This design comes from an exercise in tuning for small area and a short achievable clock period on the open sky130 flow, not from production work. Function was checked by simulation only, so behaviour that the tests miss may differ from the original. The series may have gaps, and a smaller design here may also do less where the tests do not look.

## flow/design.v in outline (module list and top-level ports)
// module top_convolution: 1506 lines
// module conv_xn: 3 lines
// module conv_fa: 4 lines
// module conv_carry: 27 lines
module top_convolution#(parameter int IMG_SIZE = 5)(
    input clk,
    input rst,
    input [23:0] in,
    input [71:0] FILTER,
    output reg [(IMG_SIZE-2)*(IMG_SIZE-2)*9-1:0] OUT);
  // ...
==> flow/run.sh <==
#!/bin/bash
# synth_recipe.tcl (not shown) runs the flow's synth.tcl, then flattens the netlist and writes it again
# the make line also repeats each setting of config.mk as NAME=value (left out here)
make -C /OpenROAD-flow-scripts/flow DESIGN_CONFIG=/design/flow/config.mk WORK_HOME=/design/flow/orfs CLKGATE_MAP_FILE= SYNTH_SCRIPT=/design/flow/synth_recipe.tcl finish
==> flow/config.mk <==
export PLATFORM = sky130hd
export DESIGN_NAME = top_convolution
export DESIGN_NICKNAME = top_convolution
export VERILOG_FILES = /design/flow/design.v
export SDC_FILE = /design/flow/constraint.sdc
export NUM_CORES = 4
export LEC_CHECK = 0
export CAP_MARGIN = 20
export CORE_MARGIN = 2
export CORE_UTILIZATION = 40
export SLEW_MARGIN = 20
export SYNTH_HIERARCHICAL = 1
export SYNTH_MINIMUM_KEEP_SIZE = 0
==> flow/constraint.sdc <==
create_clock -name core_clock -period 17.0 [get_ports {clk}]
set_input_delay 3.4000 -clock core_clock [delete_from_list [all_inputs] [get_ports {clk}]]
set_output_delay 3.4000 -clock core_clock [all_outputs]
set_load 0.01 [all_outputs]
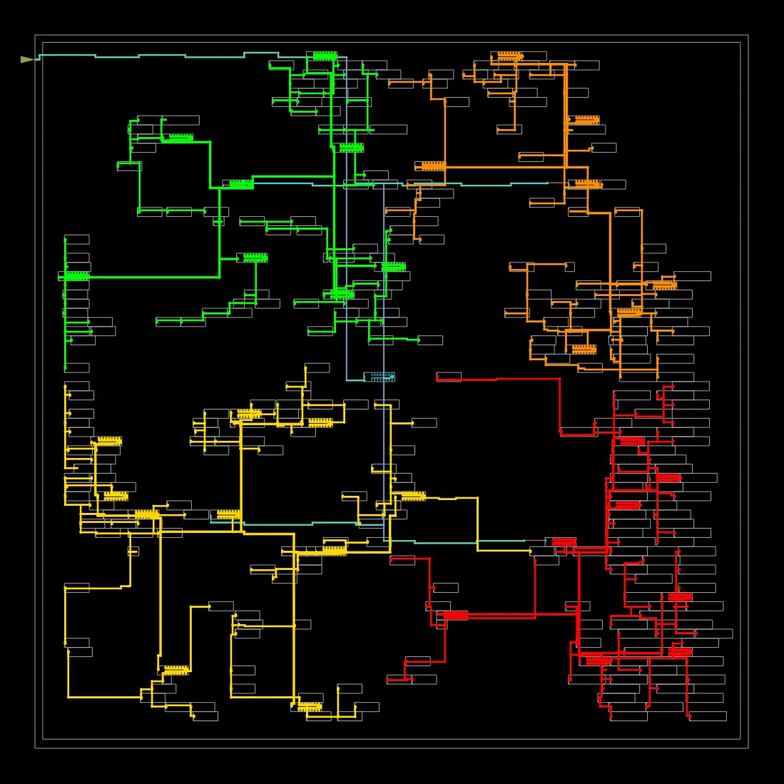
run_1/clock_tree.png
Root Buffer: clkbuf_16
H-tree depth: 2

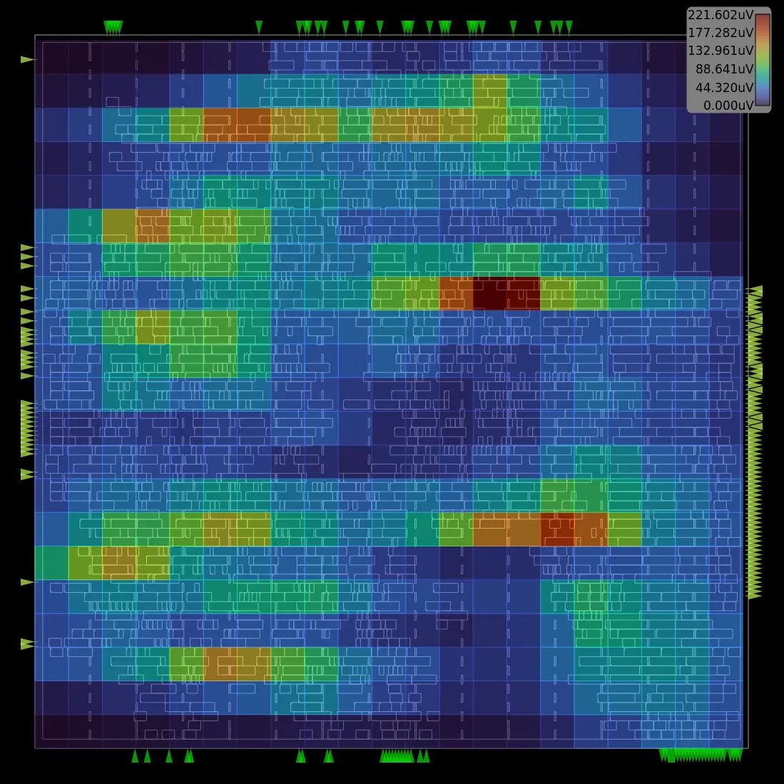
run_1/ir_drop.png

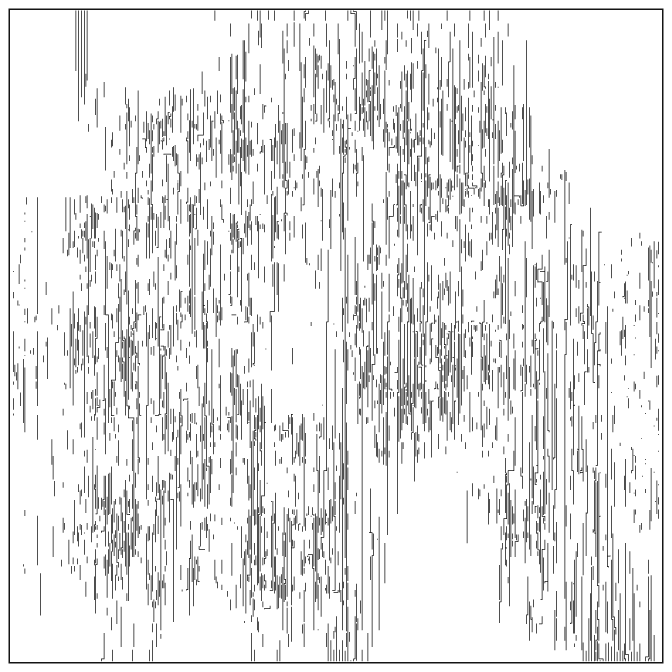
run_1/layer_met2.png
The layer carries 18,400 um of wire. The longest straight run is 107 um.

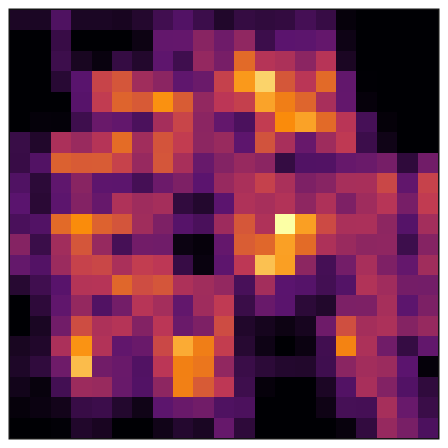
run_1/metal_density.png
The die is cut into 21 by 21 equal tiles; black is low, pale yellow is high, scaled to the fullest tile. Values are wire area over tile area, all layers added.
The fullest tile reaches 0.45. 17% of the tiles are over half the peak. The mean over all tiles is 0.13.

==> impl_metrics.ini, run 1 <==
[timing]
rsz0062_at_grt = false
totalNegativeSetupSlack_ns = 0
tightest_slew_ns = 1.02
period_needed_ns = 5.65
slew_headroom_pct = 31.8
hold_ws_ns = 0.324
skew_ns = 0.0255
hold_viol = 0
setup_viol = 0
fmax_ghz = 0.177
maxSlewViolCount = 0
finalCritPeriodShare_pct = 33.2

[clocking]
cts_num_sinks = 282
clock_latency_ns = 0.55
cts_setup_buffers = 0
clock_path_buffers = 3
cts_tree = done
cts_buffers = 34
clkSlewWorstSetupHoldPaths_ns = 0.06
post_cts_resized = 0
hold_buffers = 0

[floorplan]
die_y_um = 212
core_area_um2 = 42800
tapCellCount = 546
start_util_pct = 40.3
die_x_um = 212
die_area_um2 = 44800
io_pins = 179
rows = 76

[synthesis]
yosys_most_used_dff = dfxtp_1
yosysSeqAreaShare_pct = 37.4
synth.cell_area_um2 = 17200
synth_cell_types = 33
yosys-top-cells-count = 432 x nand2_1, 346 x fa_1, 201 x dfxtp_1
synth-simple-area-share_pct = 9.92
synth_top_area_share_pct = 40.2
avgSynthCellArea_um2 = 12.7
synth_edf_count = 81
synth_top_family_by_area = adder cells
synthAdderAreaFrac_pct = 41.0
synth_async_sr_flop_share_pct = 0
synthTopCellsByArea = fa_1 40%, dfxtp_1 23%, edfxtp_1 14%
synth_most_common_cell = nand2_1
synth-xor-area-share_pct = 8.88
ys.warnings.count = 7
synth_compound_area_share_pct = 0.965
yosys-mux-area-fraction_pct = 0
synth.largest_area_cell = fa_1
synth-seq-cells = 282
netlist_instances = 1354

[setup_path]
start_kind = flop
worstSetupPathType = reg2reg
reg2reg_slack_ns = 11.35
critical_path_arrival_ns = 6.07
required_ns = 17.41
endpoint_kind = flop
ff2ff_path_depth = 13
crit_fanout = 11

[layout]
antenna_cells = 0
num-multi-input-gates = 1077
mostFrequentLayoutCell = nand2_1
nFlopsAndLatches = 282
largest_register_ffs = 81
largest_class = multi-input gates
areaGrowthSynthToFinish_pct = 21.7
nClkBuffers = 41
sh_seq_area_pct = 30.7
layout_common_cells = 432 x nand2_1, 346 x fa_1, 201 x dfxtp_1
multi_input_area_share_pct = 51.3
multiInputGateArea_um2 = 10800
nFillCells = 3795
buffers_excl_clock = 188
inverters = 7
fin_cells = 2159
finalNetCount = 2046
register_area_um2 = 6460
drive_gt1_share_pct = 4.59
clkCellAreaFrac_pct = 5.77
nonClkBufAreaFrac_pct = 8.84
finish.utilization_pct = 49.1

[global_route]
antenna_found_initial = 1
first_global_vias = 11400
track_usage_pct = 17.7
overflow = 0
grt_pass1_wl_um = 60600
grt_max_degree = 49

[run_status]
status = complete, no violations

[drt]
via_count = 10100
detail-route-antenna-nets = 0
drt-initial-drc-count = 431
routed_wl_um = 37000
drc = 0
drtPass1Iterations = 5
avgRoutedWirePerCell_um = 17.1
detail_route.vias_per_cell = 4.70

[place]
io_buffers = 178
placed_cells = 2100
gp_congestion = 0.861
dpl.hpwl_um = 27900

[min_path]
hold_class = reg2reg
holdPathStages = 0

[run]
max-cap-violations = 0
-- run 1: critical path: stages (launching register included) --
cell,delay [ns]
dfxtp_1,0.49
ha_1,0.32
o21ai_0,0.30
o21bai_1,0.11
xor2_1,0.78
nand2_1,0.17
fa_1,0.54
fa_1,0.43
fa_1,0.50
fa_1,0.45
fa_1,0.42
fa_1,0.44
fa_1,0.42
xnor2_1,0.14
-- run 1: through the flow --
step | setup slack [ns] | instance area, um2
2_1_floorplan | 12.08 | 17500
4_1_cts | 11.33 | 21000
3_5_place_dp | 11.38 | 19800
6_report | 11.35 | 21000
3_3_place_gp | 11.50 | 19800
5_1_grt | 10.98 | 21000
-- run 1: metal layers --
layer | routed length, um | up-vias | share of wire, % | track usage, %
met5 | 0 | - | 0 | 0
met1 | 15300 | 5217 | 41 | 22.5
met4 | 1040 | 0 | 2.8 | 5.68
met2 | 18400 | 308 | 50 | 30.3
li1 | - | 4545 | - | -
met3 | 2220 | 68 | 6.0 | 3.95
## Run 2: large edit since run 1, in outline
flow/design.v: 1540 -> 1467 lines; modules unchanged: 3
  top_convolution: edited, 1506 -> 1403 lines
  conv_carry_ks: new, 23 lines
  conv_gp: new, 4 lines
  conv_g: new, 3 lines
==> module conv_g as of run 2 <==
module conv_g(input gh, input ph, input gl, output g);
    assign g = gh | (ph & gl);
endmodule
==> module conv_gp as of run 2 <==
module conv_gp(input gh, input ph, input gl, input pl, output g, output p);
    assign g = gh | (ph & gl);
    assign p = ph & pl;
endmodule
==> module conv_carry_ks as of run 2 <==
module conv_carry_ks(input [7:0] g, input [7:0] p, output [8:1] c);
    wire [7:0] g1, p1, g2, p2, g3;
    genvar i;
    for (i = 0; i < 8; i++) begin : l1
        if (i >= 1) conv_gp u (.gh(g[i]), .ph(p[i]), .gl(g[i-1]), .pl(p[i-1]), .g(g1[i]), .p(p1[i]));
        else begin
            assign g1[i] = g[i];
            assign p1[i] = p[i];
        end
    end
    for (i = 0; i < 8; i++) begin : l2
        if (i >= 2) conv_gp u (.gh(g1[i]), .ph(p1[i]), .gl(g1[i-2]), .pl(p1[i-2]), .g(g2[i]), .p(p2[i]));
        else begin
            assign g2[i] = g1[i];
            assign p2[i] = p1[i];
        end
    end
    for (i = 0; i < 8; i++) begin : l3
        if (i >= 4) conv_g u (.gh(g2[i]), .ph(p2[i]), .gl(g2[i-4]), .g(g3[i]));
        else assign g3[i] = g2[i];
    end
    assign c = g3;
endmodule
--- a/flow/config.mk
+++ b/flow/config.mk
@@ -9,4 +9,5 @@
 export CORE_MARGIN = 2
 export CORE_UTILIZATION = 40
+export CTS_BUF_LIST = sky130_fd_sc_hd__clkbuf_4
 export SLEW_MARGIN = 20
 export SYNTH_HIERARCHICAL = 1
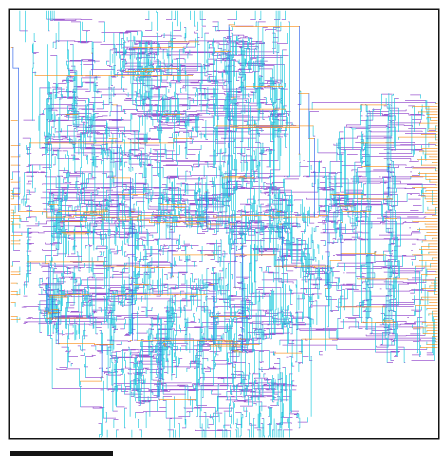
run_2/wires.png
The bar under the picture is 50 um long.
metal 2: marked cyan, wire length 16,900 um. metal 4: marked blue, wire length 811 um. metal 3: marked orange, wire length 2,070 um. metal 1: marked purple, wire length 14,200 um.

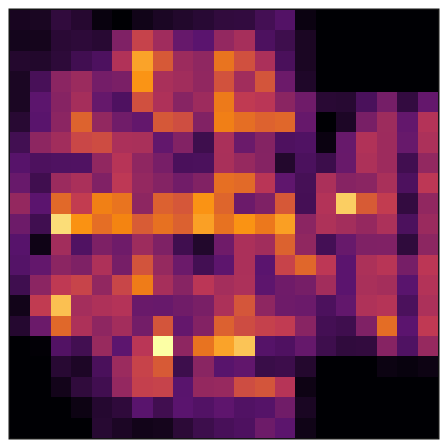
run_2/metal_density.png
The die is cut into 21 by 21 equal tiles; black is low, pale yellow is high, scaled to the fullest tile. Values are wire area over tile area, all layers added.
14% of the tiles are nearly empty. The fullest tile reaches 0.41. 17% of the tiles are over half the peak. The mean over all tiles is 0.13. The emptiest ninth of the die: north-east.

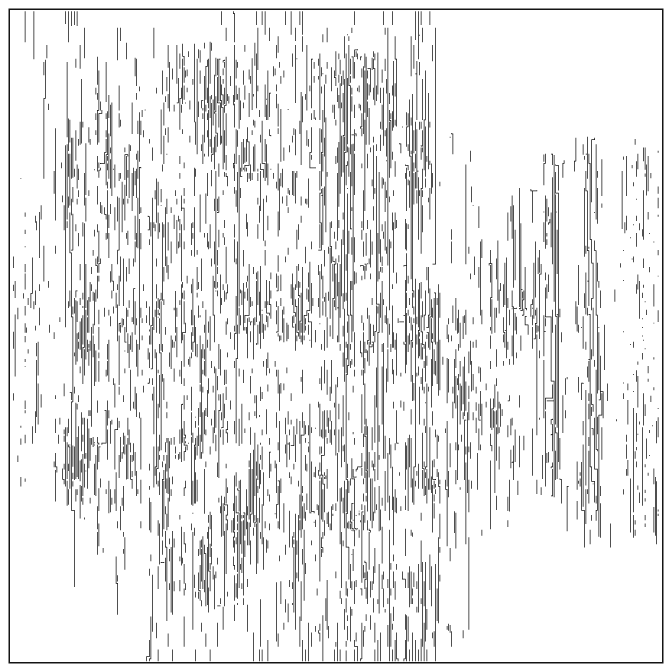
run_2/layer_met2.png
1,749 nets have wire on it. The layer carries 16,900 um of wire. The layer holds 50% of the routed length. The longest straight run is 85.5 um. The wires run mostly vertical.

==> run 2 against run 1 <==
Effect of this change: area after synthesis decreased by 3.9%; utilization decreased by 0.11 points; global-route usage decreased by 0.86 points; hold slack got worse by 0.030 ns; sequential share of layout area increased by 0.88 points; die area decreased by 3.9%; register-to-register slack improved by 0.11 ns.
==> impl_metrics.ini, run 2 <==
[run_status]
status = complete, no violations

[clocking]
post_cts_resized = 0
cts_tree = done
clkSlewWorstSetupHoldPaths_ns = 0.08
cts_max_level = 3
cts_num_sinks = 275
clock_latency_ns = 0.74

[drt]
avgRoutedWirePerCell_um = 15.7
routed_wl_um = 34000
detail-route-antenna-nets = 0
via_count = 9968
detail_route.vias_per_cell = 4.61
drt-initial-drc-count = 331
wl_met1_um = 14200

[setup_path]
worstSetupPathType = reg2reg
start_kind = flop
endpoint_kind = flop
critical_path_arrival_ns = 5.97
crit_fanout = 72

[timing]
skew_ns = 0.0702
totalNegativeSetupSlack_ns = 0
setup_viol = 0
slew_headroom_pct = 34.0
hold_ws_ns = 0.294
maxSlewViolCount = 0
fmax_ghz = 0.180
rsz0062_at_grt = false
hold_viol = 0
period_needed_ns = 5.54

[global_route]
gr-usage-met3_pct = 3.59
grt_max_degree = 73
met2_usage_pct = 28.1
busiest_layer = met2
overflow = 0
grtUsageMet1_pct = 21.7
grt_pass1_wl_um = 57500
track_usage_pct = 16.9
antenna_found_initial = 1

[layout]
mostFrequentLayoutCell = nand2_1
largest_register_ffs = 81
sh_seq_area_pct = 31.6
design_area_um2 = 20000
nClkBuffers = 103
num-multi-input-gates = 1026
inverters = 6
largest_class = multi-input gates
multiInputGateArea_um2 = 10200
fin_cells = 2163
finalNetCount = 2005
multi_input_area_share_pct = 51.0
buffers_excl_clock = 186
antenna_cells = 2

[place]
place_area_um2 = 19100
dpl.hpwl_um = 24200
placed_cells = 2025
gp_congestion = 0.759

[floorplan]
start_util_pct = 40.6
die_y_um = 208
io_pins = 179

[synthesis]
synth.cell_area_um2 = 16600
netlist_instances = 1301
avgSynthCellArea_um2 = 12.7
ys.warnings.count = 7

[min_path]
hold_class = reg2reg

[run]
max-cap-violations = 0
## run 2: changes by cell type in the layout (fill, tap and decap cells not counted), moves of 13 or more
cell	previous run	this run
nand2_1	432	397
xnor2_1	166	153
a21o_1	5	19
clkbuf_4	0	103
clkbuf_16	34	0
clkinv_1	1	20
fa_1	346	325
## run 2: critical path, stage by stage, from the launching register on
cell,delay (ns)
dfxtp_2,0.31
buf_4,0.63
nand2_1,0.16
fa_1,0.47
fa_1,0.53
fa_1,0.45
fa_1,0.45
fa_1,0.43
fa_1,0.43
fa_1,0.43
fa_1,0.42
xnor2_1,0.14
nor2_1,0.42
## run 2: through the flow
| stage | util, % | setup slack [ns] |
|---|---|---|
| floorplan | - | 12.05 |
| global placement | 46.7 | 11.46 |
| detailed placement | 46.7 | 11.36 |
| CTS | 49.0 | 11.36 |
| global route | 49.0 | 11.12 |
| finish | 49.0 | 11.46 |
## Run 3: what changed since run 2
--- a/flow/config.mk
+++ b/flow/config.mk
@@ -8,7 +8,6 @@
 export CAP_MARGIN = 20
 export CORE_MARGIN = 2
 export CORE_UTILIZATION = 40
-export CTS_BUF_LIST = sky130_fd_sc_hd__clkbuf_4
 export SLEW_MARGIN = 20
 export SYNTH_HIERARCHICAL = 1
 export SYNTH_MINIMUM_KEEP_SIZE = 0
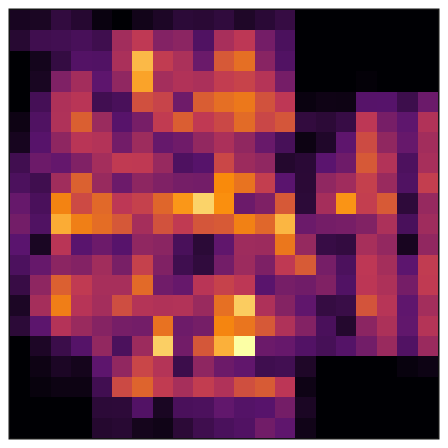
run_3/metal_density.png
The die is cut into 21 by 21 equal tiles; black is low, pale yellow is high, scaled to the fullest tile. Values are wire area over tile area, all layers added.
The emptiest ninth of the die: north-east. The mean over all tiles is 0.12. 15% of the tiles are nearly empty. 20% of the tiles are over half the peak.

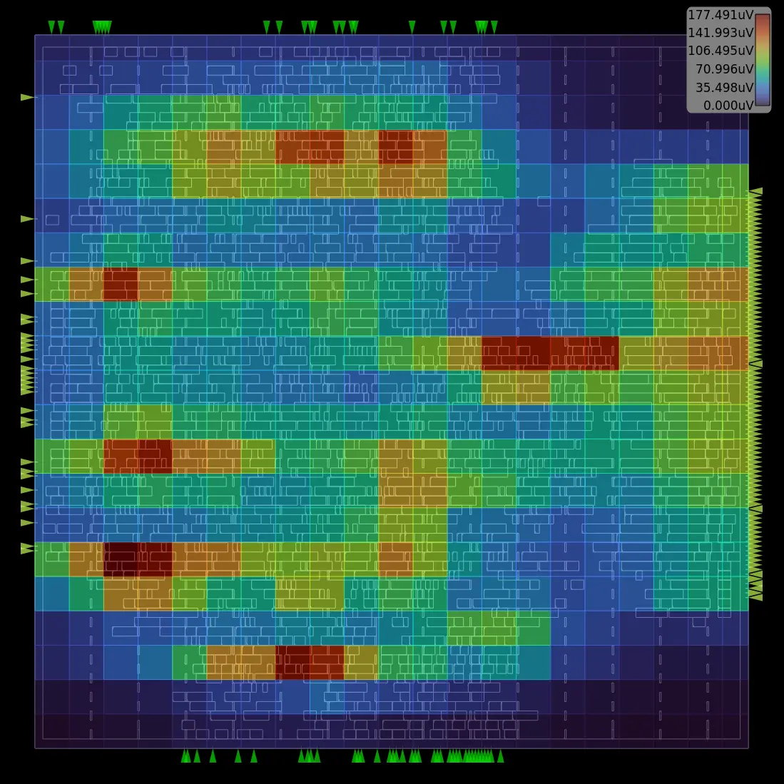
run_3/ir_drop.png

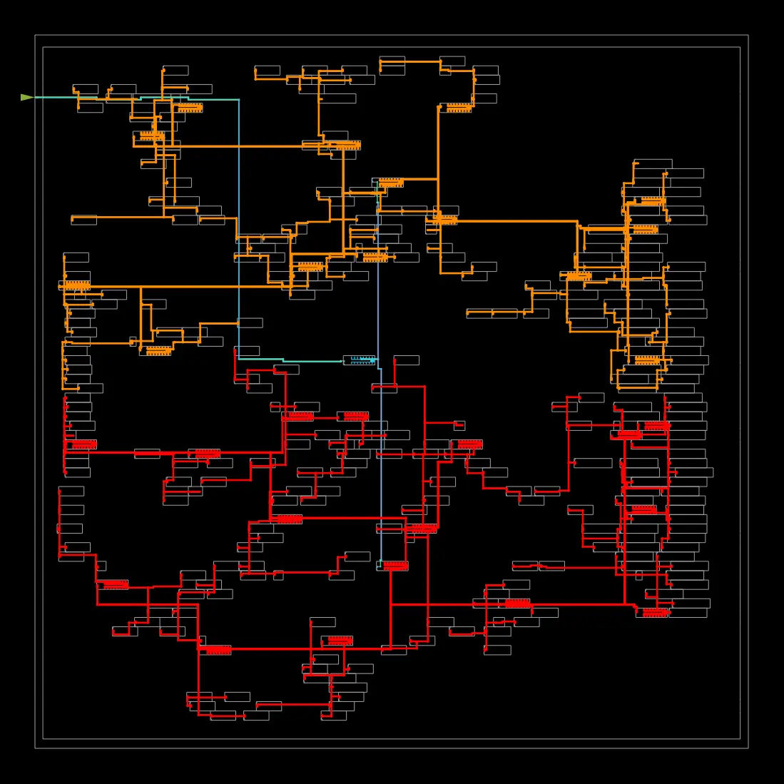
run_3/clock_tree.png
H-tree depth: 1
clock sink count: 275
total CTS buffers: 31
FF+latch count: 275

==> run 3 against run 2 <==
Effect of this change: synthesized cell count stayed put; critical endpoint is now OUT[44]; global-route usage is 0.48 points lower; clock-buffer cell count is 71 lower; cell count is 3.7% lower.
==> impl_metrics.ini, run 3 <==
[place]
dpl.hpwl_um = 24200
io_buffers = 178
gp_congestion = 0.759
preCtsSetupSlack_ns = 11.36

[setup_path]
worstSetupPathType = reg2reg
cp_slowest_stage_delay_ns = 0.64
critPathTopFamily = adder cells
start_kind = flop
cp_slowest_cell = buf_4
path_buf_inv = 1
ff2ff_path_depth = 12
crit_chain = buf_4, nand2_1, fa_1, fa_1, fa_1, fa_1, fa_1, fa_1, fa_1, fa_1, xnor2_1, nor2_1
crit_fanout = 72
worst_path_most_repeated_cell = fa_1
critical_path_arrival_ns = 5.84
worst-path-stages = 12
endpoint_kind = flop
required_ns = 17.30
reg2reg_slack_ns = 11.46

[timing]
finalCritPeriodShare_pct = 32.6
skew_ns = 0.0163
setup_ws_ns = 11.46
totalNegativeSetupSlack_ns = 0
maxSlewViolCount = 0
tightest_slew_ns = 0.962
fmax_ghz = 0.180
rsz0062_at_grt = false
setup_viol = 0
hold_viol = 0
period_needed_ns = 5.54
slew_headroom_pct = 35.7

[synthesis]
netlist_instances = 1301
avgSynthCellArea_um2 = 12.7
ys.warnings.count = 7
synth.cell_area_um2 = 16600

[min_path]
hold_class = reg2reg
holdPathStages = 0

[layout]
drive_gt1_share_pct = 4.96
areaGrowthSynthToFinish_pct = 21.5
mostFrequentLayoutCell = nand2_1
layout_common_cells = 397 x nand2_1, 325 x fa_1, 189 x dfxtp_1
largest_register_ffs = 81
finalNetCount = 1961

[global_route]
met2_usage_pct = 28.1
grt_pass1_wl_um = 56600
gr-usage-met3_pct = 2.34
track_usage_pct = 16.4
antenna_found_initial = 0
overflow = 0
first_global_vias = 10800
grt_max_degree = 73
grtUsageMet1_pct = 21.9
busiest_layer = met2

[drt]
via_count = 9704
drtPass1Iterations = 7
detail-route-antenna-nets = 0
avgRoutedWirePerCell_um = 16.0
drt-initial-drc-count = 337
detail_route.vias_per_cell = 4.66
routed_wl_um = 33400
drc = 0

[floorplan]
io_pins = 179
core_area_um2 = 40800
die_area_um2 = 43100
die_x_um = 208
die_y_um = 208
start_util_pct = 40.6
rows = 74

[run]
max-cap-violations = 0

[clocking]
hold_buffers = 0
cts_setup_buffers = 0
clock_path_buffers = 3
clkSlewWorstSetupHoldPaths_ns = 0.06
cts_tree = done
cts_root_buf = clkbuf_16
clock_latency_ns = 0.57
post_cts_resized = 0

[run_status]
status = complete, no violations
==> run 3: layer usage <==
metal,part of all wire (%),vias up
li1,-,4371
met1,43,5019
met2,50,262
met3,5.1,52
met4,2.3,0
met5,0,-
==> run 3: cell type report <==
cell class,count,area [um2]
diodes,1,2.50
clock buffers,32,779
clock inverters,26,299
fillers,3668,20700
inverters,6,22.5
multi-input cells,1026,10200
flip-flops and latches,275,6320
well taps,532,666
repair buffers,186,1840
==> run 3: through the flow <==
| step | std cells | instance area [um2] | utilization [%] | hold slack [ns] |
|---|---|---|---|---|
| final | 2084 | 20100 | 49.3 | 0.324 |
| after CTS | 2083 | 20100 | 49.3 | 0.326 |
| after global placement | 2025 | 19100 | 46.7 | 0.310 |
| after detailed placement | 2025 | 19100 | 46.7 | 0.312 |
| after floorplan | 1375 | 16800 | - | 0.310 |
| after global routing | 2083 | 20100 | 49.3 | 0.330 |
## Run 4: what changed since run 3
==> flow/flow/run.sh (new file) <==
#!/bin/bash
# Layout flow: the standard ORFS flow (standard.sh, unchanged synthesis)
# with two settings changed: the port buffers are buf_2 cells instead of the
# default choice, and timing repair aims for 12 ns of setup slack.
set -euo pipefail
export BUFFER_PORTS_ARGS="-buffer_cell sky130_fd_sc_hd__buf_2"
export SETUP_SLACK_MARGIN=12
bash standard.sh > standard_make.log 2>&1
==> flow/standard.sh (new file) <==
#!/bin/bash
# synth_recipe.tcl (not shown) runs the flow's synth.tcl, then flattens the netlist and writes it again
# the make line also repeats each setting of config.mk as NAME=value (left out here)
make -C /OpenROAD-flow-scripts/flow DESIGN_CONFIG=/design/flow/config.mk WORK_HOME=/design/flow/orfs CLKGATE_MAP_FILE= SYNTH_SCRIPT=/design/flow/synth_recipe.tcl "${@:-finish}"
--- a/flow/config.mk
+++ b/flow/config.mk
@@ -8,6 +8,7 @@
 export CAP_MARGIN = 20
 export CORE_MARGIN = 2
 export CORE_UTILIZATION = 40
+export CTS_BUF_LIST = sky130_fd_sc_hd__clkbuf_4
 export SLEW_MARGIN = 20
 export SYNTH_HIERARCHICAL = 1
 export SYNTH_MINIMUM_KEEP_SIZE = 0
removed: flow/run.sh
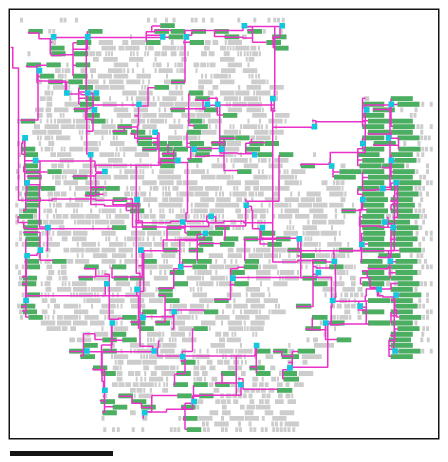
run_4/clk_routes.png
The bar under the picture is 50 um long.
clock wires: marked magenta, length 4,160 um. clock drivers: marked cyan, count 75. flip-flops: marked green, count 275.
There are 76 routed clock nets. Position of the flops: widely spread.

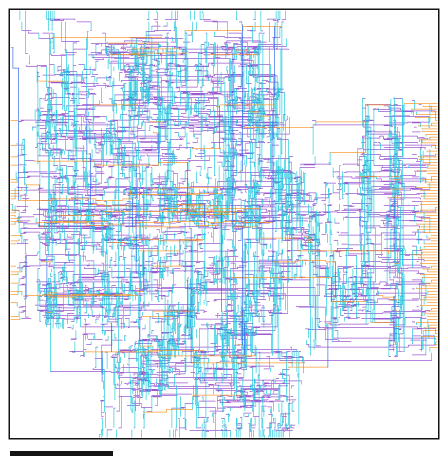
run_4/wires.png
The bar under the picture is 50 um long.
metal 1: marked purple, wire length 14,200 um. metal 2: marked cyan, wire length 17,200 um. metal 4: marked blue, wire length 1,010 um. metal 3: marked orange, wire length 2,430 um.

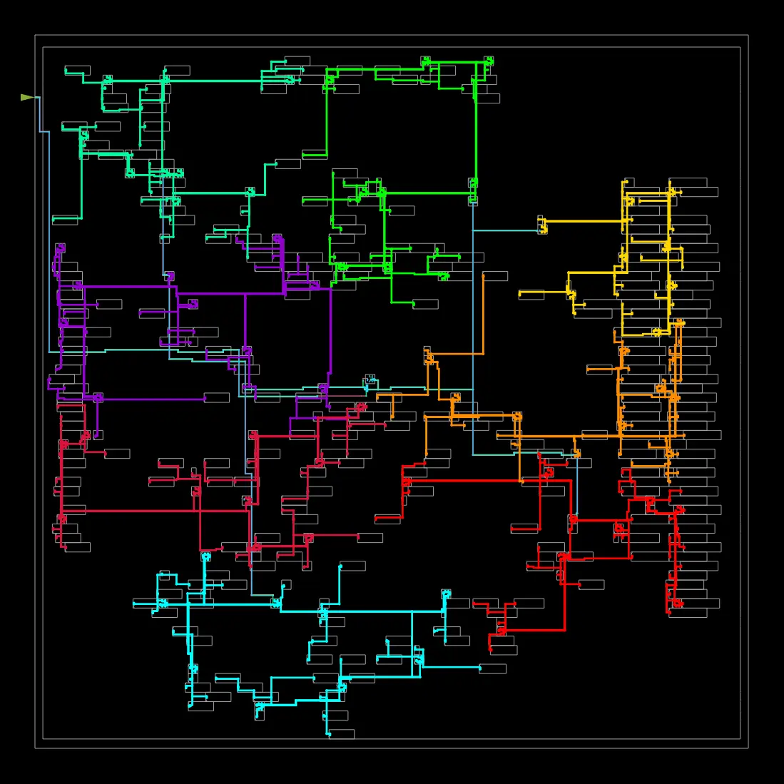
run_4/clock_tree.png
H-tree depth: 3
Root Buffer: clkbuf_4
total CTS buffers: 75

==> run 4 against run 3 <==
Effect of this change: clock-buffer cell count grew 74; global-route usage grew 0.71 points; register-to-register slack gained 0.74 ns; area after synthesis is the same; cell count grew 3.8%; flip-flop and latch count is the same; sequential share of layout area grew 1.4 points; clock skew grew 0.037 ns; via count grew 3.8%; first-iteration DRC count grew 33%; wire length grew 4.3%.
==> impl_metrics.ini, run 4 <==
[drt]
met2_length_um = 17200
routed_wl_um = 34900
met3_length_um = 2430
detail_route.vias_per_cell = 4.66
detail-route-antenna-nets = 0
via_count = 10100
avgRoutedWirePerCell_um = 16.1
routed.top_layer = met4
drc = 0
drt-initial-drc-count = 448
drtPass1Iterations = 8
wl_met1_um = 14200

[layout]
mostFrequentLayoutCell = nand2_1
drive_gt1_share_pct = 20.3
finalNetCount = 2015
largest_register_ffs = 81
areaGrowthSynthToFinish_pct = 16.5
layout_common_cells = 397 x nand2_1, 323 x fa_1, 186 x dfxtp_1
finish.utilization_pct = 47.3

[clocking]
clock_path_buffers = 3
hold_buffers = 0
cts_tree = done
cts_num_sinks = 275
clock_latency_ns = 0.74
clkSlewWorstSetupHoldPaths_ns = 0.07

[min_path]
hold_class = reg2reg
holdPathStages = 0

[global_route]
met2_usage_pct = 28.5
antenna_found_initial = 2
first_global_vias = 11200
grtUsageMet1_pct = 21.3
busiest_layer = met2
gr-usage-met3_pct = 4.36
grt_max_degree = 64
track_usage_pct = 17.1
grt_pass1_wl_um = 57800
overflow = 0

[timing]
period_needed_ns = 4.80
hold_ws_ns = 0.307
tightest_slew_ns = 1.08
totalNegativeSetupSlack_ns = 0
skew_ns = 0.0530
finalCritPeriodShare_pct = 28.2
maxSlewViolCount = 0
fmax_ghz = 0.208
setup_viol = 0
slew_headroom_pct = 27.7
rsz0062_at_grt = false
hold_viol = 0

[setup_path]
reg2reg_slack_ns = 12.20
critical_path_arrival_ns = 5.24
path_buf_inv = 2
endpoint_kind = flop
crit_fanout = 18
ff2ff_path_depth = 13
start_kind = flop
cp_slowest_stage_delay_ns = 0.49
required_ns = 17.44
crit_chain = buf_16, nand2_1, fa_1, fa_1, fa_1, fa_1, fa_1, fa_1, fa_1, fa_1, xnor2_1, nor2_2, buf_4
critPathTopFamily = adder cells
worst-path-stages = 13
cp_slowest_cell = fa_1
worstSetupPathType = reg2reg
worst_path_most_repeated_cell = fa_1

[run_status]
status = complete, no violations

[synthesis]
synth.cell_area_um2 = 16600
netlist_instances = 1301
avgSynthCellArea_um2 = 12.7
ys.warnings.count = 7

[place]
gp_congestion = 0.776
io_buffers = 178
dpl.hpwl_um = 23800

[floorplan]
rows = 74
die_x_um = 208
die_y_um = 208
start_util_pct = 40.6
core_area_um2 = 40800
die_area_um2 = 43100
io_pins = 179

[run]
max-cap-violations = 0
==> run 4: repair_timing <==
item / CTS / global route
pin swaps: 1 / 2
setup endpoints to repair: 36 / 18
setup buffers: 3 / 1
hold endpoints to repair: 0 / 0
resized for setup: 14 / 10
cloned: 4 / 0
==> run 4: final cells by class <==
cell class | count | area (um2)
timing repair buffer | 196 | 1190
clock inverter | 20 | 83.8
tap | 532 | 666
fill | 3763 | 21500
multi-input combinational | 1026 | 10200
inverter | 6 | 22.5
sequential | 275 | 6330
antenna | 2 | 5.00
clock buffer | 106 | 796
==> run 4: per-stage QoR <==
step	worst slack, ns	instance area (um2)	instances
final	12.20	19300	2163
after CTS	12.01	19300	2160
after global routing	12.03	19300	2162
after floorplan	12.05	16800	1375
after detailed placement	11.41	18200	2027
after global placement	11.55	18200	2026
## Run 5: what changed since run 4
==> flow/flow/run.sh (replaced) <==
#!/bin/bash
# Layout flow: the standard ORFS flow (standard.sh, unchanged synthesis)
# with two settings changed: the port buffers are buf_2 cells instead of the
# default choice, and timing repair aims for 0 ns of setup slack.
set -euo pipefail
export BUFFER_PORTS_ARGS="-buffer_cell sky130_fd_sc_hd__buf_2"
export SETUP_SLACK_MARGIN=0
bash standard.sh > standard_make.log 2>&1
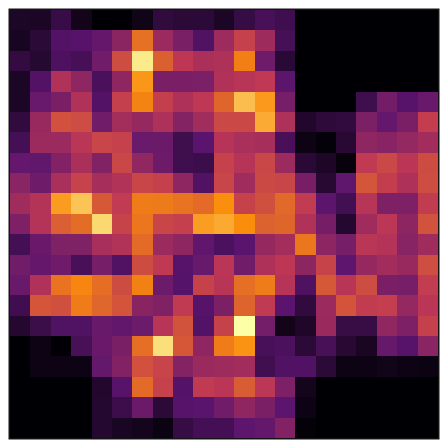
run_5/metal_density.png
The die is cut into 21 by 21 equal tiles; black is low, pale yellow is high, scaled to the fullest tile. Values are wire area over tile area, all layers added.
16% of the tiles are nearly empty. The fullest tile reaches 0.39. The emptiest ninth of the die: north-east. The mean over all tiles is 0.13.

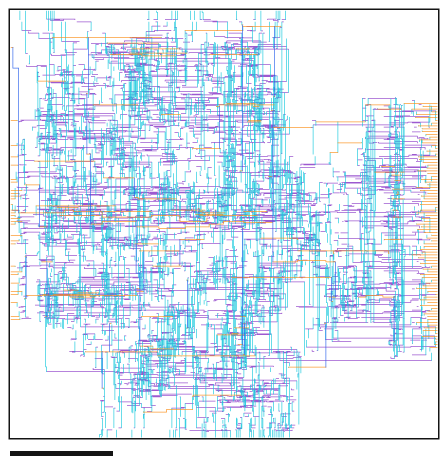
run_5/wires.png
The bar under the picture is 50 um long.
metal 1: marked purple, wire length 14,100 um. metal 4: marked blue, wire length 773 um. metal 2: marked cyan, wire length 16,600 um. metal 3: marked orange, wire length 2,130 um.

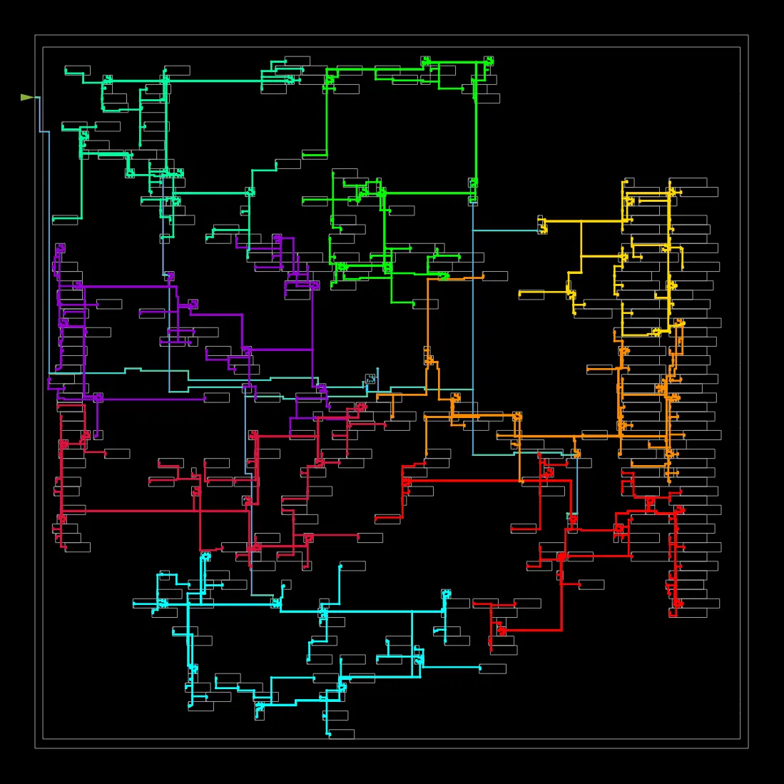
run_5/clock_tree.png

==> run 5 against run 4 <==
Effect of this change: clock-buffer cell count stayed put; critical path depth is 1 lower; non-clock buffer count is 8 lower; still clean; sequential share of layout area is 0.37 points higher.
==> impl_metrics.ini, run 5 <==
[run_status]
status = complete, no violations

[floorplan]
rows = 74
die_area_um2 = 43100
die_y_um = 208
start_util_pct = 40.6
core_area_um2 = 40800

[global_route]
gr-usage-met3_pct = 4.19
grt_max_degree = 73
met2_usage_pct = 27.4
first_global_vias = 11100
grtUsageMet1_pct = 20.7
grt_pass1_wl_um = 56300
track_usage_pct = 16.5
busiest_layer = met2

[timing]
slew_headroom_pct = 27.2
rsz0062_at_grt = false
setup_viol = 0
maxSlewViolCount = 0
finalCritPeriodShare_pct = 32.7
hold_viol = 0
skew_ns = 0.0543
fmax_ghz = 0.180
totalNegativeSetupSlack_ns = 0

[setup_path]
reg2reg_slack_ns = 11.45
start_kind = flop
endpoint_kind = flop
required_ns = 17.43
crit_fanout = 72

[min_path]
hold_class = reg2reg
holdPathStages = 0

[drt]
met3_length_um = 2130
routed.top_layer = met4
drt-initial-drc-count = 413
wl_met1_um = 14100
via_count = 9970
detail-route-antenna-nets = 0
met2_length_um = 16600
detail_route.vias_per_cell = 4.63
drc = 0
avgRoutedWirePerCell_um = 15.6
drtPass1Iterations = 7
routed_wl_um = 33600

[place]
gp_congestion = 0.776
io_buffers = 178
dpl.hpwl_um = 23800

[synthesis]
synth.cell_area_um2 = 16600
ys.warnings.count = 7
netlist_instances = 1301

[clocking]
clkSlewWorstSetupHoldPaths_ns = 0.07
cts_num_sinks = 275
cts_tree = done
clock_path_buffers = 3
cts_buffers = 75
hold_buffers = 0
cts_max_level = 3
cts_root_buf = clkbuf_4
post_cts_resized = 0

[layout]
finalNetCount = 2007
areaGrowthSynthToFinish_pct = 15.0
mostFrequentLayoutCell = nand2_1
drive_gt1_share_pct = 19.4

[run]
max-cap-violations = 0
## run 5: metrics by stage
stage | setup WS [ns] | util [%] | instance area, um2 | hold slack [ns]
floorplan | 12.05 | - | 16800 | 0.310
global placement | 11.55 | 44.5 | 18200 | 0.310
detailed placement | 11.41 | 44.5 | 18200 | 0.312
CTS | 11.33 | 46.7 | 19100 | 0.309
global route | 11.09 | 46.7 | 19100 | 0.319
finish | 11.45 | 46.7 | 19100 | 0.308
## run 5: worst max-delay path: stages, from the launching register on
cell	delay (ns)
dfxtp_2	0.31
buf_4	0.65
nand2_1	0.17
fa_1	0.58
fa_1	0.45
fa_1	0.43
fa_1	0.43
fa_1	0.43
fa_1	0.43
fa_1	0.42
fa_1	0.41
xnor2_1	0.13
nor2_1	0.38
## run 5: cell type report
type | count | area, um2
fill | 3779 | 21800
multi-input combinational | 1026 | 10200
sequential | 275 | 6320
timing repair buffer | 188 | 966
clock buffer | 106 | 796
tap | 532 | 666
clock inverter | 20 | 83.8
inverter | 6 | 22.5
antenna | 1 | 2.50
## Run 6: what changed since run 5
==> flow/flow/run.sh (replaced) <==
#!/bin/bash
# Layout flow: the standard ORFS flow (standard.sh, unchanged synthesis)
# with two settings changed: the port buffers are buf_2 cells instead of the
# default choice, and timing repair aims for 13 ns of setup slack.
set -euo pipefail
export BUFFER_PORTS_ARGS="-buffer_cell sky130_fd_sc_hd__buf_2"
export SETUP_SLACK_MARGIN=13
bash standard.sh > standard_make.log 2>&1
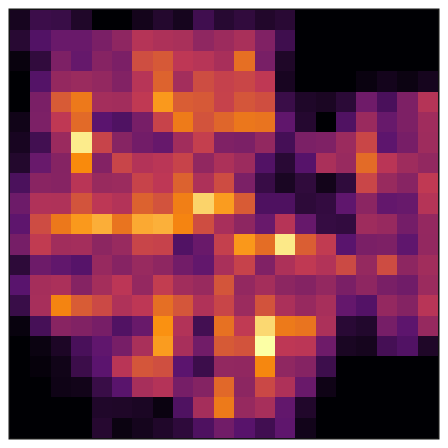
run_6/metal_density.png
The die is cut into 21 by 21 equal tiles; black is low, pale yellow is high, scaled to the fullest tile. Values are wire area over tile area, all layers added.
21% of the tiles are over half the peak. The fullest tile reaches 0.45. The mean over all tiles is 0.15. 14% of the tiles are nearly empty. The emptiest ninth of the die: north-east.

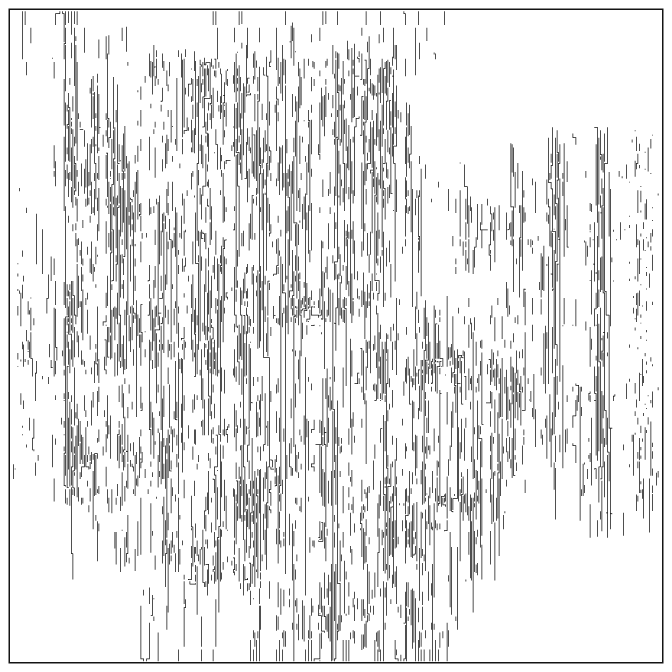
run_6/layer_met2.png
1,823 nets have wire on it. The longest straight run is 89.4 um.

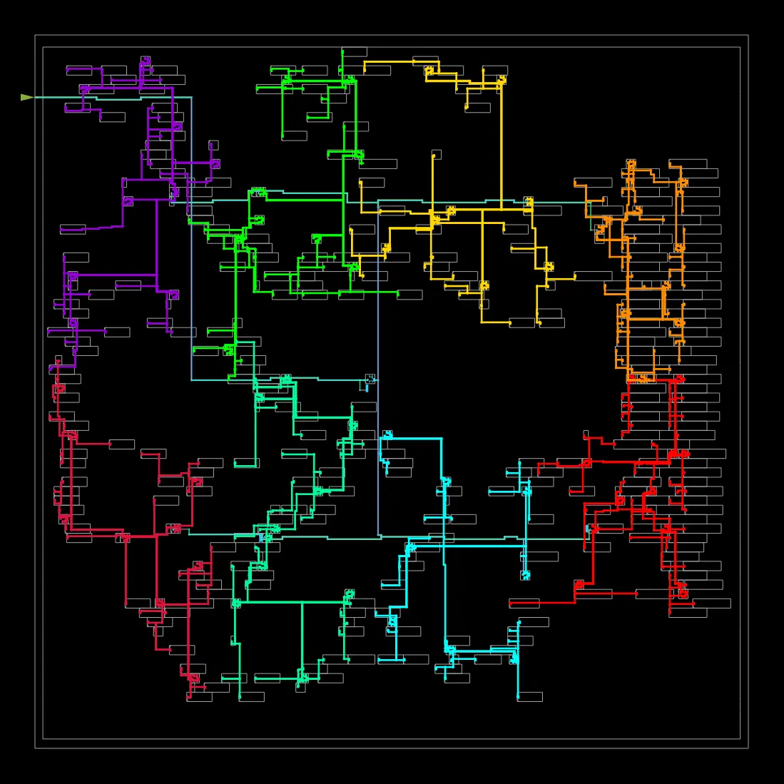
run_6/clock_tree.png

==> run 6 against run 5 <==
Effect of this change: design area rose by 8.8%; die area did not move; highest routed layer unchanged; flip-flop and latch count did not move; cell count rose by 2.4%; register-to-register slack improved by 1.1 ns; critical path type is now reg2out; wire length rose by 16%; non-clock buffer count rose by 43; via count rose by 4.5%.
==> impl_metrics.ini, run 6 <==
[run_status]
status = complete, no violations

[floorplan]
io_pins = 179
rows = 74
tapCellCount = 532
die_x_um = 208
die_y_um = 208
die_area_um2 = 43100
core_area_um2 = 40800

[layout]
largest_register_ffs = 81
largest_class = multi-input gates
finish.utilization_pct = 50.8
nClkBuffers = 104
finalNetCount = 2051
drive_gt1_share_pct = 32.7
register_area_um2 = 6340
layout_common_cells = 379 x nand2_1, 186 x fa_1, 184 x dfxtp_1
sh_seq_area_pct = 30.5
multiInputGateArea_um2 = 10900
nonClkBufAreaFrac_pct = 8.69
num-multi-input-gates = 1027
areaGrowthSynthToFinish_pct = 25.2
clkCellAreaFrac_pct = 4.78
antenna_cells = 3
inverters = 6
mostFrequentLayoutCell = nand2_1
nFillCells = 3549
nFlopsAndLatches = 275

[setup_path]
required_ns = 13.60
start_kind = flop
worstSetupPathType = reg2out
critPathTopFamily = flip-flops
crit_chain = buf_2
reg2reg_slack_ns = 12.59
endpoint_kind = output port
ff2ff_path_depth = 13
cp_slowest_cell = edfxtp_1
worst-path-stages = 1
path_buf_inv = 1
cp_slowest_stage_delay_ns = 0.41
critical_path_arrival_ns = 1.29
crit_fanout = 1

[drt]
routed_wl_um = 38800
avgRoutedWirePerCell_um = 17.6
detail-route-antenna-nets = 0
via_count = 10400
detail_route.vias_per_cell = 4.72

[synthesis]
synth.cell_area_um2 = 16600
netlist_instances = 1301
avgSynthCellArea_um2 = 12.7

[min_path]
holdPathStages = 0
hold_class = reg2reg

[place]
dpl.hpwl_um = 24400
gp_congestion = 0.813

[global_route]
grt_pass1_wl_um = 63400
first_global_vias = 12000
overflow = 0
grt_max_degree = 55
antenna_found_initial = 2

[clocking]
cts_buffers = 75
cts_tree = done
cts_num_sinks = 275
cts_root_buf = clkbuf_4
clock_latency_ns = 0.75
hold_buffers = 0
clock_path_buffers = 3

[timing]
slew_headroom_pct = 39.6
tightest_slew_ns = 0.905
finalCritPeriodShare_pct = 27.6
period_needed_ns = 4.69
rsz0062_at_grt = true
maxSlewViolCount = 0
totalNegativeSetupSlack_ns = 0
skew_ns = 0.0334
fmax_ghz = 0.213
-- run 6: repair_timing --
item	in CTS	in global routing
gates cloned	11	0
setup buffers	29	7
gates resized for setup	103	22
setup endpoints to repair	151	130
hold endpoints to repair	0	0
pin swaps	77	55
-- run 6: metal layers --
metal	global-route usage (%)	share of wire, %	vias up
li1	-	-	4608
met1	23.8	41	5372
met2	32.3	50	343
met3	4.70	6.1	97
met4	7.73	3.5	0
met5	0	0	-
-- run 6: per-stage QoR --
step	cells	hold WS, ns	worst slack, ns	area (um2)
4_1_cts	2196	0.313	12.22	20600
2_1_floorplan	1375	0.310	12.11	17500
5_1_grt	2205	0.323	12.19	20700
6_report	2206	0.313	12.31	20700
3_5_place_dp	2024	0.312	11.91	18700
3_3_place_gp	2024	0.311	11.93	18700
## Run 7: what changed since run 6
==> flow/flow/run.sh (replaced) <==
#!/bin/bash
# Layout flow: the standard ORFS flow (standard.sh, unchanged synthesis)
# with two settings changed: the port buffers are buf_2 cells instead of the
# default choice, and timing repair aims for 12.5 ns of setup slack.
set -euo pipefail
export BUFFER_PORTS_ARGS="-buffer_cell sky130_fd_sc_hd__buf_2"
export SETUP_SLACK_MARGIN=12.5
bash standard.sh > standard_make.log 2>&1
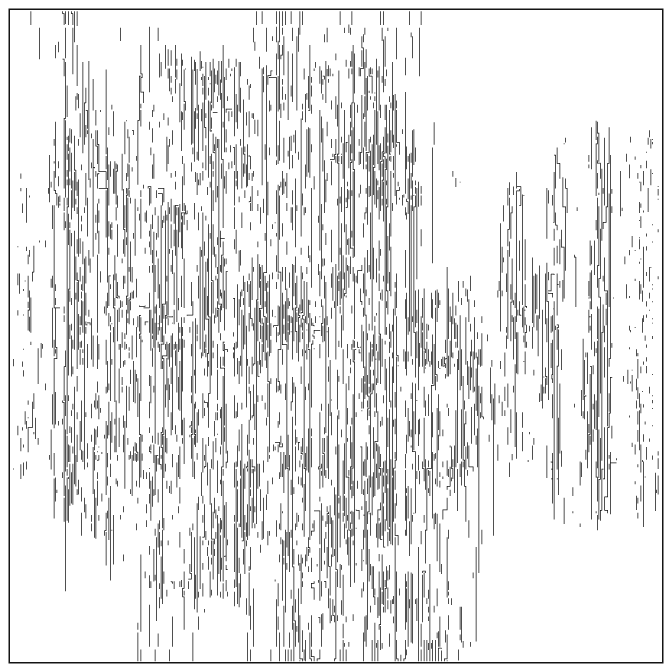
run_7/layer_met2.png
1,781 nets have wire on it. The longest straight run is 72.3 um. The layer carries 18,900 um of wire. The layer holds 51% of the routed length. The wires run mostly vertical.

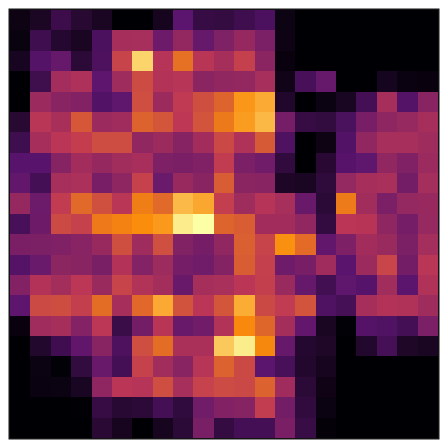
run_7/metal_density.png
The die is cut into 21 by 21 equal tiles; black is low, pale yellow is high, scaled to the fullest tile. Values are wire area over tile area, all layers added.
The mean over all tiles is 0.14. 19% of the tiles are over half the peak. The fullest tile reaches 0.43. 15% of the tiles are nearly empty.

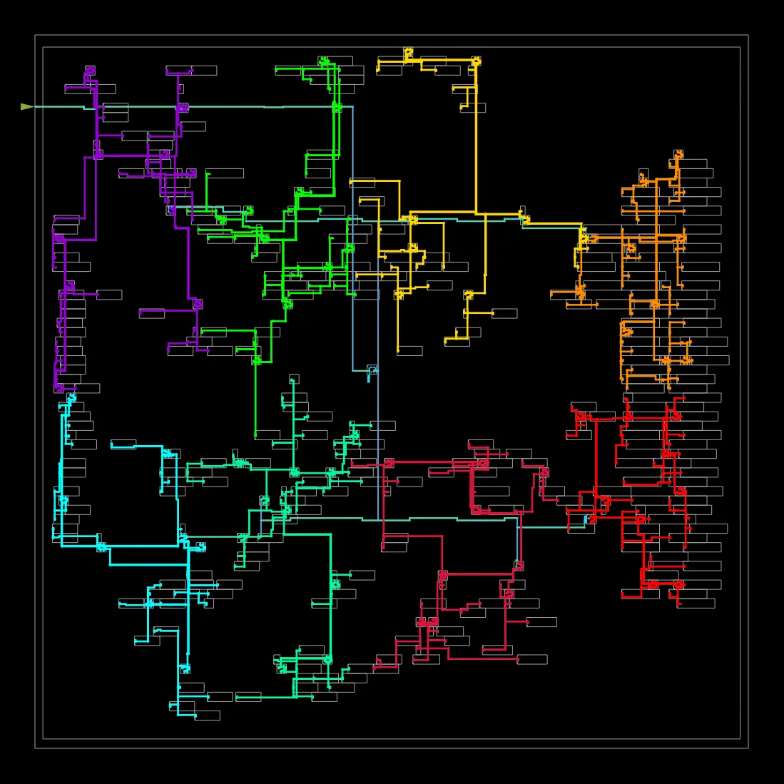
run_7/clock_tree.png
total CTS buffers: 76

==> run 7 against run 6 <==
Effect of this change: flip-flop and latch count unchanged; first-iteration DRC count decreased by 3.7%; design area decreased by 4.2%; register-to-register slack improved by 0.03 ns; non-clock buffer count decreased by 24; maximum frequency increased by 0.45%; still clean on timing, DRC and antenna; highest routed layer is now met5.
==> impl_metrics.ini, run 7 <==
[global_route]
grtUsageMet1_pct = 22.4
grt_max_degree = 55
overflow = 0
track_usage_pct = 17.9
first_global_vias = 11400
gr-usage-met3_pct = 4.04
met2_usage_pct = 30.4
busiest_layer = met2
antenna_found_initial = 3
grt_pass1_wl_um = 59700

[drt]
detail-route-antenna-nets = 0
detail_route.vias_per_cell = 4.65
routed.top_layer = met5
wl_met1_um = 15300
drtPass1Iterations = 5
met3_length_um = 2050
avgRoutedWirePerCell_um = 17.1
routed_wl_um = 37300
met2_length_um = 18900
via_count = 10100
drt-initial-drc-count = 447
drc = 0

[clocking]
cts_num_sinks = 275
cts_max_level = 3
clkSlewWorstSetupHoldPaths_ns = 0.07
cts_root_buf = clkbuf_4
clock_path_buffers = 3
clock_latency_ns = 0.73
hold_buffers = 0
cts_tree = done

[synthesis]
ys.warnings.count = 7
synth.cell_area_um2 = 16600
avgSynthCellArea_um2 = 12.7
netlist_instances = 1301

[setup_path]
cp_slowest_cell = edfxtp_1
path_buf_inv = 1
start_kind = flop
critPathTopFamily = flip-flops
critical_path_arrival_ns = 1.27
worstSetupPathType = reg2out
ff2ff_path_depth = 12
crit_fanout = 1
endpoint_kind = output port
crit_chain = buf_2
cp_slowest_stage_delay_ns = 0.41
worst-path-stages = 1
reg2reg_slack_ns = 12.62
required_ns = 13.60

[timing]
hold_ws_ns = 0.306
totalNegativeSetupSlack_ns = 0
slew_headroom_pct = 25.7
maxSlewViolCount = 0
rsz0062_at_grt = true
setup_viol = 0
skew_ns = 0.0336
finalCritPeriodShare_pct = 27.5
hold_viol = 0
tightest_slew_ns = 1.11
setup_ws_ns = 12.33
period_needed_ns = 4.67
fmax_ghz = 0.214

[floorplan]
io_pins = 179
die_x_um = 208
start_util_pct = 40.6
die_area_um2 = 43100
core_area_um2 = 40800
rows = 74
die_y_um = 208

[place]
io_buffers = 178
place_area_um2 = 18200
preCtsSetupSlack_ns = 11.68
gp_congestion = 0.784
placed_cells = 2024
dpl.hpwl_um = 24100

[run_status]
status = complete, no violations

[layout]
areaGrowthSynthToFinish_pct = 19.9
nFillCells = 3644
layout_common_cells = 397 x nand2_1, 272 x fa_1, 185 x dfxtp_1
finalNetCount = 2027
fin_cells = 2182
drive_gt1_share_pct = 24.6
largest_register_ffs = 81
finish.utilization_pct = 48.7
mostFrequentLayoutCell = nand2_1
design_area_um2 = 19900

[run]
max-cap-violations = 0

[min_path]
holdPathStages = 0
hold_class = reg2reg
-- run 7: what timing repair did --
| item | CTS | global route |
|---|---|---|
| setup buffers | 14 | 0 |
| hold endpoints to repair | 0 | 0 |
| gates resized for setup | 41 | 41 |
| cloned | 5 | 3 |
| pin swaps | 7 | 13 |
| setup endpoints to repair | 140 | 113 |
-- run 7: final cells by class --
class / instances / area (um2) / share of cell area, %
diodes: 2 / 5.00 / 0.0252
clock buffers: 97 / 728 / 3.66
clock inverters: 37 / 287 / 1.44
inverters: 6 / 22.5 / 0.113
multi-input cells: 1026 / 10400 / 52.5
flip-flops and latches: 275 / 6340 / 31.9
well taps: 532 / 666 / 3.35
repair buffers: 207 / 1390 / 7.01
## Run 8: what changed since run 7
--- a/flow/config.mk
+++ b/flow/config.mk
@@ -7,8 +7,9 @@
 export LEC_CHECK = 0
 export CAP_MARGIN = 20
 export CORE_MARGIN = 2
-export CORE_UTILIZATION = 40
+export CORE_UTILIZATION = 65
 export CTS_BUF_LIST = sky130_fd_sc_hd__clkbuf_4
+export PLACE_DENSITY = 0.75
 export SLEW_MARGIN = 20
 export SYNTH_HIERARCHICAL = 1
 export SYNTH_MINIMUM_KEEP_SIZE = 0
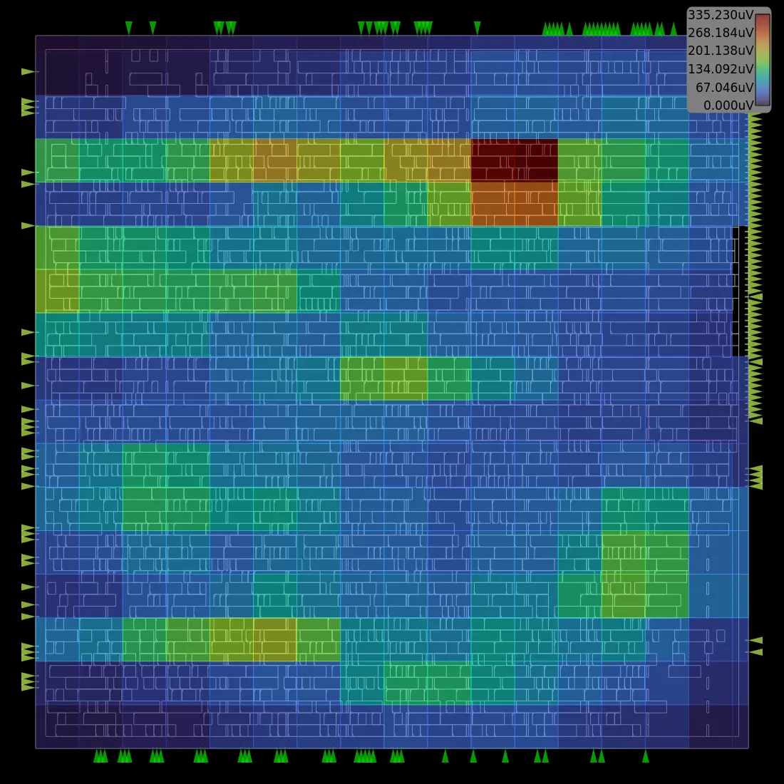
run_8/ir_drop.png

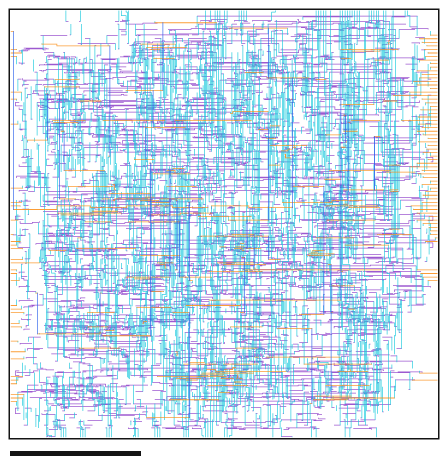
run_8/wires.png
The bar under the picture is 50 um long.
metal 4: marked blue, wire length 923 um. metal 2: marked cyan, wire length 18,600 um. metal 1: marked purple, wire length 14,400 um. metal 3: marked orange, wire length 2,360 um.

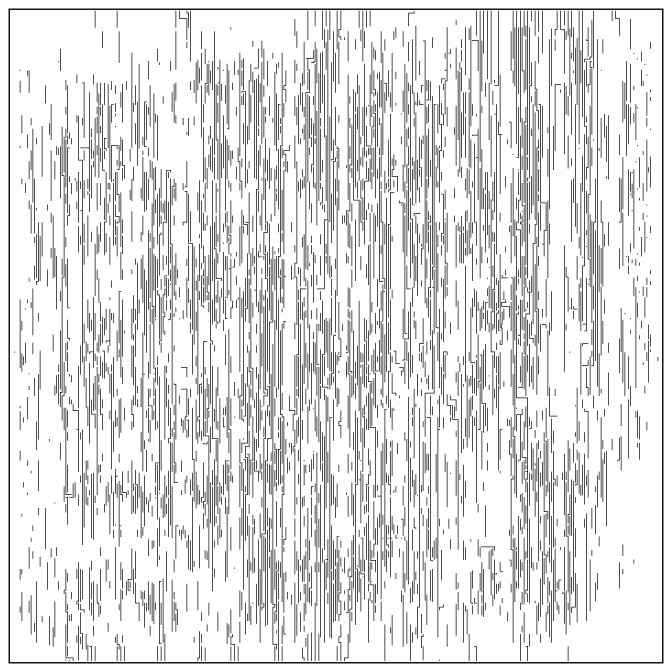
run_8/layer_met2.png
The layer carries 18,600 um of wire. 1,799 nets have wire on it. The layer holds 51% of the routed length.

==> run 8 against run 7 <==
Effect of this change: hold slack worse by 0.041 ns; utilization is 29 points higher; non-clock buffer count is 9 higher; wire length is 2.9% lower; via count is 1.9% higher; largest cell class unchanged; synthesized cell count stayed put.
==> impl_metrics.ini, run 8 <==
[drt]
routed_wl_um = 36200
via_count = 10300
drc = 0
detail-route-antenna-nets = 0
drt-initial-drc-count = 761
drtPass1Iterations = 5
avgRoutedWirePerCell_um = 18.3
detail_route.vias_per_cell = 5.23

[setup_path]
worstSetupPathType = reg2out
cp_slowest_stage_delay_ns = 0.45
critPathTopFamily = flip-flops
crit_fanout = 1
path_buf_inv = 1
start_kind = flop
reg2reg_slack_ns = 12.56
crit_chain = buf_2
endpoint_kind = output port
worst-path-stages = 1
required_ns = 13.60
critical_path_arrival_ns = 1.34
ff2ff_path_depth = 12
cp_slowest_cell = edfxtp_1

[timing]
maxSlewViolCount = 0
skew_ns = 0.0752
finalCritPeriodShare_pct = 27.9
slew_headroom_pct = 31.9
fmax_ghz = 0.211
period_needed_ns = 4.74
rsz0062_at_grt = true
tightest_slew_ns = 1.02
totalNegativeSetupSlack_ns = 0
hold_viol = 0
setup_viol = 0
setup_ws_ns = 12.26

[place]
io_buffers = 178
preCtsSetupSlack_ns = 11.77
gp_congestion = 0.825
dpl.hpwl_um = 23100

[layout]
sh_seq_area_pct = 32.4
nClkBuffers = 101
multi_input_area_share_pct = 53.4
drive_gt1_share_pct = 25.2
num-multi-input-gates = 1026
layout_common_cells = 396 x nand2_1, 265 x fa_1, 187 x dfxtp_1
mostFrequentLayoutCell = nand2_1
multiInputGateArea_um2 = 10500
finalNetCount = 2032
nFlopsAndLatches = 275
register_area_um2 = 6340
nFillCells = 1565
largest_register_ffs = 81
buffers_excl_clock = 216
areaGrowthSynthToFinish_pct = 18.1
clkCellAreaFrac_pct = 4.75
largest_class = multi-input gates
inverters = 6
antenna_cells = 1
nonClkBufAreaFrac_pct = 7.17

[clocking]
cts_max_level = 3
cts_root_buf = clkbuf_4
clock_path_buffers = 3
cts_num_sinks = 275
clkSlewWorstSetupHoldPaths_ns = 0.10
clock_latency_ns = 0.72
cts_buffers = 72
cts_tree = done
hold_buffers = 0

[synthesis]
avgSynthCellArea_um2 = 12.7
ys.warnings.count = 7
netlist_instances = 1301
synth.cell_area_um2 = 16600

[floorplan]
io_pins = 179
die_x_um = 164
tapCellCount = 330
die_area_um2 = 26800
core_area_um2 = 25100
die_y_um = 164
start_util_pct = 66.0
rows = 58

[global_route]
overflow = 0
grt_pass1_wl_um = 57500
track_usage_pct = 28.4
first_global_vias = 11500
antenna_found_initial = 1
grt_max_degree = 64

[min_path]
hold_class = reg2reg
holdPathStages = 0

[run]
max-cap-violations = 0

[run_status]
status = complete, no violations
-- run 8: worst reg2reg max path, stage by stage, from the launching register on --
cell and delay [ns]:
dfxtp_4 0.38, buf_12 0.14, buf_4 0.17, nand2_1 0.10
fa_1 0.47, fa_2 0.39, fa_1 0.41, fa_1 0.39
fa_1 0.39, fa_1 0.49, fa_2 0.41, fa_1 0.40
xnor2_1 0.13
-- run 8: repair_timing --
action / in CTS / in global routing
pin swaps: 13 / 25
setup endpoints to repair: 139 / 121
buffers inserted: 11 / 10
cloned: 4 / 3
resized for setup: 51 / 37
-- run 8: metal layers --
metal  GRT usage [%]  vias up  share of wire (%)
li1                -     4555                  -
met1            37.0     5279                 40
met2            49.1      431                 51
met3            5.03       78                6.5
met4            9.01        0                2.5
met5               0        -                  0
-- run 8: stage by stage --
| step | utilization [%] | std cells | cell area, um2 | hold slack [ns] |
|---|---|---|---|---|
| floorplan | - | 1375 | 17000 | 0.310 |
| global placement | 71.7 | 1825 | 18000 | 0.310 |
| detailed placement | 71.7 | 1825 | 18000 | 0.312 |
| CTS | 76.9 | 1965 | 19300 | 0.282 |
| global route | 77.9 | 1979 | 19600 | 0.292 |
| finish | 77.9 | 1979 | 19600 | 0.265 |
==> run 9: too many edits to list; what changed since run 8 <==
flow/design.v: 1467 -> 1626 lines; modules unchanged: 6
  top_convolution: edited, 1403 -> 1552 lines
  conv_ha: new, 4 lines
  conv_xo: new, 3 lines
  conv_or: new, 3 lines
==> module conv_xo as of run 9 <==
module conv_xo(input a, input b, output y);
    assign y = a ^ b;
endmodule
==> module conv_ha as of run 9 <==
module conv_ha(input a, input b, output s, output co);
    assign s = a ^ b;
    assign co = a & b;
endmodule
==> module conv_or as of run 9 <==
module conv_or(input a, input b, output y);
    assign y = a | b;
endmodule
--- a/flow/config.mk
+++ b/flow/config.mk
@@ -8,7 +8,6 @@
 export CAP_MARGIN = 20
 export CORE_MARGIN = 2
-export CORE_UTILIZATION = 65
+export CORE_UTILIZATION = 40
 export CTS_BUF_LIST = sky130_fd_sc_hd__clkbuf_4
-export PLACE_DENSITY = 0.75
 export SLEW_MARGIN = 20
 export SYNTH_HIERARCHICAL = 1
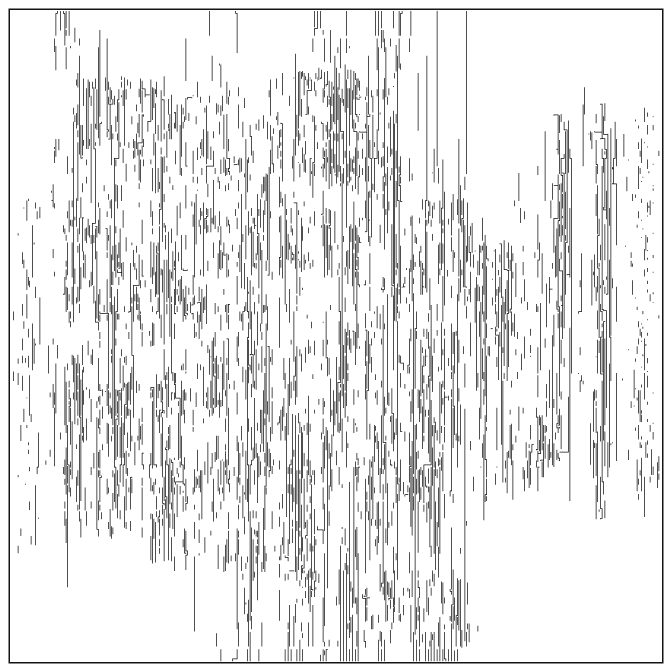
run_9/layer_met2.png
The wires run mostly vertical. 1,658 nets have wire on it.

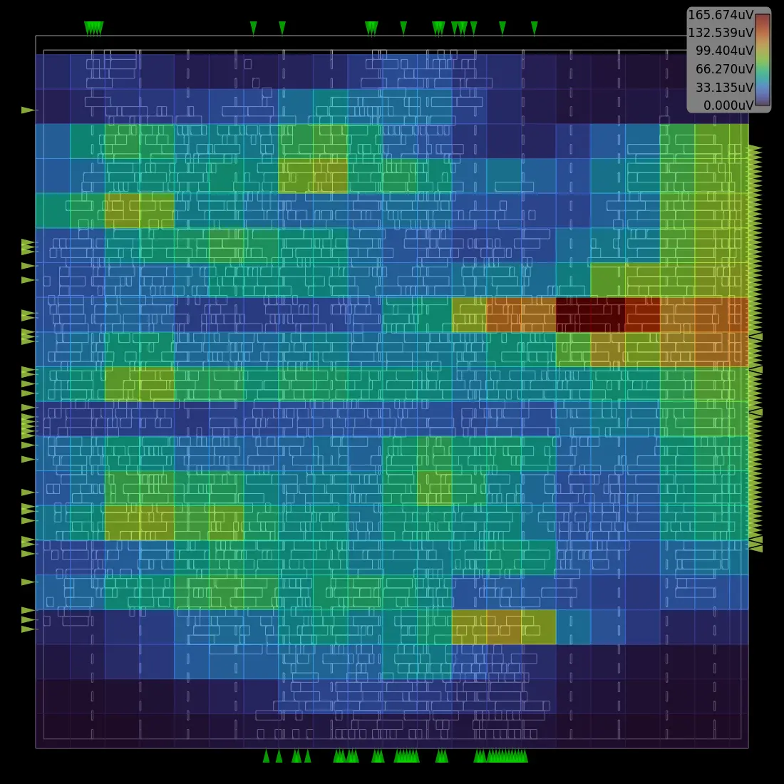
run_9/ir_drop.png

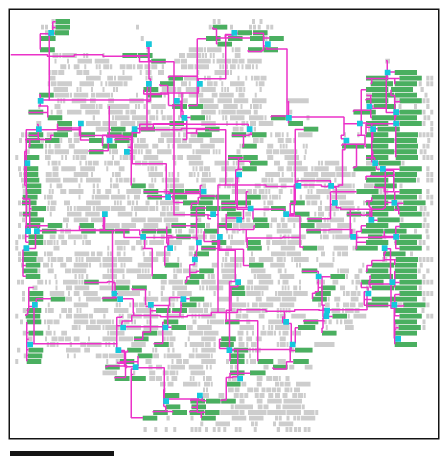
run_9/clk_routes.png
The bar under the picture is 50 um long.
clock drivers: marked cyan, count 74. clock wires: marked magenta, length 4,020 um. flip-flops: marked green, count 275.
There are 75 routed clock nets.

==> run 9 against run 8 <==
Effect of this change: still clean on timing, DRC and antenna; hold slack better by 0.030 ns; cell count up 9.3%; design area down 4.1%; register-to-register slack better by 0.10 ns; die area up 58%; sequential share of layout area up 1.4 points; wire length down 5.8%.
==> impl_metrics.ini, run 9 <==
[global_route]
antenna_found_initial = 2
grt_pass1_wl_um = 55700
overflow = 0
first_global_vias = 10900
track_usage_pct = 17.1
grt_max_degree = 71

[layout]
layout_common_cells = 397 x nand2_1, 253 x fa_1, 186 x dfxtp_1
drive_gt1_share_pct = 20.5
finish.utilization_pct = 47.0
fin_cells = 2163
finalNetCount = 1941
design_area_um2 = 18800
areaGrowthSynthToFinish_pct = 15.6
largest_register_ffs = 81
mostFrequentLayoutCell = nand2_1

[place]
placed_cells = 2025
io_buffers = 178
preCtsSetupSlack_ns = 11.91
place_area_um2 = 17600
dpl.hpwl_um = 23400
gp_congestion = 0.799

[drt]
drc = 0
drtPass1Iterations = 5
avgRoutedWirePerCell_um = 15.8
routed_wl_um = 34100
detail-route-antenna-nets = 0
detail_route.vias_per_cell = 4.63
via_count = 10000
drt-initial-drc-count = 360

[clocking]
cts_buffers = 74
cts_max_level = 3
clock_latency_ns = 0.76
clkSlewWorstSetupHoldPaths_ns = 0.07
cts_root_buf = clkbuf_4
hold_buffers = 0
cts_tree = done
clock_path_buffers = 3
cts_num_sinks = 275

[floorplan]
die_x_um = 205
die_area_um2 = 42200
io_pins = 179
core_area_um2 = 39900
die_y_um = 205
rows = 73
start_util_pct = 40.7

[timing]
rsz0062_at_grt = true
hold_viol = 0
maxSlewViolCount = 0
tightest_slew_ns = 1.02
setup_ws_ns = 12.31
skew_ns = 0.0647
period_needed_ns = 4.69
totalNegativeSetupSlack_ns = 0
fmax_ghz = 0.213
hold_ws_ns = 0.295
finalCritPeriodShare_pct = 27.6
setup_viol = 0
slew_headroom_pct = 31.7

[setup_path]
cp_slowest_cell = edfxtp_1
crit_chain = buf_2
worstSetupPathType = reg2out
worst-path-stages = 1
crit_fanout = 1
path_buf_inv = 1
critical_path_arrival_ns = 1.29
endpoint_kind = output port
ff2ff_path_depth = 11
reg2reg_slack_ns = 12.66
start_kind = flop
cp_slowest_stage_delay_ns = 0.40
critPathTopFamily = flip-flops
required_ns = 13.60

[min_path]
holdPathStages = 0
hold_class = reg2reg

[synthesis]
ys.warnings.count = 7
synth.cell_area_um2 = 16200
avgSynthCellArea_um2 = 11.8
netlist_instances = 1378

[run]
max-cap-violations = 0

[run_status]
status = complete, no violations
[run 9: layout make-up]
class / instances / area (um2)
antenna: 2 / 5.00
clock buffer: 100 / 751
clock inverter: 34 / 256
fill: 3700 / 21200
inverter: 14 / 52.6
multi-input combinational: 1025 / 9660
sequential: 275 / 6330
tap: 525 / 657
timing repair buffer: 188 / 1040
[run 9: timing repair]
item,in CTS,in global routing
setup endpoints to repair,112,105
setup buffers,0,0
resized for setup,9,12
gates cloned,0,2
[run 9: layer usage]
layer  track usage, %  part of all wire, %  wire length [um]  up-vias
met3             3.94                  5.9              2000       54
li1                 -                    -                 -     4671
met1             21.3                   43             14700     4993
met2             29.1                   49             16700      287
met4             5.94                  2.0               695        0
met5                0                    0                 0        -
## Run 10: what changed since run 9
==> flow/flow/run.sh (replaced) <==
#!/bin/bash
# Layout flow: the standard ORFS flow (standard.sh, unchanged synthesis)
# with two settings changed: the port buffers are buf_1 cells instead of the
# default choice, and timing repair aims for 12.5 ns of setup slack.
set -euo pipefail
export BUFFER_PORTS_ARGS="-buffer_cell sky130_fd_sc_hd__buf_1"
export SETUP_SLACK_MARGIN=12.5
bash standard.sh > standard_make.log 2>&1
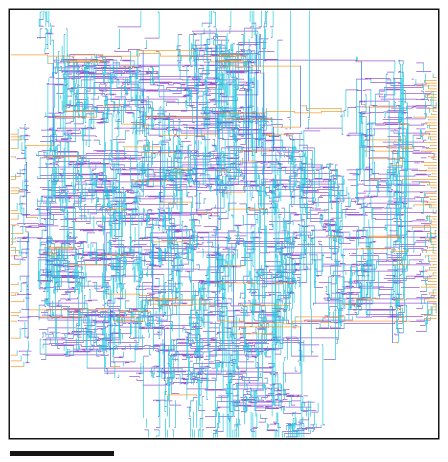
run_10/wires.png
The bar under the picture is 50 um long.
metal 1: marked purple, wire length 15,200 um. metal 2: marked cyan, wire length 17,400 um. metal 3: marked orange, wire length 1,980 um. metal 4: marked blue, wire length 915 um.

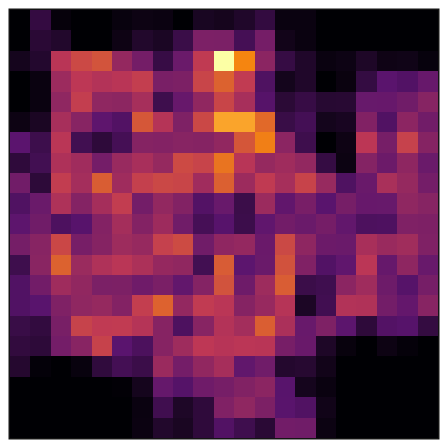
run_10/metal_density.png
The die is cut into 21 by 21 equal tiles; black is low, pale yellow is high, scaled to the fullest tile. Values are wire area over tile area, all layers added.
The mean over all tiles is 0.13. The emptiest ninth of the die: south-east. The densest ninth of the die: centre. The fullest tile reaches 0.50.

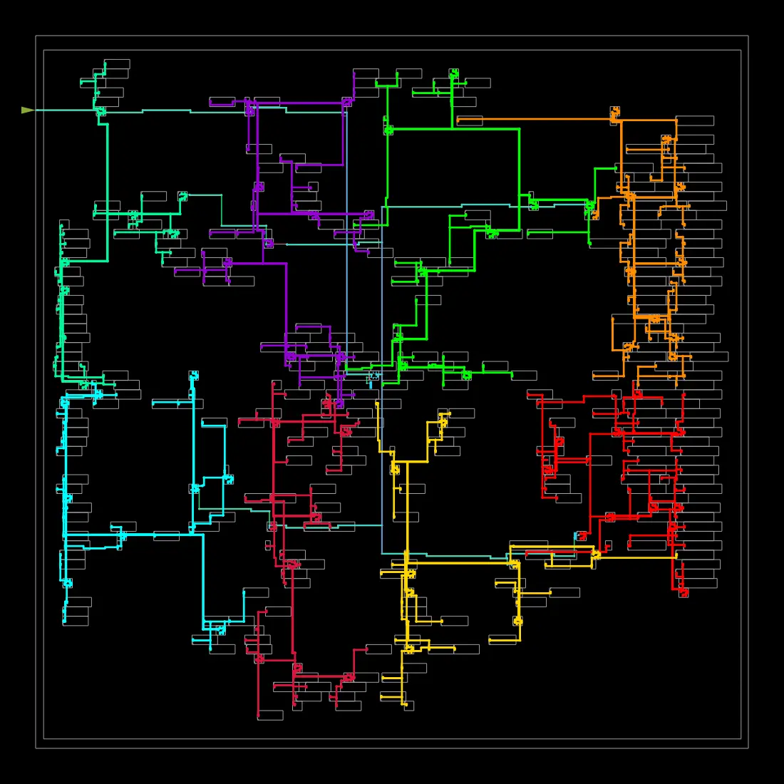
run_10/clock_tree.png
total CTS buffers: 75

==> run 10 against run 9 <==
Effect of this change: hold slack improved by 0.015 ns; highest routed layer unchanged; still clean; area after synthesis did not move; synthesized cell count did not move; flip-flop and latch count did not move; critical path type unchanged.
==> impl_metrics.ini, run 10 <==
[setup_path]
critical_path_arrival_ns = 1.29
path_buf_inv = 1
cp_slowest_stage_delay_ns = 0.40
critPathTopFamily = flip-flops
required_ns = 13.60
endpoint_kind = output port
reg2reg_slack_ns = 12.66
cp_slowest_cell = edfxtp_1
worstSetupPathType = reg2out
start_kind = flop
crit_fanout = 1
ff2ff_path_depth = 11
worst-path-stages = 1
crit_chain = clkbuf_2

[drt]
drtPass1Iterations = 4
drc = 0
detail-route-antenna-nets = 0
via_count = 10200
detail_route.vias_per_cell = 4.72
drt-initial-drc-count = 374
routed_wl_um = 35500
avgRoutedWirePerCell_um = 16.4

[clocking]
clkSlewWorstSetupHoldPaths_ns = 0.06
cts_tree = done
cts_setup_buffers = 1
cts_root_buf = clkbuf_4
cts_num_sinks = 275
cts_max_level = 3
clock_path_buffers = 3
clock_latency_ns = 0.74
post_cts_resized = 11
hold_buffers = 0

[timing]
setup_ws_ns = 12.31
finalCritPeriodShare_pct = 27.6
tightest_slew_ns = 1.05
totalNegativeSetupSlack_ns = 0
rsz0062_at_grt = true
hold_ws_ns = 0.311
fmax_ghz = 0.213
period_needed_ns = 4.69
maxSlewViolCount = 0
skew_ns = 0.0447
setup_viol = 0
hold_viol = 0
slew_headroom_pct = 30.1

[run_status]
status = complete, no violations

[global_route]
grt_pass1_wl_um = 56400
overflow = 0
first_global_vias = 11100
track_usage_pct = 17.3
antenna_found_initial = 2
grt_max_degree = 73

[floorplan]
io_pins = 179
rows = 73
core_area_um2 = 39900
die_x_um = 205
die_area_um2 = 42200
die_y_um = 205
start_util_pct = 40.7

[layout]
mostFrequentLayoutCell = nand2_1
drive_gt1_share_pct = 13.8
layout_common_cells = 397 x nand2_1, 253 x fa_1, 187 x dfxtp_1
finish.utilization_pct = 46.8
design_area_um2 = 18700
largest_register_ffs = 81
nFillCells = 3735
fin_cells = 2169
register_area_um2 = 6330
multiInputGateArea_um2 = 9670
areaGrowthSynthToFinish_pct = 15.2
finalNetCount = 1952

[synthesis]
netlist_instances = 1378
synth.cell_area_um2 = 16200
avgSynthCellArea_um2 = 11.8
ys.warnings.count = 7

[min_path]
hold_class = reg2reg
holdPathStages = 0

[place]
preCtsSetupSlack_ns = 11.91
place_area_um2 = 17400
gp_congestion = 0.823
io_buffers = 178
dpl.hpwl_um = 23500
placed_cells = 2025

[run]
max-cap-violations = 0
-- run 10: cell types whose count changed in the layout (fill, tap and decap cells not counted), moves of 2 or more --
cell	before	now
buf_1	0	108
buf_2	178	0
buf_4	4	9
bufinv_16	4	2
clkbuf_16	1	4
clkbuf_2	0	70
clkinv_1	15	21
clkinv_2	9	4
dfxtp_2	5	3
-- run 10: layout make-up --
class,instances,share of cell area [%]
clock inverter,31,0.950
tap,525,3.51
multi-input combinational,1025,51.7
antenna,2,0.0268
sequential,275,33.9
timing repair buffer,198,5.65
inverter,14,0.281
clock buffer,99,3.97
-- run 10: metal layers --
| layer | share of wire [%] | track usage (%) |
|---|---|---|
| met5 | 0 | 0 |
| met3 | 5.6 | 3.69 |
| met2 | 49 | 29.4 |
| met4 | 2.6 | 6.24 |
| met1 | 43 | 21.7 |
## Run 11: what changed since run 10
--- a/flow/config.mk
+++ b/flow/config.mk
@@ -8,7 +8,7 @@
 export CAP_MARGIN = 20
 export CORE_MARGIN = 2
 export CORE_UTILIZATION = 40
-export CTS_BUF_LIST = sky130_fd_sc_hd__clkbuf_4
+export CTS_BUF_LIST = sky130_fd_sc_hd__clkbuf_8
 export SLEW_MARGIN = 20
 export SYNTH_HIERARCHICAL = 1
 export SYNTH_MINIMUM_KEEP_SIZE = 0
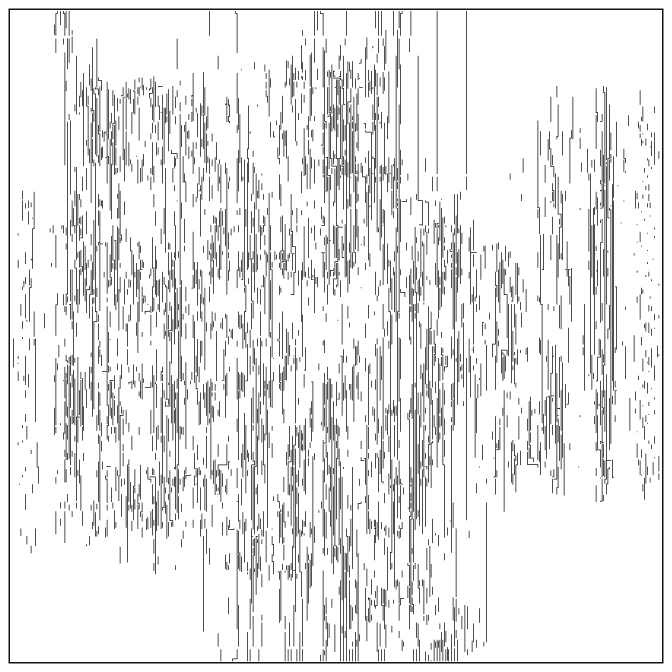
run_11/layer_met2.png
The longest straight run is 73.6 um. The layer holds 48% of the routed length. The wires run mostly vertical. The layer carries 17,000 um of wire. 1,668 nets have wire on it.

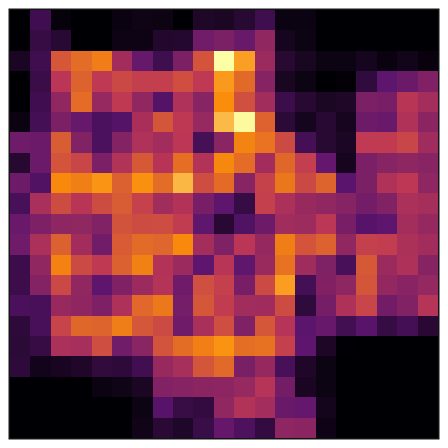
run_11/metal_density.png
The die is cut into 21 by 21 equal tiles; black is low, pale yellow is high, scaled to the fullest tile. Values are wire area over tile area, all layers added.
15% of the tiles are nearly empty. 25% of the tiles are over half the peak. The mean over all tiles is 0.13. The emptiest ninth of the die: south-east. The fullest tile reaches 0.41.

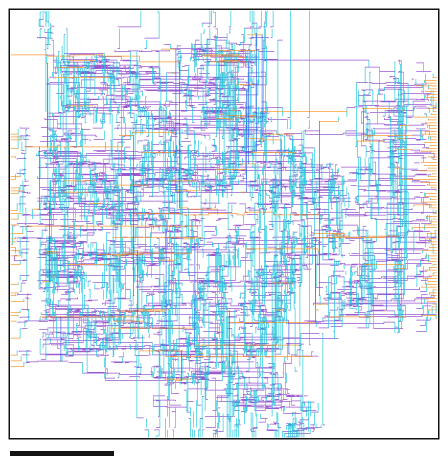
run_11/wires.png
The bar under the picture is 50 um long.
metal 3: marked orange, wire length 2,030 um. metal 2: marked cyan, wire length 17,000 um. metal 4: marked blue, wire length 973 um. metal 1: marked purple, wire length 15,000 um.

==> run 11 against run 10 <==
Effect of this change: global-route usage down 0.26 points; utilization hardly changed; largest cell class unchanged; cell count shrank 2.3%; first-iteration DRC count is 8.0% lower.
==> impl_metrics.ini, run 11 <==
[timing]
slew_headroom_pct = 30.4
setup_viol = 0
skew_ns = 0.0273
hold_viol = 0
tightest_slew_ns = 1.04
setup_ws_ns = 12.47
hold_ws_ns = 0.324
maxSlewViolCount = 0
rsz0062_at_grt = true
finalCritPeriodShare_pct = 26.6
period_needed_ns = 4.53
fmax_ghz = 0.221
totalNegativeSetupSlack_ns = 0

[floorplan]
die_y_um = 205
die_x_um = 205
rows = 73
die_area_um2 = 42200
core_area_um2 = 39900
io_pins = 179
start_util_pct = 40.7

[synthesis]
avgSynthCellArea_um2 = 11.8
netlist_instances = 1378
synth.cell_area_um2 = 16200
ys.warnings.count = 7

[layout]
drive_gt1_share_pct = 11.4
antenna_cells = 0
largest_register_ffs = 81
areaGrowthSynthToFinish_pct = 15.2
finalNetCount = 1922
nFillCells = 3707
layout_common_cells = 397 x nand2_1, 253 x fa_1, 187 x dfxtp_1
mostFrequentLayoutCell = nand2_1
multiInputGateArea_um2 = 9670
register_area_um2 = 6330
design_area_um2 = 18700

[clocking]
clock_latency_ns = 0.60
cts_tree = done
cts_num_sinks = 275
cts_buffers = 47
clkSlewWorstSetupHoldPaths_ns = 0.06
cts_max_level = 2
cts_root_buf = clkbuf_8
clock_path_buffers = 3

[global_route]
grt_max_degree = 73
grt_pass1_wl_um = 55800
antenna_found_initial = 0
first_global_vias = 10800
overflow = 0
track_usage_pct = 17.0

[place]
preCtsSetupSlack_ns = 11.91
dpl.hpwl_um = 23500
io_buffers = 178
gp_congestion = 0.823
place_area_um2 = 17400

[setup_path]
critical_path_arrival_ns = 1.13
worstSetupPathType = reg2out
crit_chain = clkbuf_2
critPathTopFamily = flip-flops
start_kind = flop
cp_slowest_stage_delay_ns = 0.40
required_ns = 13.60
worst-path-stages = 1
cp_slowest_cell = edfxtp_1
reg2reg_slack_ns = 12.67
ff2ff_path_depth = 11
path_buf_inv = 1
endpoint_kind = output port
crit_fanout = 1

[drt]
avgRoutedWirePerCell_um = 16.5
routed_wl_um = 35000
drt-initial-drc-count = 344
via_count = 10100
detail-route-antenna-nets = 0
detail_route.vias_per_cell = 4.75
drtPass1Iterations = 5
drc = 0

[min_path]
hold_class = reg2reg
holdPathStages = 0

[run_status]
status = complete, no violations

[run]
max-cap-violations = 0
run 11: cell type report:
class	instances	share of cell area, %
timing repair buffer	196	5.41
inverter	14	0.281
multi-input combinational	1025	51.7
clock inverter	27	1.03
tap	525	3.51
clock buffer	57	4.20
sequential	275	33.9
run 11: what timing repair did:
action                                  in CTS  in global routing
cloned                                       0                  4
hold buffers                                 0                  0
endpoints found under the setup margin     120                105
setup buffers                                1                  5
resized for setup                           11                 82
run 11: metal layers:
layer / track usage (%) / vias up / part of all wire (%)
li1: - / 4589 / -
met1: 21.9 / 5113 / 43
met2: 29.2 / 310 / 48
met3: 2.68 / 59 / 5.8
met4: 5.88 / 0 / 2.8
met5: 0 / - / 0
run 11: worst reg2reg max path: stages, from the launching register on:
cell and delay, ns:
dfxtp_2 0.48, buf_16 0.20, nand2_1 0.10, fa_1 0.44
fa_1 0.47, fa_1 0.42, fa_1 0.39, fa_1 0.39
fa_1 0.39, fa_1 0.39, xor2_1 0.19, nor2b_4 0.16
run 11: per-stage QoR:
step / util [%] / instances
detailed placement: 43.6 / 2025
global route: 46.8 / 2119
CTS: 46.2 / 2110
global placement: 43.6 / 2025
floorplan: - / 1381
finish: 46.8 / 2119
## Run 12: what changed since run 11
--- a/flow/config.mk
+++ b/flow/config.mk
@@ -8,7 +8,9 @@
 export CAP_MARGIN = 20
 export CORE_MARGIN = 2
 export CORE_UTILIZATION = 40
-export CTS_BUF_LIST = sky130_fd_sc_hd__clkbuf_8
+export CTS_BUF_LIST = sky130_fd_sc_hd__clkbuf_16
+export CTS_CLUSTER_DIAMETER = 80
+export CTS_CLUSTER_SIZE = 40
 export SLEW_MARGIN = 20
 export SYNTH_HIERARCHICAL = 1
 export SYNTH_MINIMUM_KEEP_SIZE = 0
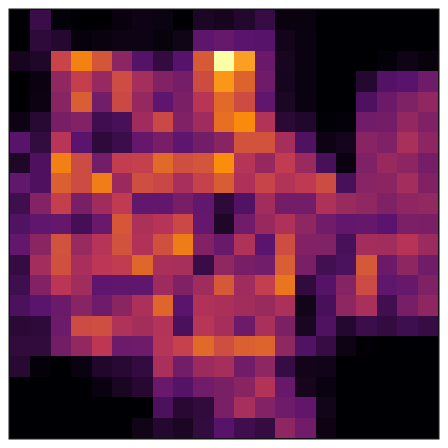
run_12/metal_density.png
The die is cut into 21 by 21 equal tiles; black is low, pale yellow is high, scaled to the fullest tile. Values are wire area over tile area, all layers added.
15% of the tiles are over half the peak. The mean over all tiles is 0.13. 17% of the tiles are nearly empty.

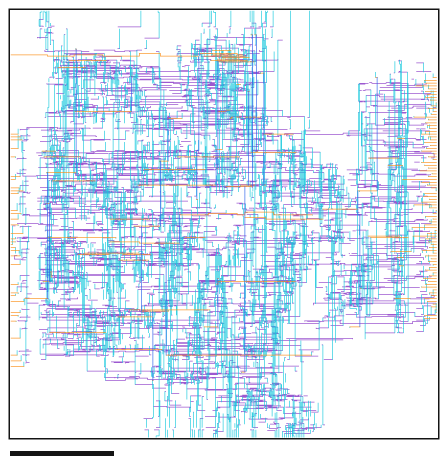
run_12/wires.png
The bar under the picture is 50 um long.
metal 4: marked blue, wire length 961 um. metal 1: marked purple, wire length 15,000 um. metal 3: marked orange, wire length 1,670 um. metal 2: marked cyan, wire length 17,000 um.

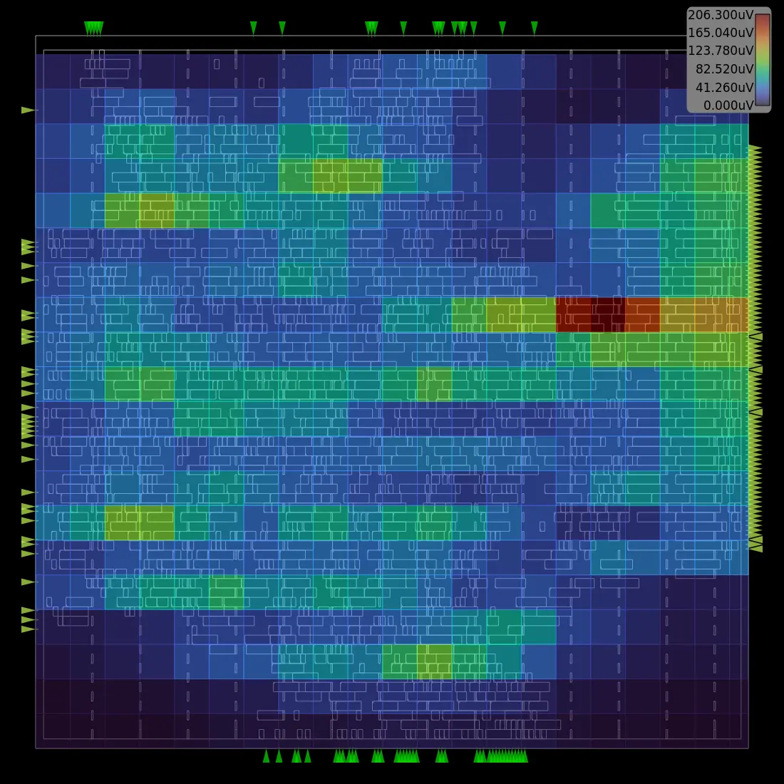
run_12/ir_drop.png

==> run 12 against run 11 <==
Effect of this change: non-clock buffer count grew 4; flip-flop and latch count is the same; critical path depth is the same; largest cell class unchanged; clock-buffer cell count fell by 38; area after synthesis unchanged; highest routed layer unchanged; design area fell by 1.1%; cell count fell by 2.2%; synthesized cell count did not move; global-route usage fell by 0.46 points.
==> impl_metrics.ini, run 12 <==
[setup_path]
crit_chain = clkbuf_2
start_kind = flop
reg2reg_slack_ns = 12.65
crit_fanout = 1
cp_slowest_stage_delay_ns = 0.42
cp_slowest_cell = edfxtp_1
critical_path_arrival_ns = 1.13
ff2ff_path_depth = 11
worstSetupPathType = reg2out
endpoint_kind = output port
critPathTopFamily = flip-flops
required_ns = 13.60
worst-path-stages = 1
path_buf_inv = 1

[drt]
routed_wl_um = 34600
drtPass1Iterations = 5
detail_route.vias_per_cell = 4.74
detail-route-antenna-nets = 0
drt-initial-drc-count = 393
drc = 0
via_count = 9814
avgRoutedWirePerCell_um = 16.7

[place]
preCtsSetupSlack_ns = 11.91
place_area_um2 = 17400
placed_cells = 2025
gp_congestion = 0.823
io_buffers = 178
dpl.hpwl_um = 23500

[timing]
maxSlewViolCount = 0
setup_ws_ns = 12.47
hold_ws_ns = 0.307
hold_viol = 0
period_needed_ns = 4.53
setup_viol = 0
fmax_ghz = 0.221
rsz0062_at_grt = true
finalCritPeriodShare_pct = 26.6
slew_headroom_pct = 30.6
totalNegativeSetupSlack_ns = 0
tightest_slew_ns = 1.04
skew_ns = 0.0354

[run_status]
status = complete, no violations

[layout]
register_area_um2 = 6330
antenna_cells = 0
drive_gt1_share_pct = 9.83
largest_register_ffs = 81
multiInputGateArea_um2 = 9670
design_area_um2 = 18500
areaGrowthSynthToFinish_pct = 13.9
finalNetCount = 1898
finish.utilization_pct = 46.3
fin_cells = 2072
layout_common_cells = 397 x nand2_1, 253 x fa_1, 187 x dfxtp_1
nFillCells = 3692
mostFrequentLayoutCell = nand2_1

[global_route]
grt_max_degree = 73
track_usage_pct = 16.6
overflow = 0
first_global_vias = 10500
grt_pass1_wl_um = 54800
antenna_found_initial = 0

[clocking]
clock_latency_ns = 0.56
cts_buffers = 19
cts_max_level = 1
clkSlewWorstSetupHoldPaths_ns = 0.12
clock_path_buffers = 3
cts_root_buf = clkbuf_16
cts_num_sinks = 275
hold_buffers = 0
cts_tree = done

[floorplan]
core_area_um2 = 39900
die_area_um2 = 42200
die_x_um = 205
die_y_um = 205
rows = 73
io_pins = 179
start_util_pct = 40.7

[synthesis]
ys.warnings.count = 7
synth.cell_area_um2 = 16200
netlist_instances = 1378
avgSynthCellArea_um2 = 11.8

[run]
max-cap-violations = 0

[min_path]
holdPathStages = 0
hold_class = reg2reg
## run 12: cell count changes in the layout (fill, tap and decap cells not counted), sizes merged
cell / change
clkbuf: -40
inv: -10
buf: +6
bufinv: -3
clkinv: -1
clkinvlp: +1
## run 12: routing by layer
layer	global-route usage (%)	vias to the layer above	wire (um)
met5	0	-	0
met4	4.21	0	961
met3	1.96	47	1670
met2	29.1	270	17000
met1	21.8	4988	15000
li1	-	4509	-
## run 12: final cells by class
class | instances | share of cell area (%)
inverters | 14 | 0.284
clock buffers | 19 | 2.57
multi-input cells | 1025 | 52.3
clock inverters | 14 | 1.39
repair buffers | 200 | 5.62
flip-flops and latches | 275 | 34.3
well taps | 525 | 3.55
## run 12: timing repair
item | 4_1_cts | 5_1_grt
setup buffers | 1 | 9
gates cloned | 0 | 4
setup endpoints to repair | 91 | 105
gates resized for setup | 10 | 83
pin swaps | 0 | 10
## Run 13: what changed since run 12
--- a/flow/config.mk
+++ b/flow/config.mk
@@ -9,8 +9,8 @@
 export CORE_MARGIN = 2
 export CORE_UTILIZATION = 40
 export CTS_BUF_LIST = sky130_fd_sc_hd__clkbuf_16
-export CTS_CLUSTER_DIAMETER = 80
-export CTS_CLUSTER_SIZE = 40
+export CTS_CLUSTER_DIAMETER = 60
+export CTS_CLUSTER_SIZE = 30
 export SLEW_MARGIN = 20
 export SYNTH_HIERARCHICAL = 1
 export SYNTH_MINIMUM_KEEP_SIZE = 0
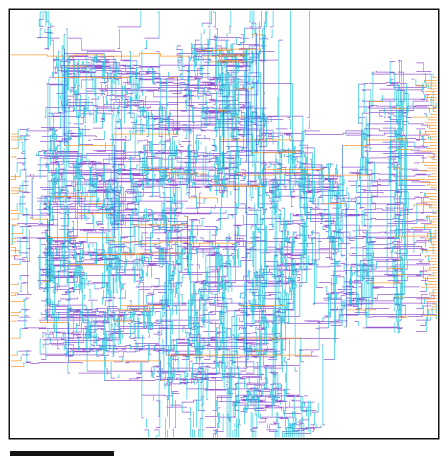
run_13/wires.png
The bar under the picture is 50 um long.
metal 4: marked blue, wire length 870 um. metal 3: marked orange, wire length 1,690 um. metal 1: marked purple, wire length 15,000 um. metal 2: marked cyan, wire length 16,900 um.

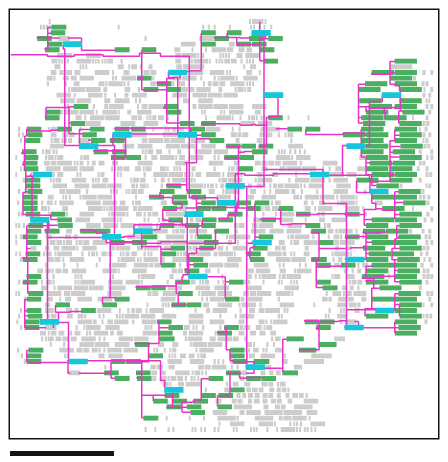
run_13/clk_routes.png
The bar under the picture is 50 um long.
clock drivers: marked cyan, count 27. clock wires: marked magenta, length 3,360 um. flip-flops: marked green, count 275.
Position of the flops: widely spread.

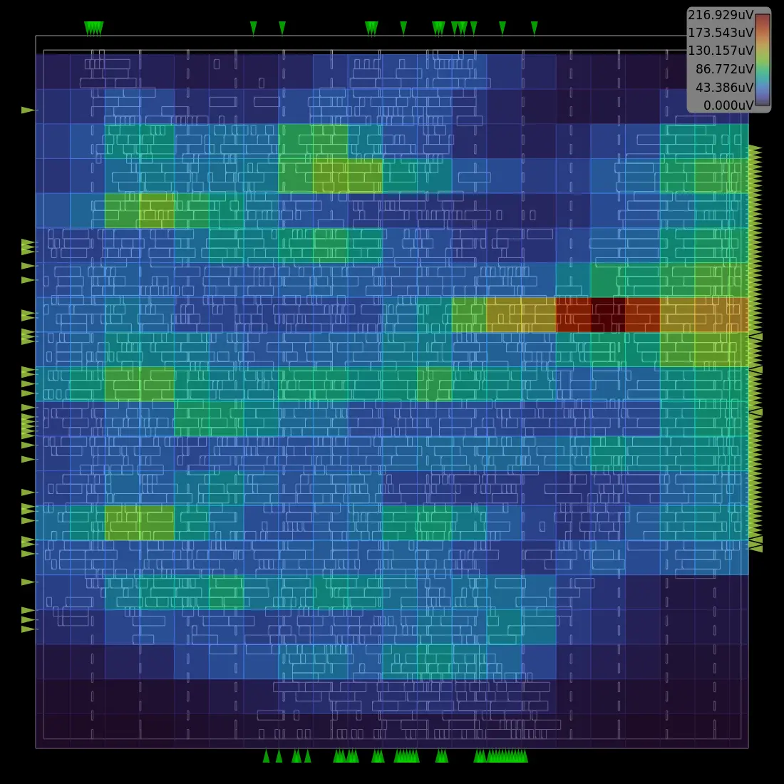
run_13/ir_drop.png

==> run 13 against run 12 <==
Effect of this change: critical endpoint unchanged; utilization rose by 0.60 points; setup slack gained 0.014 ns; non-clock buffer count fell by 1; design area is 1.3% higher; synthesized cell count unchanged; clock-buffer cell count is 8 higher; critical path type unchanged; global-route usage increased by 0.098 points.
==> impl_metrics.ini, run 13 <==
[timing]
rsz0062_at_grt = true
fmax_ghz = 0.222
hold_viol = 0
hold_ws_ns = 0.314
slew_headroom_pct = 31.1
setup_viol = 0
setup_ws_ns = 12.49
period_needed_ns = 4.51
maxSlewViolCount = 0
totalNegativeSetupSlack_ns = 0
tightest_slew_ns = 1.03
skew_ns = 0.0166
finalCritPeriodShare_pct = 26.6

[layout]
mostFrequentLayoutCell = nand2_1
layout_common_cells = 397 x nand2_1, 253 x fa_1, 187 x dfxtp_1
finish.utilization_pct = 46.9
fin_cells = 2088
drive_gt1_share_pct = 10.6
finalNetCount = 1905
antenna_cells = 0
areaGrowthSynthToFinish_pct = 15.4
design_area_um2 = 18700
nFillCells = 3704
largest_register_ffs = 81

[place]
dpl.hpwl_um = 23500
io_buffers = 178
placed_cells = 2025
preCtsSetupSlack_ns = 11.91
gp_congestion = 0.823
place_area_um2 = 17400

[clocking]
clock_latency_ns = 0.57
cts_setup_buffers = 1
clock_path_buffers = 3
cts_num_sinks = 275
clkSlewWorstSetupHoldPaths_ns = 0.08
cts_buffers = 27
cts_tree = done
post_cts_resized = 11
cts_max_level = 1
hold_buffers = 0
cts_root_buf = clkbuf_16

[global_route]
overflow = 0
grt_max_degree = 73
track_usage_pct = 16.7
grt_pass1_wl_um = 55100
first_global_vias = 10600
antenna_found_initial = 0

[setup_path]
critical_path_arrival_ns = 1.11
cp_slowest_cell = edfxtp_1
ff2ff_path_depth = 11
crit_chain = clkbuf_2
critPathTopFamily = flip-flops
path_buf_inv = 1
worst-path-stages = 1
required_ns = 13.60
cp_slowest_stage_delay_ns = 0.41
start_kind = flop
worstSetupPathType = reg2out
reg2reg_slack_ns = 12.65
crit_fanout = 1
endpoint_kind = output port

[drt]
detail_route.vias_per_cell = 4.73
drt-initial-drc-count = 354
via_count = 9870
drtPass1Iterations = 5
detail-route-antenna-nets = 0
avgRoutedWirePerCell_um = 16.5
routed_wl_um = 34400
drc = 0

[floorplan]
die_x_um = 205
die_y_um = 205
die_area_um2 = 42200
rows = 73
start_util_pct = 40.7
io_pins = 179
core_area_um2 = 39900

[min_path]
holdPathStages = 0
hold_class = reg2reg

[run_status]
status = complete, no violations

[synthesis]
ys.warnings.count = 7
synth.cell_area_um2 = 16200
netlist_instances = 1378
avgSynthCellArea_um2 = 11.8

[run]
max-cap-violations = 0
## run 13: area by class of cell
cell class	instances	area (um2)	area share, %
Multi-Input combinational cell	1025	9660	51.6
Inverter	14	52.6	0.281
Sequential cell	275	6330	33.8
Clock inverter	23	300	1.60
Timing Repair Buffer	199	1040	5.55
Tap cell	525	657	3.51
Clock buffer	27	676	3.61
## run 13: per-layer routing
| metal | vias up | global-route usage (%) | wire length (um) |
|---|---|---|---|
| met3 | 50 | 2.22 | 1690 |
| met1 | 5005 | 22.0 | 15000 |
| li1 | 4550 | - | - |
| met2 | 265 | 28.9 | 16900 |
| met4 | 0 | 4.29 | 870 |
| met5 | - | 0 | 0 |
## Run 14: what changed since run 13
==> flow/run.sh (new file) <==
#!/bin/bash
# synth_recipe.tcl (not shown) runs the flow's synth.tcl, then flattens the netlist and writes it again
# the make line also repeats each setting of config.mk as NAME=value (left out here)
make -C /OpenROAD-flow-scripts/flow DESIGN_CONFIG=/design/flow/config.mk WORK_HOME=/design/flow/orfs CLKGATE_MAP_FILE= SYNTH_SCRIPT=/design/flow/synth_recipe.tcl finish
removed: flow/flow/run.sh
removed: flow/standard.sh
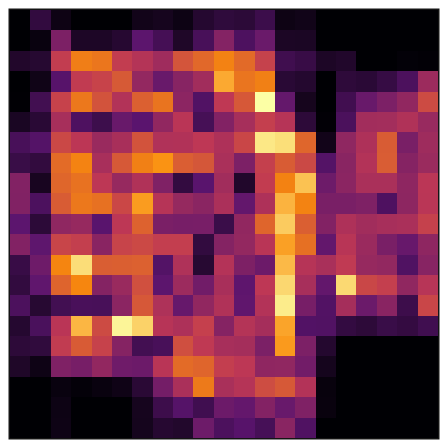
run_14/metal_density.png
The die is cut into 21 by 21 equal tiles; black is low, pale yellow is high, scaled to the fullest tile. Values are wire area over tile area, all layers added.
The emptiest ninth of the die: south-east. 24% of the tiles are over half the peak. 15% of the tiles are nearly empty.

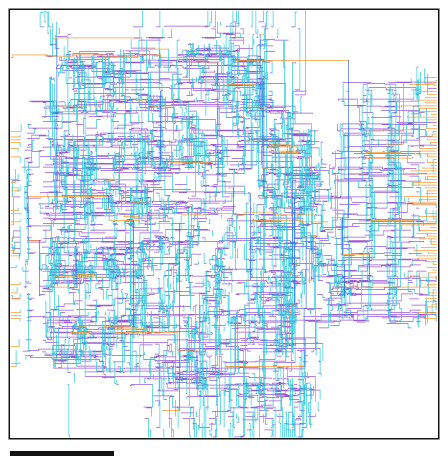
run_14/wires.png
The bar under the picture is 50 um long.
metal 2: marked cyan, wire length 16,400 um. metal 1: marked purple, wire length 14,700 um. metal 3: marked orange, wire length 1,780 um. metal 4: marked blue, wire length 886 um.

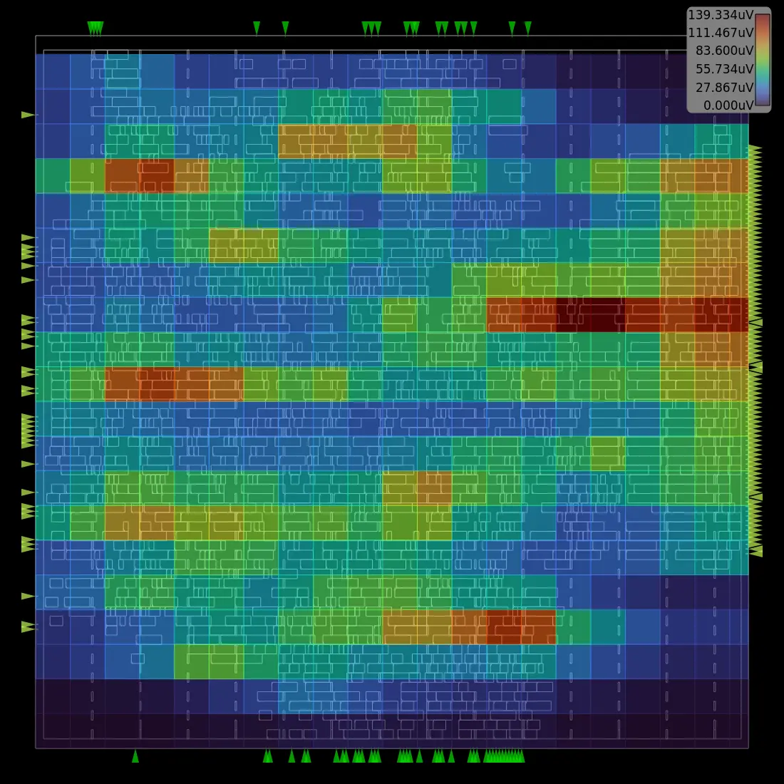
run_14/ir_drop.png

==> run 14 against run 13 <==
Effect of this change: setup slack lost 0.77 ns; via count shrank 1.3%; synthesized cell count is the same; area after synthesis is the same; clock skew grew 0.0075 ns; maximum frequency shrank 15%; first-iteration DRC count shrank 11%; critical endpoint is now OUT[35]; highest routed layer unchanged.
==> impl_metrics.ini, run 14 <==
[run_status]
status = complete, no violations

[floorplan]
start_util_pct = 40.7
core_area_um2 = 39900
rows = 73
die_area_um2 = 42200
io_pins = 179
die_x_um = 205
die_y_um = 205

[timing]
skew_ns = 0.0240
setup_viol = 0
fmax_ghz = 0.189
totalNegativeSetupSlack_ns = 0
setup_ws_ns = 11.72
finalCritPeriodShare_pct = 31.1
maxSlewViolCount = 0
tightest_slew_ns = 0.958
slew_headroom_pct = 36.0
period_needed_ns = 5.28
hold_viol = 0
rsz0062_at_grt = false

[clocking]
post_cts_resized = 0
clkSlewWorstSetupHoldPaths_ns = 0.09
cts_root_buf = clkbuf_16
cts_setup_buffers = 0
clock_path_buffers = 3
hold_buffers = 0
cts_num_sinks = 275
cts_buffers = 27
clock_latency_ns = 0.57
cts_max_level = 1
cts_tree = done

[setup_path]
critical_path_arrival_ns = 5.58
worstSetupPathType = reg2reg
required_ns = 17.29
crit_fanout = 72
ff2ff_path_depth = 12
worst_path_most_repeated_cell = fa_1
critPathTopFamily = adder cells
cp_slowest_stage_delay_ns = 0.67
endpoint_kind = flop
cp_slowest_cell = buf_4
path_buf_inv = 1
worst-path-stages = 12
start_kind = flop
reg2reg_slack_ns = 11.72
crit_chain = buf_4, nand2_1, or2_1, fa_1, fa_1, fa_1, fa_1, fa_1, fa_1, fa_1, xor2_1, nor2b_1

[drt]
routed.top_layer = met4
via_count = 9741
met2_length_um = 16400
met3_length_um = 1780
drtPass1Iterations = 5
detail-route-antenna-nets = 0
drt-initial-drc-count = 315
avgRoutedWirePerCell_um = 16.3
drc = 0
wl_met1_um = 14700
detail_route.vias_per_cell = 4.70
routed_wl_um = 33800

[place]
dpl.hpwl_um = 23800
preCtsSetupSlack_ns = 11.49
gp_congestion = 0.788
placed_cells = 2025
io_buffers = 178

[layout]
areaGrowthSynthToFinish_pct = 20.0
finish.utilization_pct = 48.8
drive_gt1_share_pct = 4.58
layout_common_cells = 397 x nand2_1, 253 x fa_1, 188 x dfxtp_1
largest_register_ffs = 81
fin_cells = 2074
mostFrequentLayoutCell = nand2_1
antenna_cells = 0
finalNetCount = 1892

[run]
max-cap-violations = 0

[global_route]
first_global_vias = 10800
track_usage_pct = 16.8
antenna_found_initial = 0
grt_pass1_wl_um = 55800
grt_max_degree = 73
overflow = 0

[min_path]
hold_class = reg2reg
holdPathStages = 0

[synthesis]
netlist_instances = 1378
synth.cell_area_um2 = 16200
ys.warnings.count = 7
avgSynthCellArea_um2 = 11.8
run 14: changes by cell type in the layout (fill, tap and decap cells not counted), moves of 5 or more:
cell / before / now
clkdlybuf4s50_1: 0 / 178
ha_1: 5 / 12
ha_4: 6 / 0
clkbuf_2: 69 / 0
buf_1: 108 / 0
clkinv_16: 0 / 5
run 14: stage by stage:
step	instance area, um2	hold slack (ns)
2_1_floorplan	16200	0.310
3_3_place_gp	18400	0.311
3_5_place_dp	18400	0.312
4_1_cts	19500	0.312
5_1_grt	19500	0.325
6_report	19500	0.314
run 14: layout make-up:
| class | instances | area, um2 |
|---|---|---|
| flip-flops and latches | 275 | 6320 |
| repair buffers | 187 | 1850 |
| inverters | 14 | 52.6 |
| well taps | 525 | 657 |
| clock inverters | 22 | 359 |
| clock buffers | 27 | 676 |
| fillers | 3592 | 20400 |
| multi-input cells | 1024 | 9560 |
run 14: layer usage:
layer | up-vias | global-route usage (%)
li1 | 4511 | -
met2 | 266 | 29.2
met5 | - | 0
met3 | 56 | 2.57
met4 | 0 | 4.47
met1 | 4908 | 22.0
==> run 15: too many edits to list; what changed since run 14 <==
flow/design.v: 1626 -> 1488 lines; modules unchanged: 9
  top_convolution: edited, 1552 -> 1414 lines
==> flow/flow/run.sh (new file) <==
#!/bin/bash
# Layout flow: the standard ORFS flow (standard.sh, unchanged synthesis)
# with two settings changed: the port buffers are buf_1 cells instead of the
# default choice, and timing repair aims for 12.5 ns of setup slack.
set -euo pipefail
export BUFFER_PORTS_ARGS="-buffer_cell sky130_fd_sc_hd__buf_1"
export SETUP_SLACK_MARGIN=12.5
bash standard.sh > standard_make.log 2>&1
==> flow/standard.sh (new file) <==
#!/bin/bash
# synth_recipe.tcl (not shown) runs the flow's synth.tcl, then flattens the netlist and writes it again
# the make line also repeats each setting of config.mk as NAME=value (left out here)
make -C /OpenROAD-flow-scripts/flow DESIGN_CONFIG=/design/flow/config.mk WORK_HOME=/design/flow/orfs CLKGATE_MAP_FILE= SYNTH_SCRIPT=/design/flow/synth_recipe.tcl "${@:-finish}"
--- a/flow/config.mk
+++ b/flow/config.mk
@@ -9,7 +9,5 @@
 export CORE_MARGIN = 2
 export CORE_UTILIZATION = 40
-export CTS_BUF_LIST = sky130_fd_sc_hd__clkbuf_16
-export CTS_CLUSTER_DIAMETER = 60
-export CTS_CLUSTER_SIZE = 30
+export CTS_BUF_LIST = sky130_fd_sc_hd__clkbuf_16 sky130_fd_sc_hd__clkbuf_8 sky130_fd_sc_hd__clkbuf_4
 export SLEW_MARGIN = 20
 export SYNTH_HIERARCHICAL = 1
removed: flow/run.sh
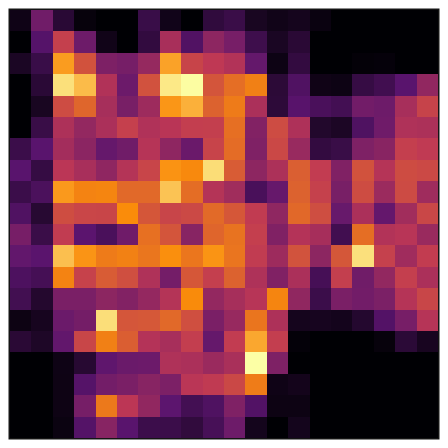
run_15/metal_density.png
The die is cut into 20 by 20 equal tiles; black is low, pale yellow is high, scaled to the fullest tile. Values are wire area over tile area, all layers added.
The densest ninth of the die: centre. 16% of the tiles are nearly empty. 29% of the tiles are over half the peak. The fullest tile reaches 0.37. The emptiest ninth of the die: south-east. The mean over all tiles is 0.13.

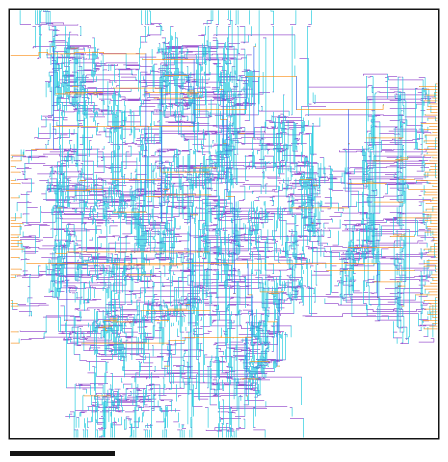
run_15/wires.png
The bar under the picture is 50 um long.
metal 1: marked purple, wire length 14,200 um. metal 3: marked orange, wire length 1,770 um. metal 2: marked cyan, wire length 16,900 um. metal 4: marked blue, wire length 705 um.

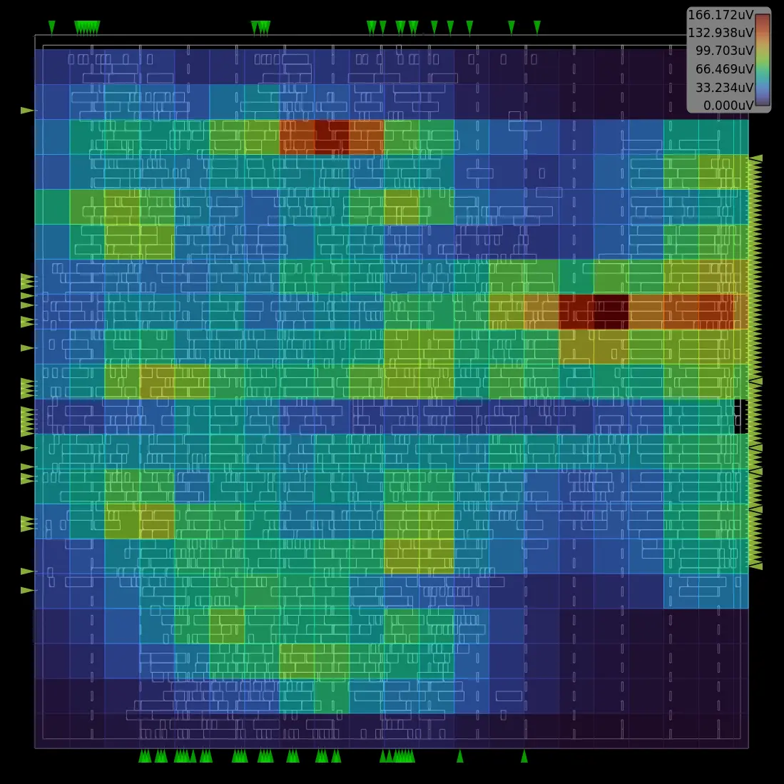
run_15/ir_drop.png

==> run 15 against run 14 <==
Effect of this change: sequential share of layout area increased by 1.6 points; wire length decreased by 0.85%; design area decreased by 4.8%; cell count decreased by 2.7%; critical path depth decreased by 11; global-route usage decreased by 0.76 points; setup slack improved by 0.75 ns.
==> impl_metrics.ini, run 15 <==
[run_status]
status = complete, no violations

[global_route]
grt_pass1_wl_um = 53000
overflow = 0
track_usage_pct = 16.1
first_global_vias = 10400
grt_max_degree = 73
antenna_found_initial = 0

[setup_path]
worstSetupPathType = reg2out
crit_chain = clkbuf_2
critPathTopFamily = flip-flops
path_buf_inv = 1
critical_path_arrival_ns = 1.14
reg2reg_slack_ns = 12.63
ff2ff_path_depth = 11
start_kind = flop
required_ns = 13.60
cp_slowest_stage_delay_ns = 0.40
endpoint_kind = output port
cp_slowest_cell = edfxtp_1
worst-path-stages = 1
crit_fanout = 1

[floorplan]
die_x_um = 204
core_area_um2 = 39600
io_pins = 179
die_y_um = 204
start_util_pct = 40.4
rows = 73
die_area_um2 = 41700

[drt]
detail_route.vias_per_cell = 4.74
via_count = 9564
detail-route-antenna-nets = 0
routed_wl_um = 33500
avgRoutedWirePerCell_um = 16.6
drc = 0
drt-initial-drc-count = 287
drtPass1Iterations = 5

[layout]
mostFrequentLayoutCell = nand2_1
antenna_cells = 0
finalNetCount = 1895
register_area_um2 = 6320
drive_gt1_share_pct = 9.72
fin_cells = 2017
layout_common_cells = 397 x nand2_1, 253 x fa_1, 189 x dfxtp_1
nFillCells = 3639
multiInputGateArea_um2 = 9490
design_area_um2 = 18500
areaGrowthSynthToFinish_pct = 15.6
largest_register_ffs = 81

[timing]
period_needed_ns = 4.54
setup_ws_ns = 12.46
fmax_ghz = 0.220
maxSlewViolCount = 0
finalCritPeriodShare_pct = 26.7
setup_viol = 0
hold_viol = 0
slew_headroom_pct = 32.9
totalNegativeSetupSlack_ns = 0
skew_ns = 0.0289
tightest_slew_ns = 1.00
rsz0062_at_grt = true
hold_ws_ns = 0.320

[synthesis]
ys.warnings.count = 7
avgSynthCellArea_um2 = 12.3
netlist_instances = 1305
synth.cell_area_um2 = 16000

[place]
place_area_um2 = 17200
placed_cells = 1952
preCtsSetupSlack_ns = 11.94
dpl.hpwl_um = 22800
io_buffers = 178
gp_congestion = 0.811

[clocking]
cts_root_buf = clkbuf_16
clkSlewWorstSetupHoldPaths_ns = 0.07
cts_num_sinks = 275
cts_buffers = 31
hold_buffers = 0
clock_latency_ns = 0.58
clock_path_buffers = 3
cts_max_level = 1
post_cts_resized = 10
cts_tree = done
cts_setup_buffers = 0

[run]
max-cap-violations = 0

[min_path]
hold_class = reg2reg
holdPathStages = 0
==> run 15: cell count changes in the layout (fill, tap and decap cells not counted), sizes merged <==
| cell | before | now |
|---|---|---|
| clkinv | 12 | 9 |
| bufinv | 0 | 4 |
| xnor2 | 73 | 8 |
| clkdlybuf4s50 | 178 | 0 |
| inv | 23 | 13 |
| ha | 12 | 77 |
| clkbuf | 27 | 86 |
| or2 | 72 | 7 |
| buf | 9 | 140 |
| clkinvlp | 1 | 6 |
==> run 15: area by class of cell <==
cell class | instances | share of cell area [%]
Sequential cell | 275 | 34.1
Tap cell | 525 | 3.54
Inverter | 6 | 0.122
Timing Repair Buffer | 194 | 5.27
Multi-Input combinational cell | 959 | 51.2
Clock inverter | 26 | 1.54
Clock buffer | 32 | 4.23
==> run 15: routing by layer <==
layer  part of all wire, %  routed length [um]  global-route usage (%)
met1                    42               14200                    20.6
met5                     0                   0                       0
met3                   5.3                1770                    2.30
met4                   2.1                 705                    3.93
met2                    50               16900                    28.6
==> run 15: per-stage QoR <==
stage          util (%)
3_3_place_gp       43.4
4_1_cts            46.2
2_1_floorplan         -
6_report           46.8
3_5_place_dp       43.4
5_1_grt            46.8

==> static timing again, ports no longer ideal <==
The flow's constraints put no driver on any port. The routed layouts listed below were extracted and timed again, unchanged, in two steps. Step 1: set_driving_cell puts a clkbuf_16 on clk and a buf_2 on each other input, an assumption about the parent block. Step 2 moves the port delays by t, midway between the first and last clock arrival at a register: inputs arrive t later, outputs are due t later. That takes back most of the time a late clock gives input paths. Three values: no drivers, after step 1, after step 2; two values: the first two.
| run | t (ns) | setup WS [ns] | latest minus earliest clock arrival (ns) |
|---|---|---|---|
| run 1 | 0.583 | 11.349 / 11.349 / 11.349 | 0.025 / 0.025 |
| run 2 | 0.751 | 11.458 / 11.458 / 11.458 | 0.078 / 0.078 |
| run 3 | 0.614 | 11.457 / 11.457 / 11.457 | 0.021 / 0.020 |
| run 4 | 0.764 | 12.200 / 12.200 / 11.860 | 0.062 / 0.063 |
| run 5 | 0.768 | 11.449 / 11.449 / 11.449 | 0.059 / 0.060 |
| run 6 | 0.776 | 12.309 / 12.259 / 11.919 | 0.039 / 0.039 |
| run 7 | 0.754 | 12.330 / 12.282 / 11.884 | 0.047 / 0.048 |
| run 8 | 0.719 | 12.264 / 12.224 / 11.897 | 0.076 / 0.076 |
| run 9 | 0.770 | 12.306 / 12.259 / 11.881 | 0.071 / 0.071 |
| run 10 | 0.768 | 12.314 / 12.265 / 11.831 | 0.052 / 0.051 |
| run 11 | 0.628 | 12.474 / 12.427 / 11.866 | 0.030 / 0.030 |
| run 12 | 0.589 | 12.472 / 12.422 / 11.945 | 0.041 / 0.041 |
| run 13 | 0.615 | 12.485 / 12.434 / 11.894 | 0.020 / 0.019 |
| run 14 | 0.607 | 11.716 / 11.716 / 11.500 | 0.026 / 0.026 |
| run 15 | 0.619 | 12.465 / 12.414 / 11.922 | 0.030 / 0.029 |
After both steps every run listed still meets setup and hold. For run 11, which loses most, drivers alone change the setup slack by -0.047 ns; drivers and shift together by -0.608 ns.
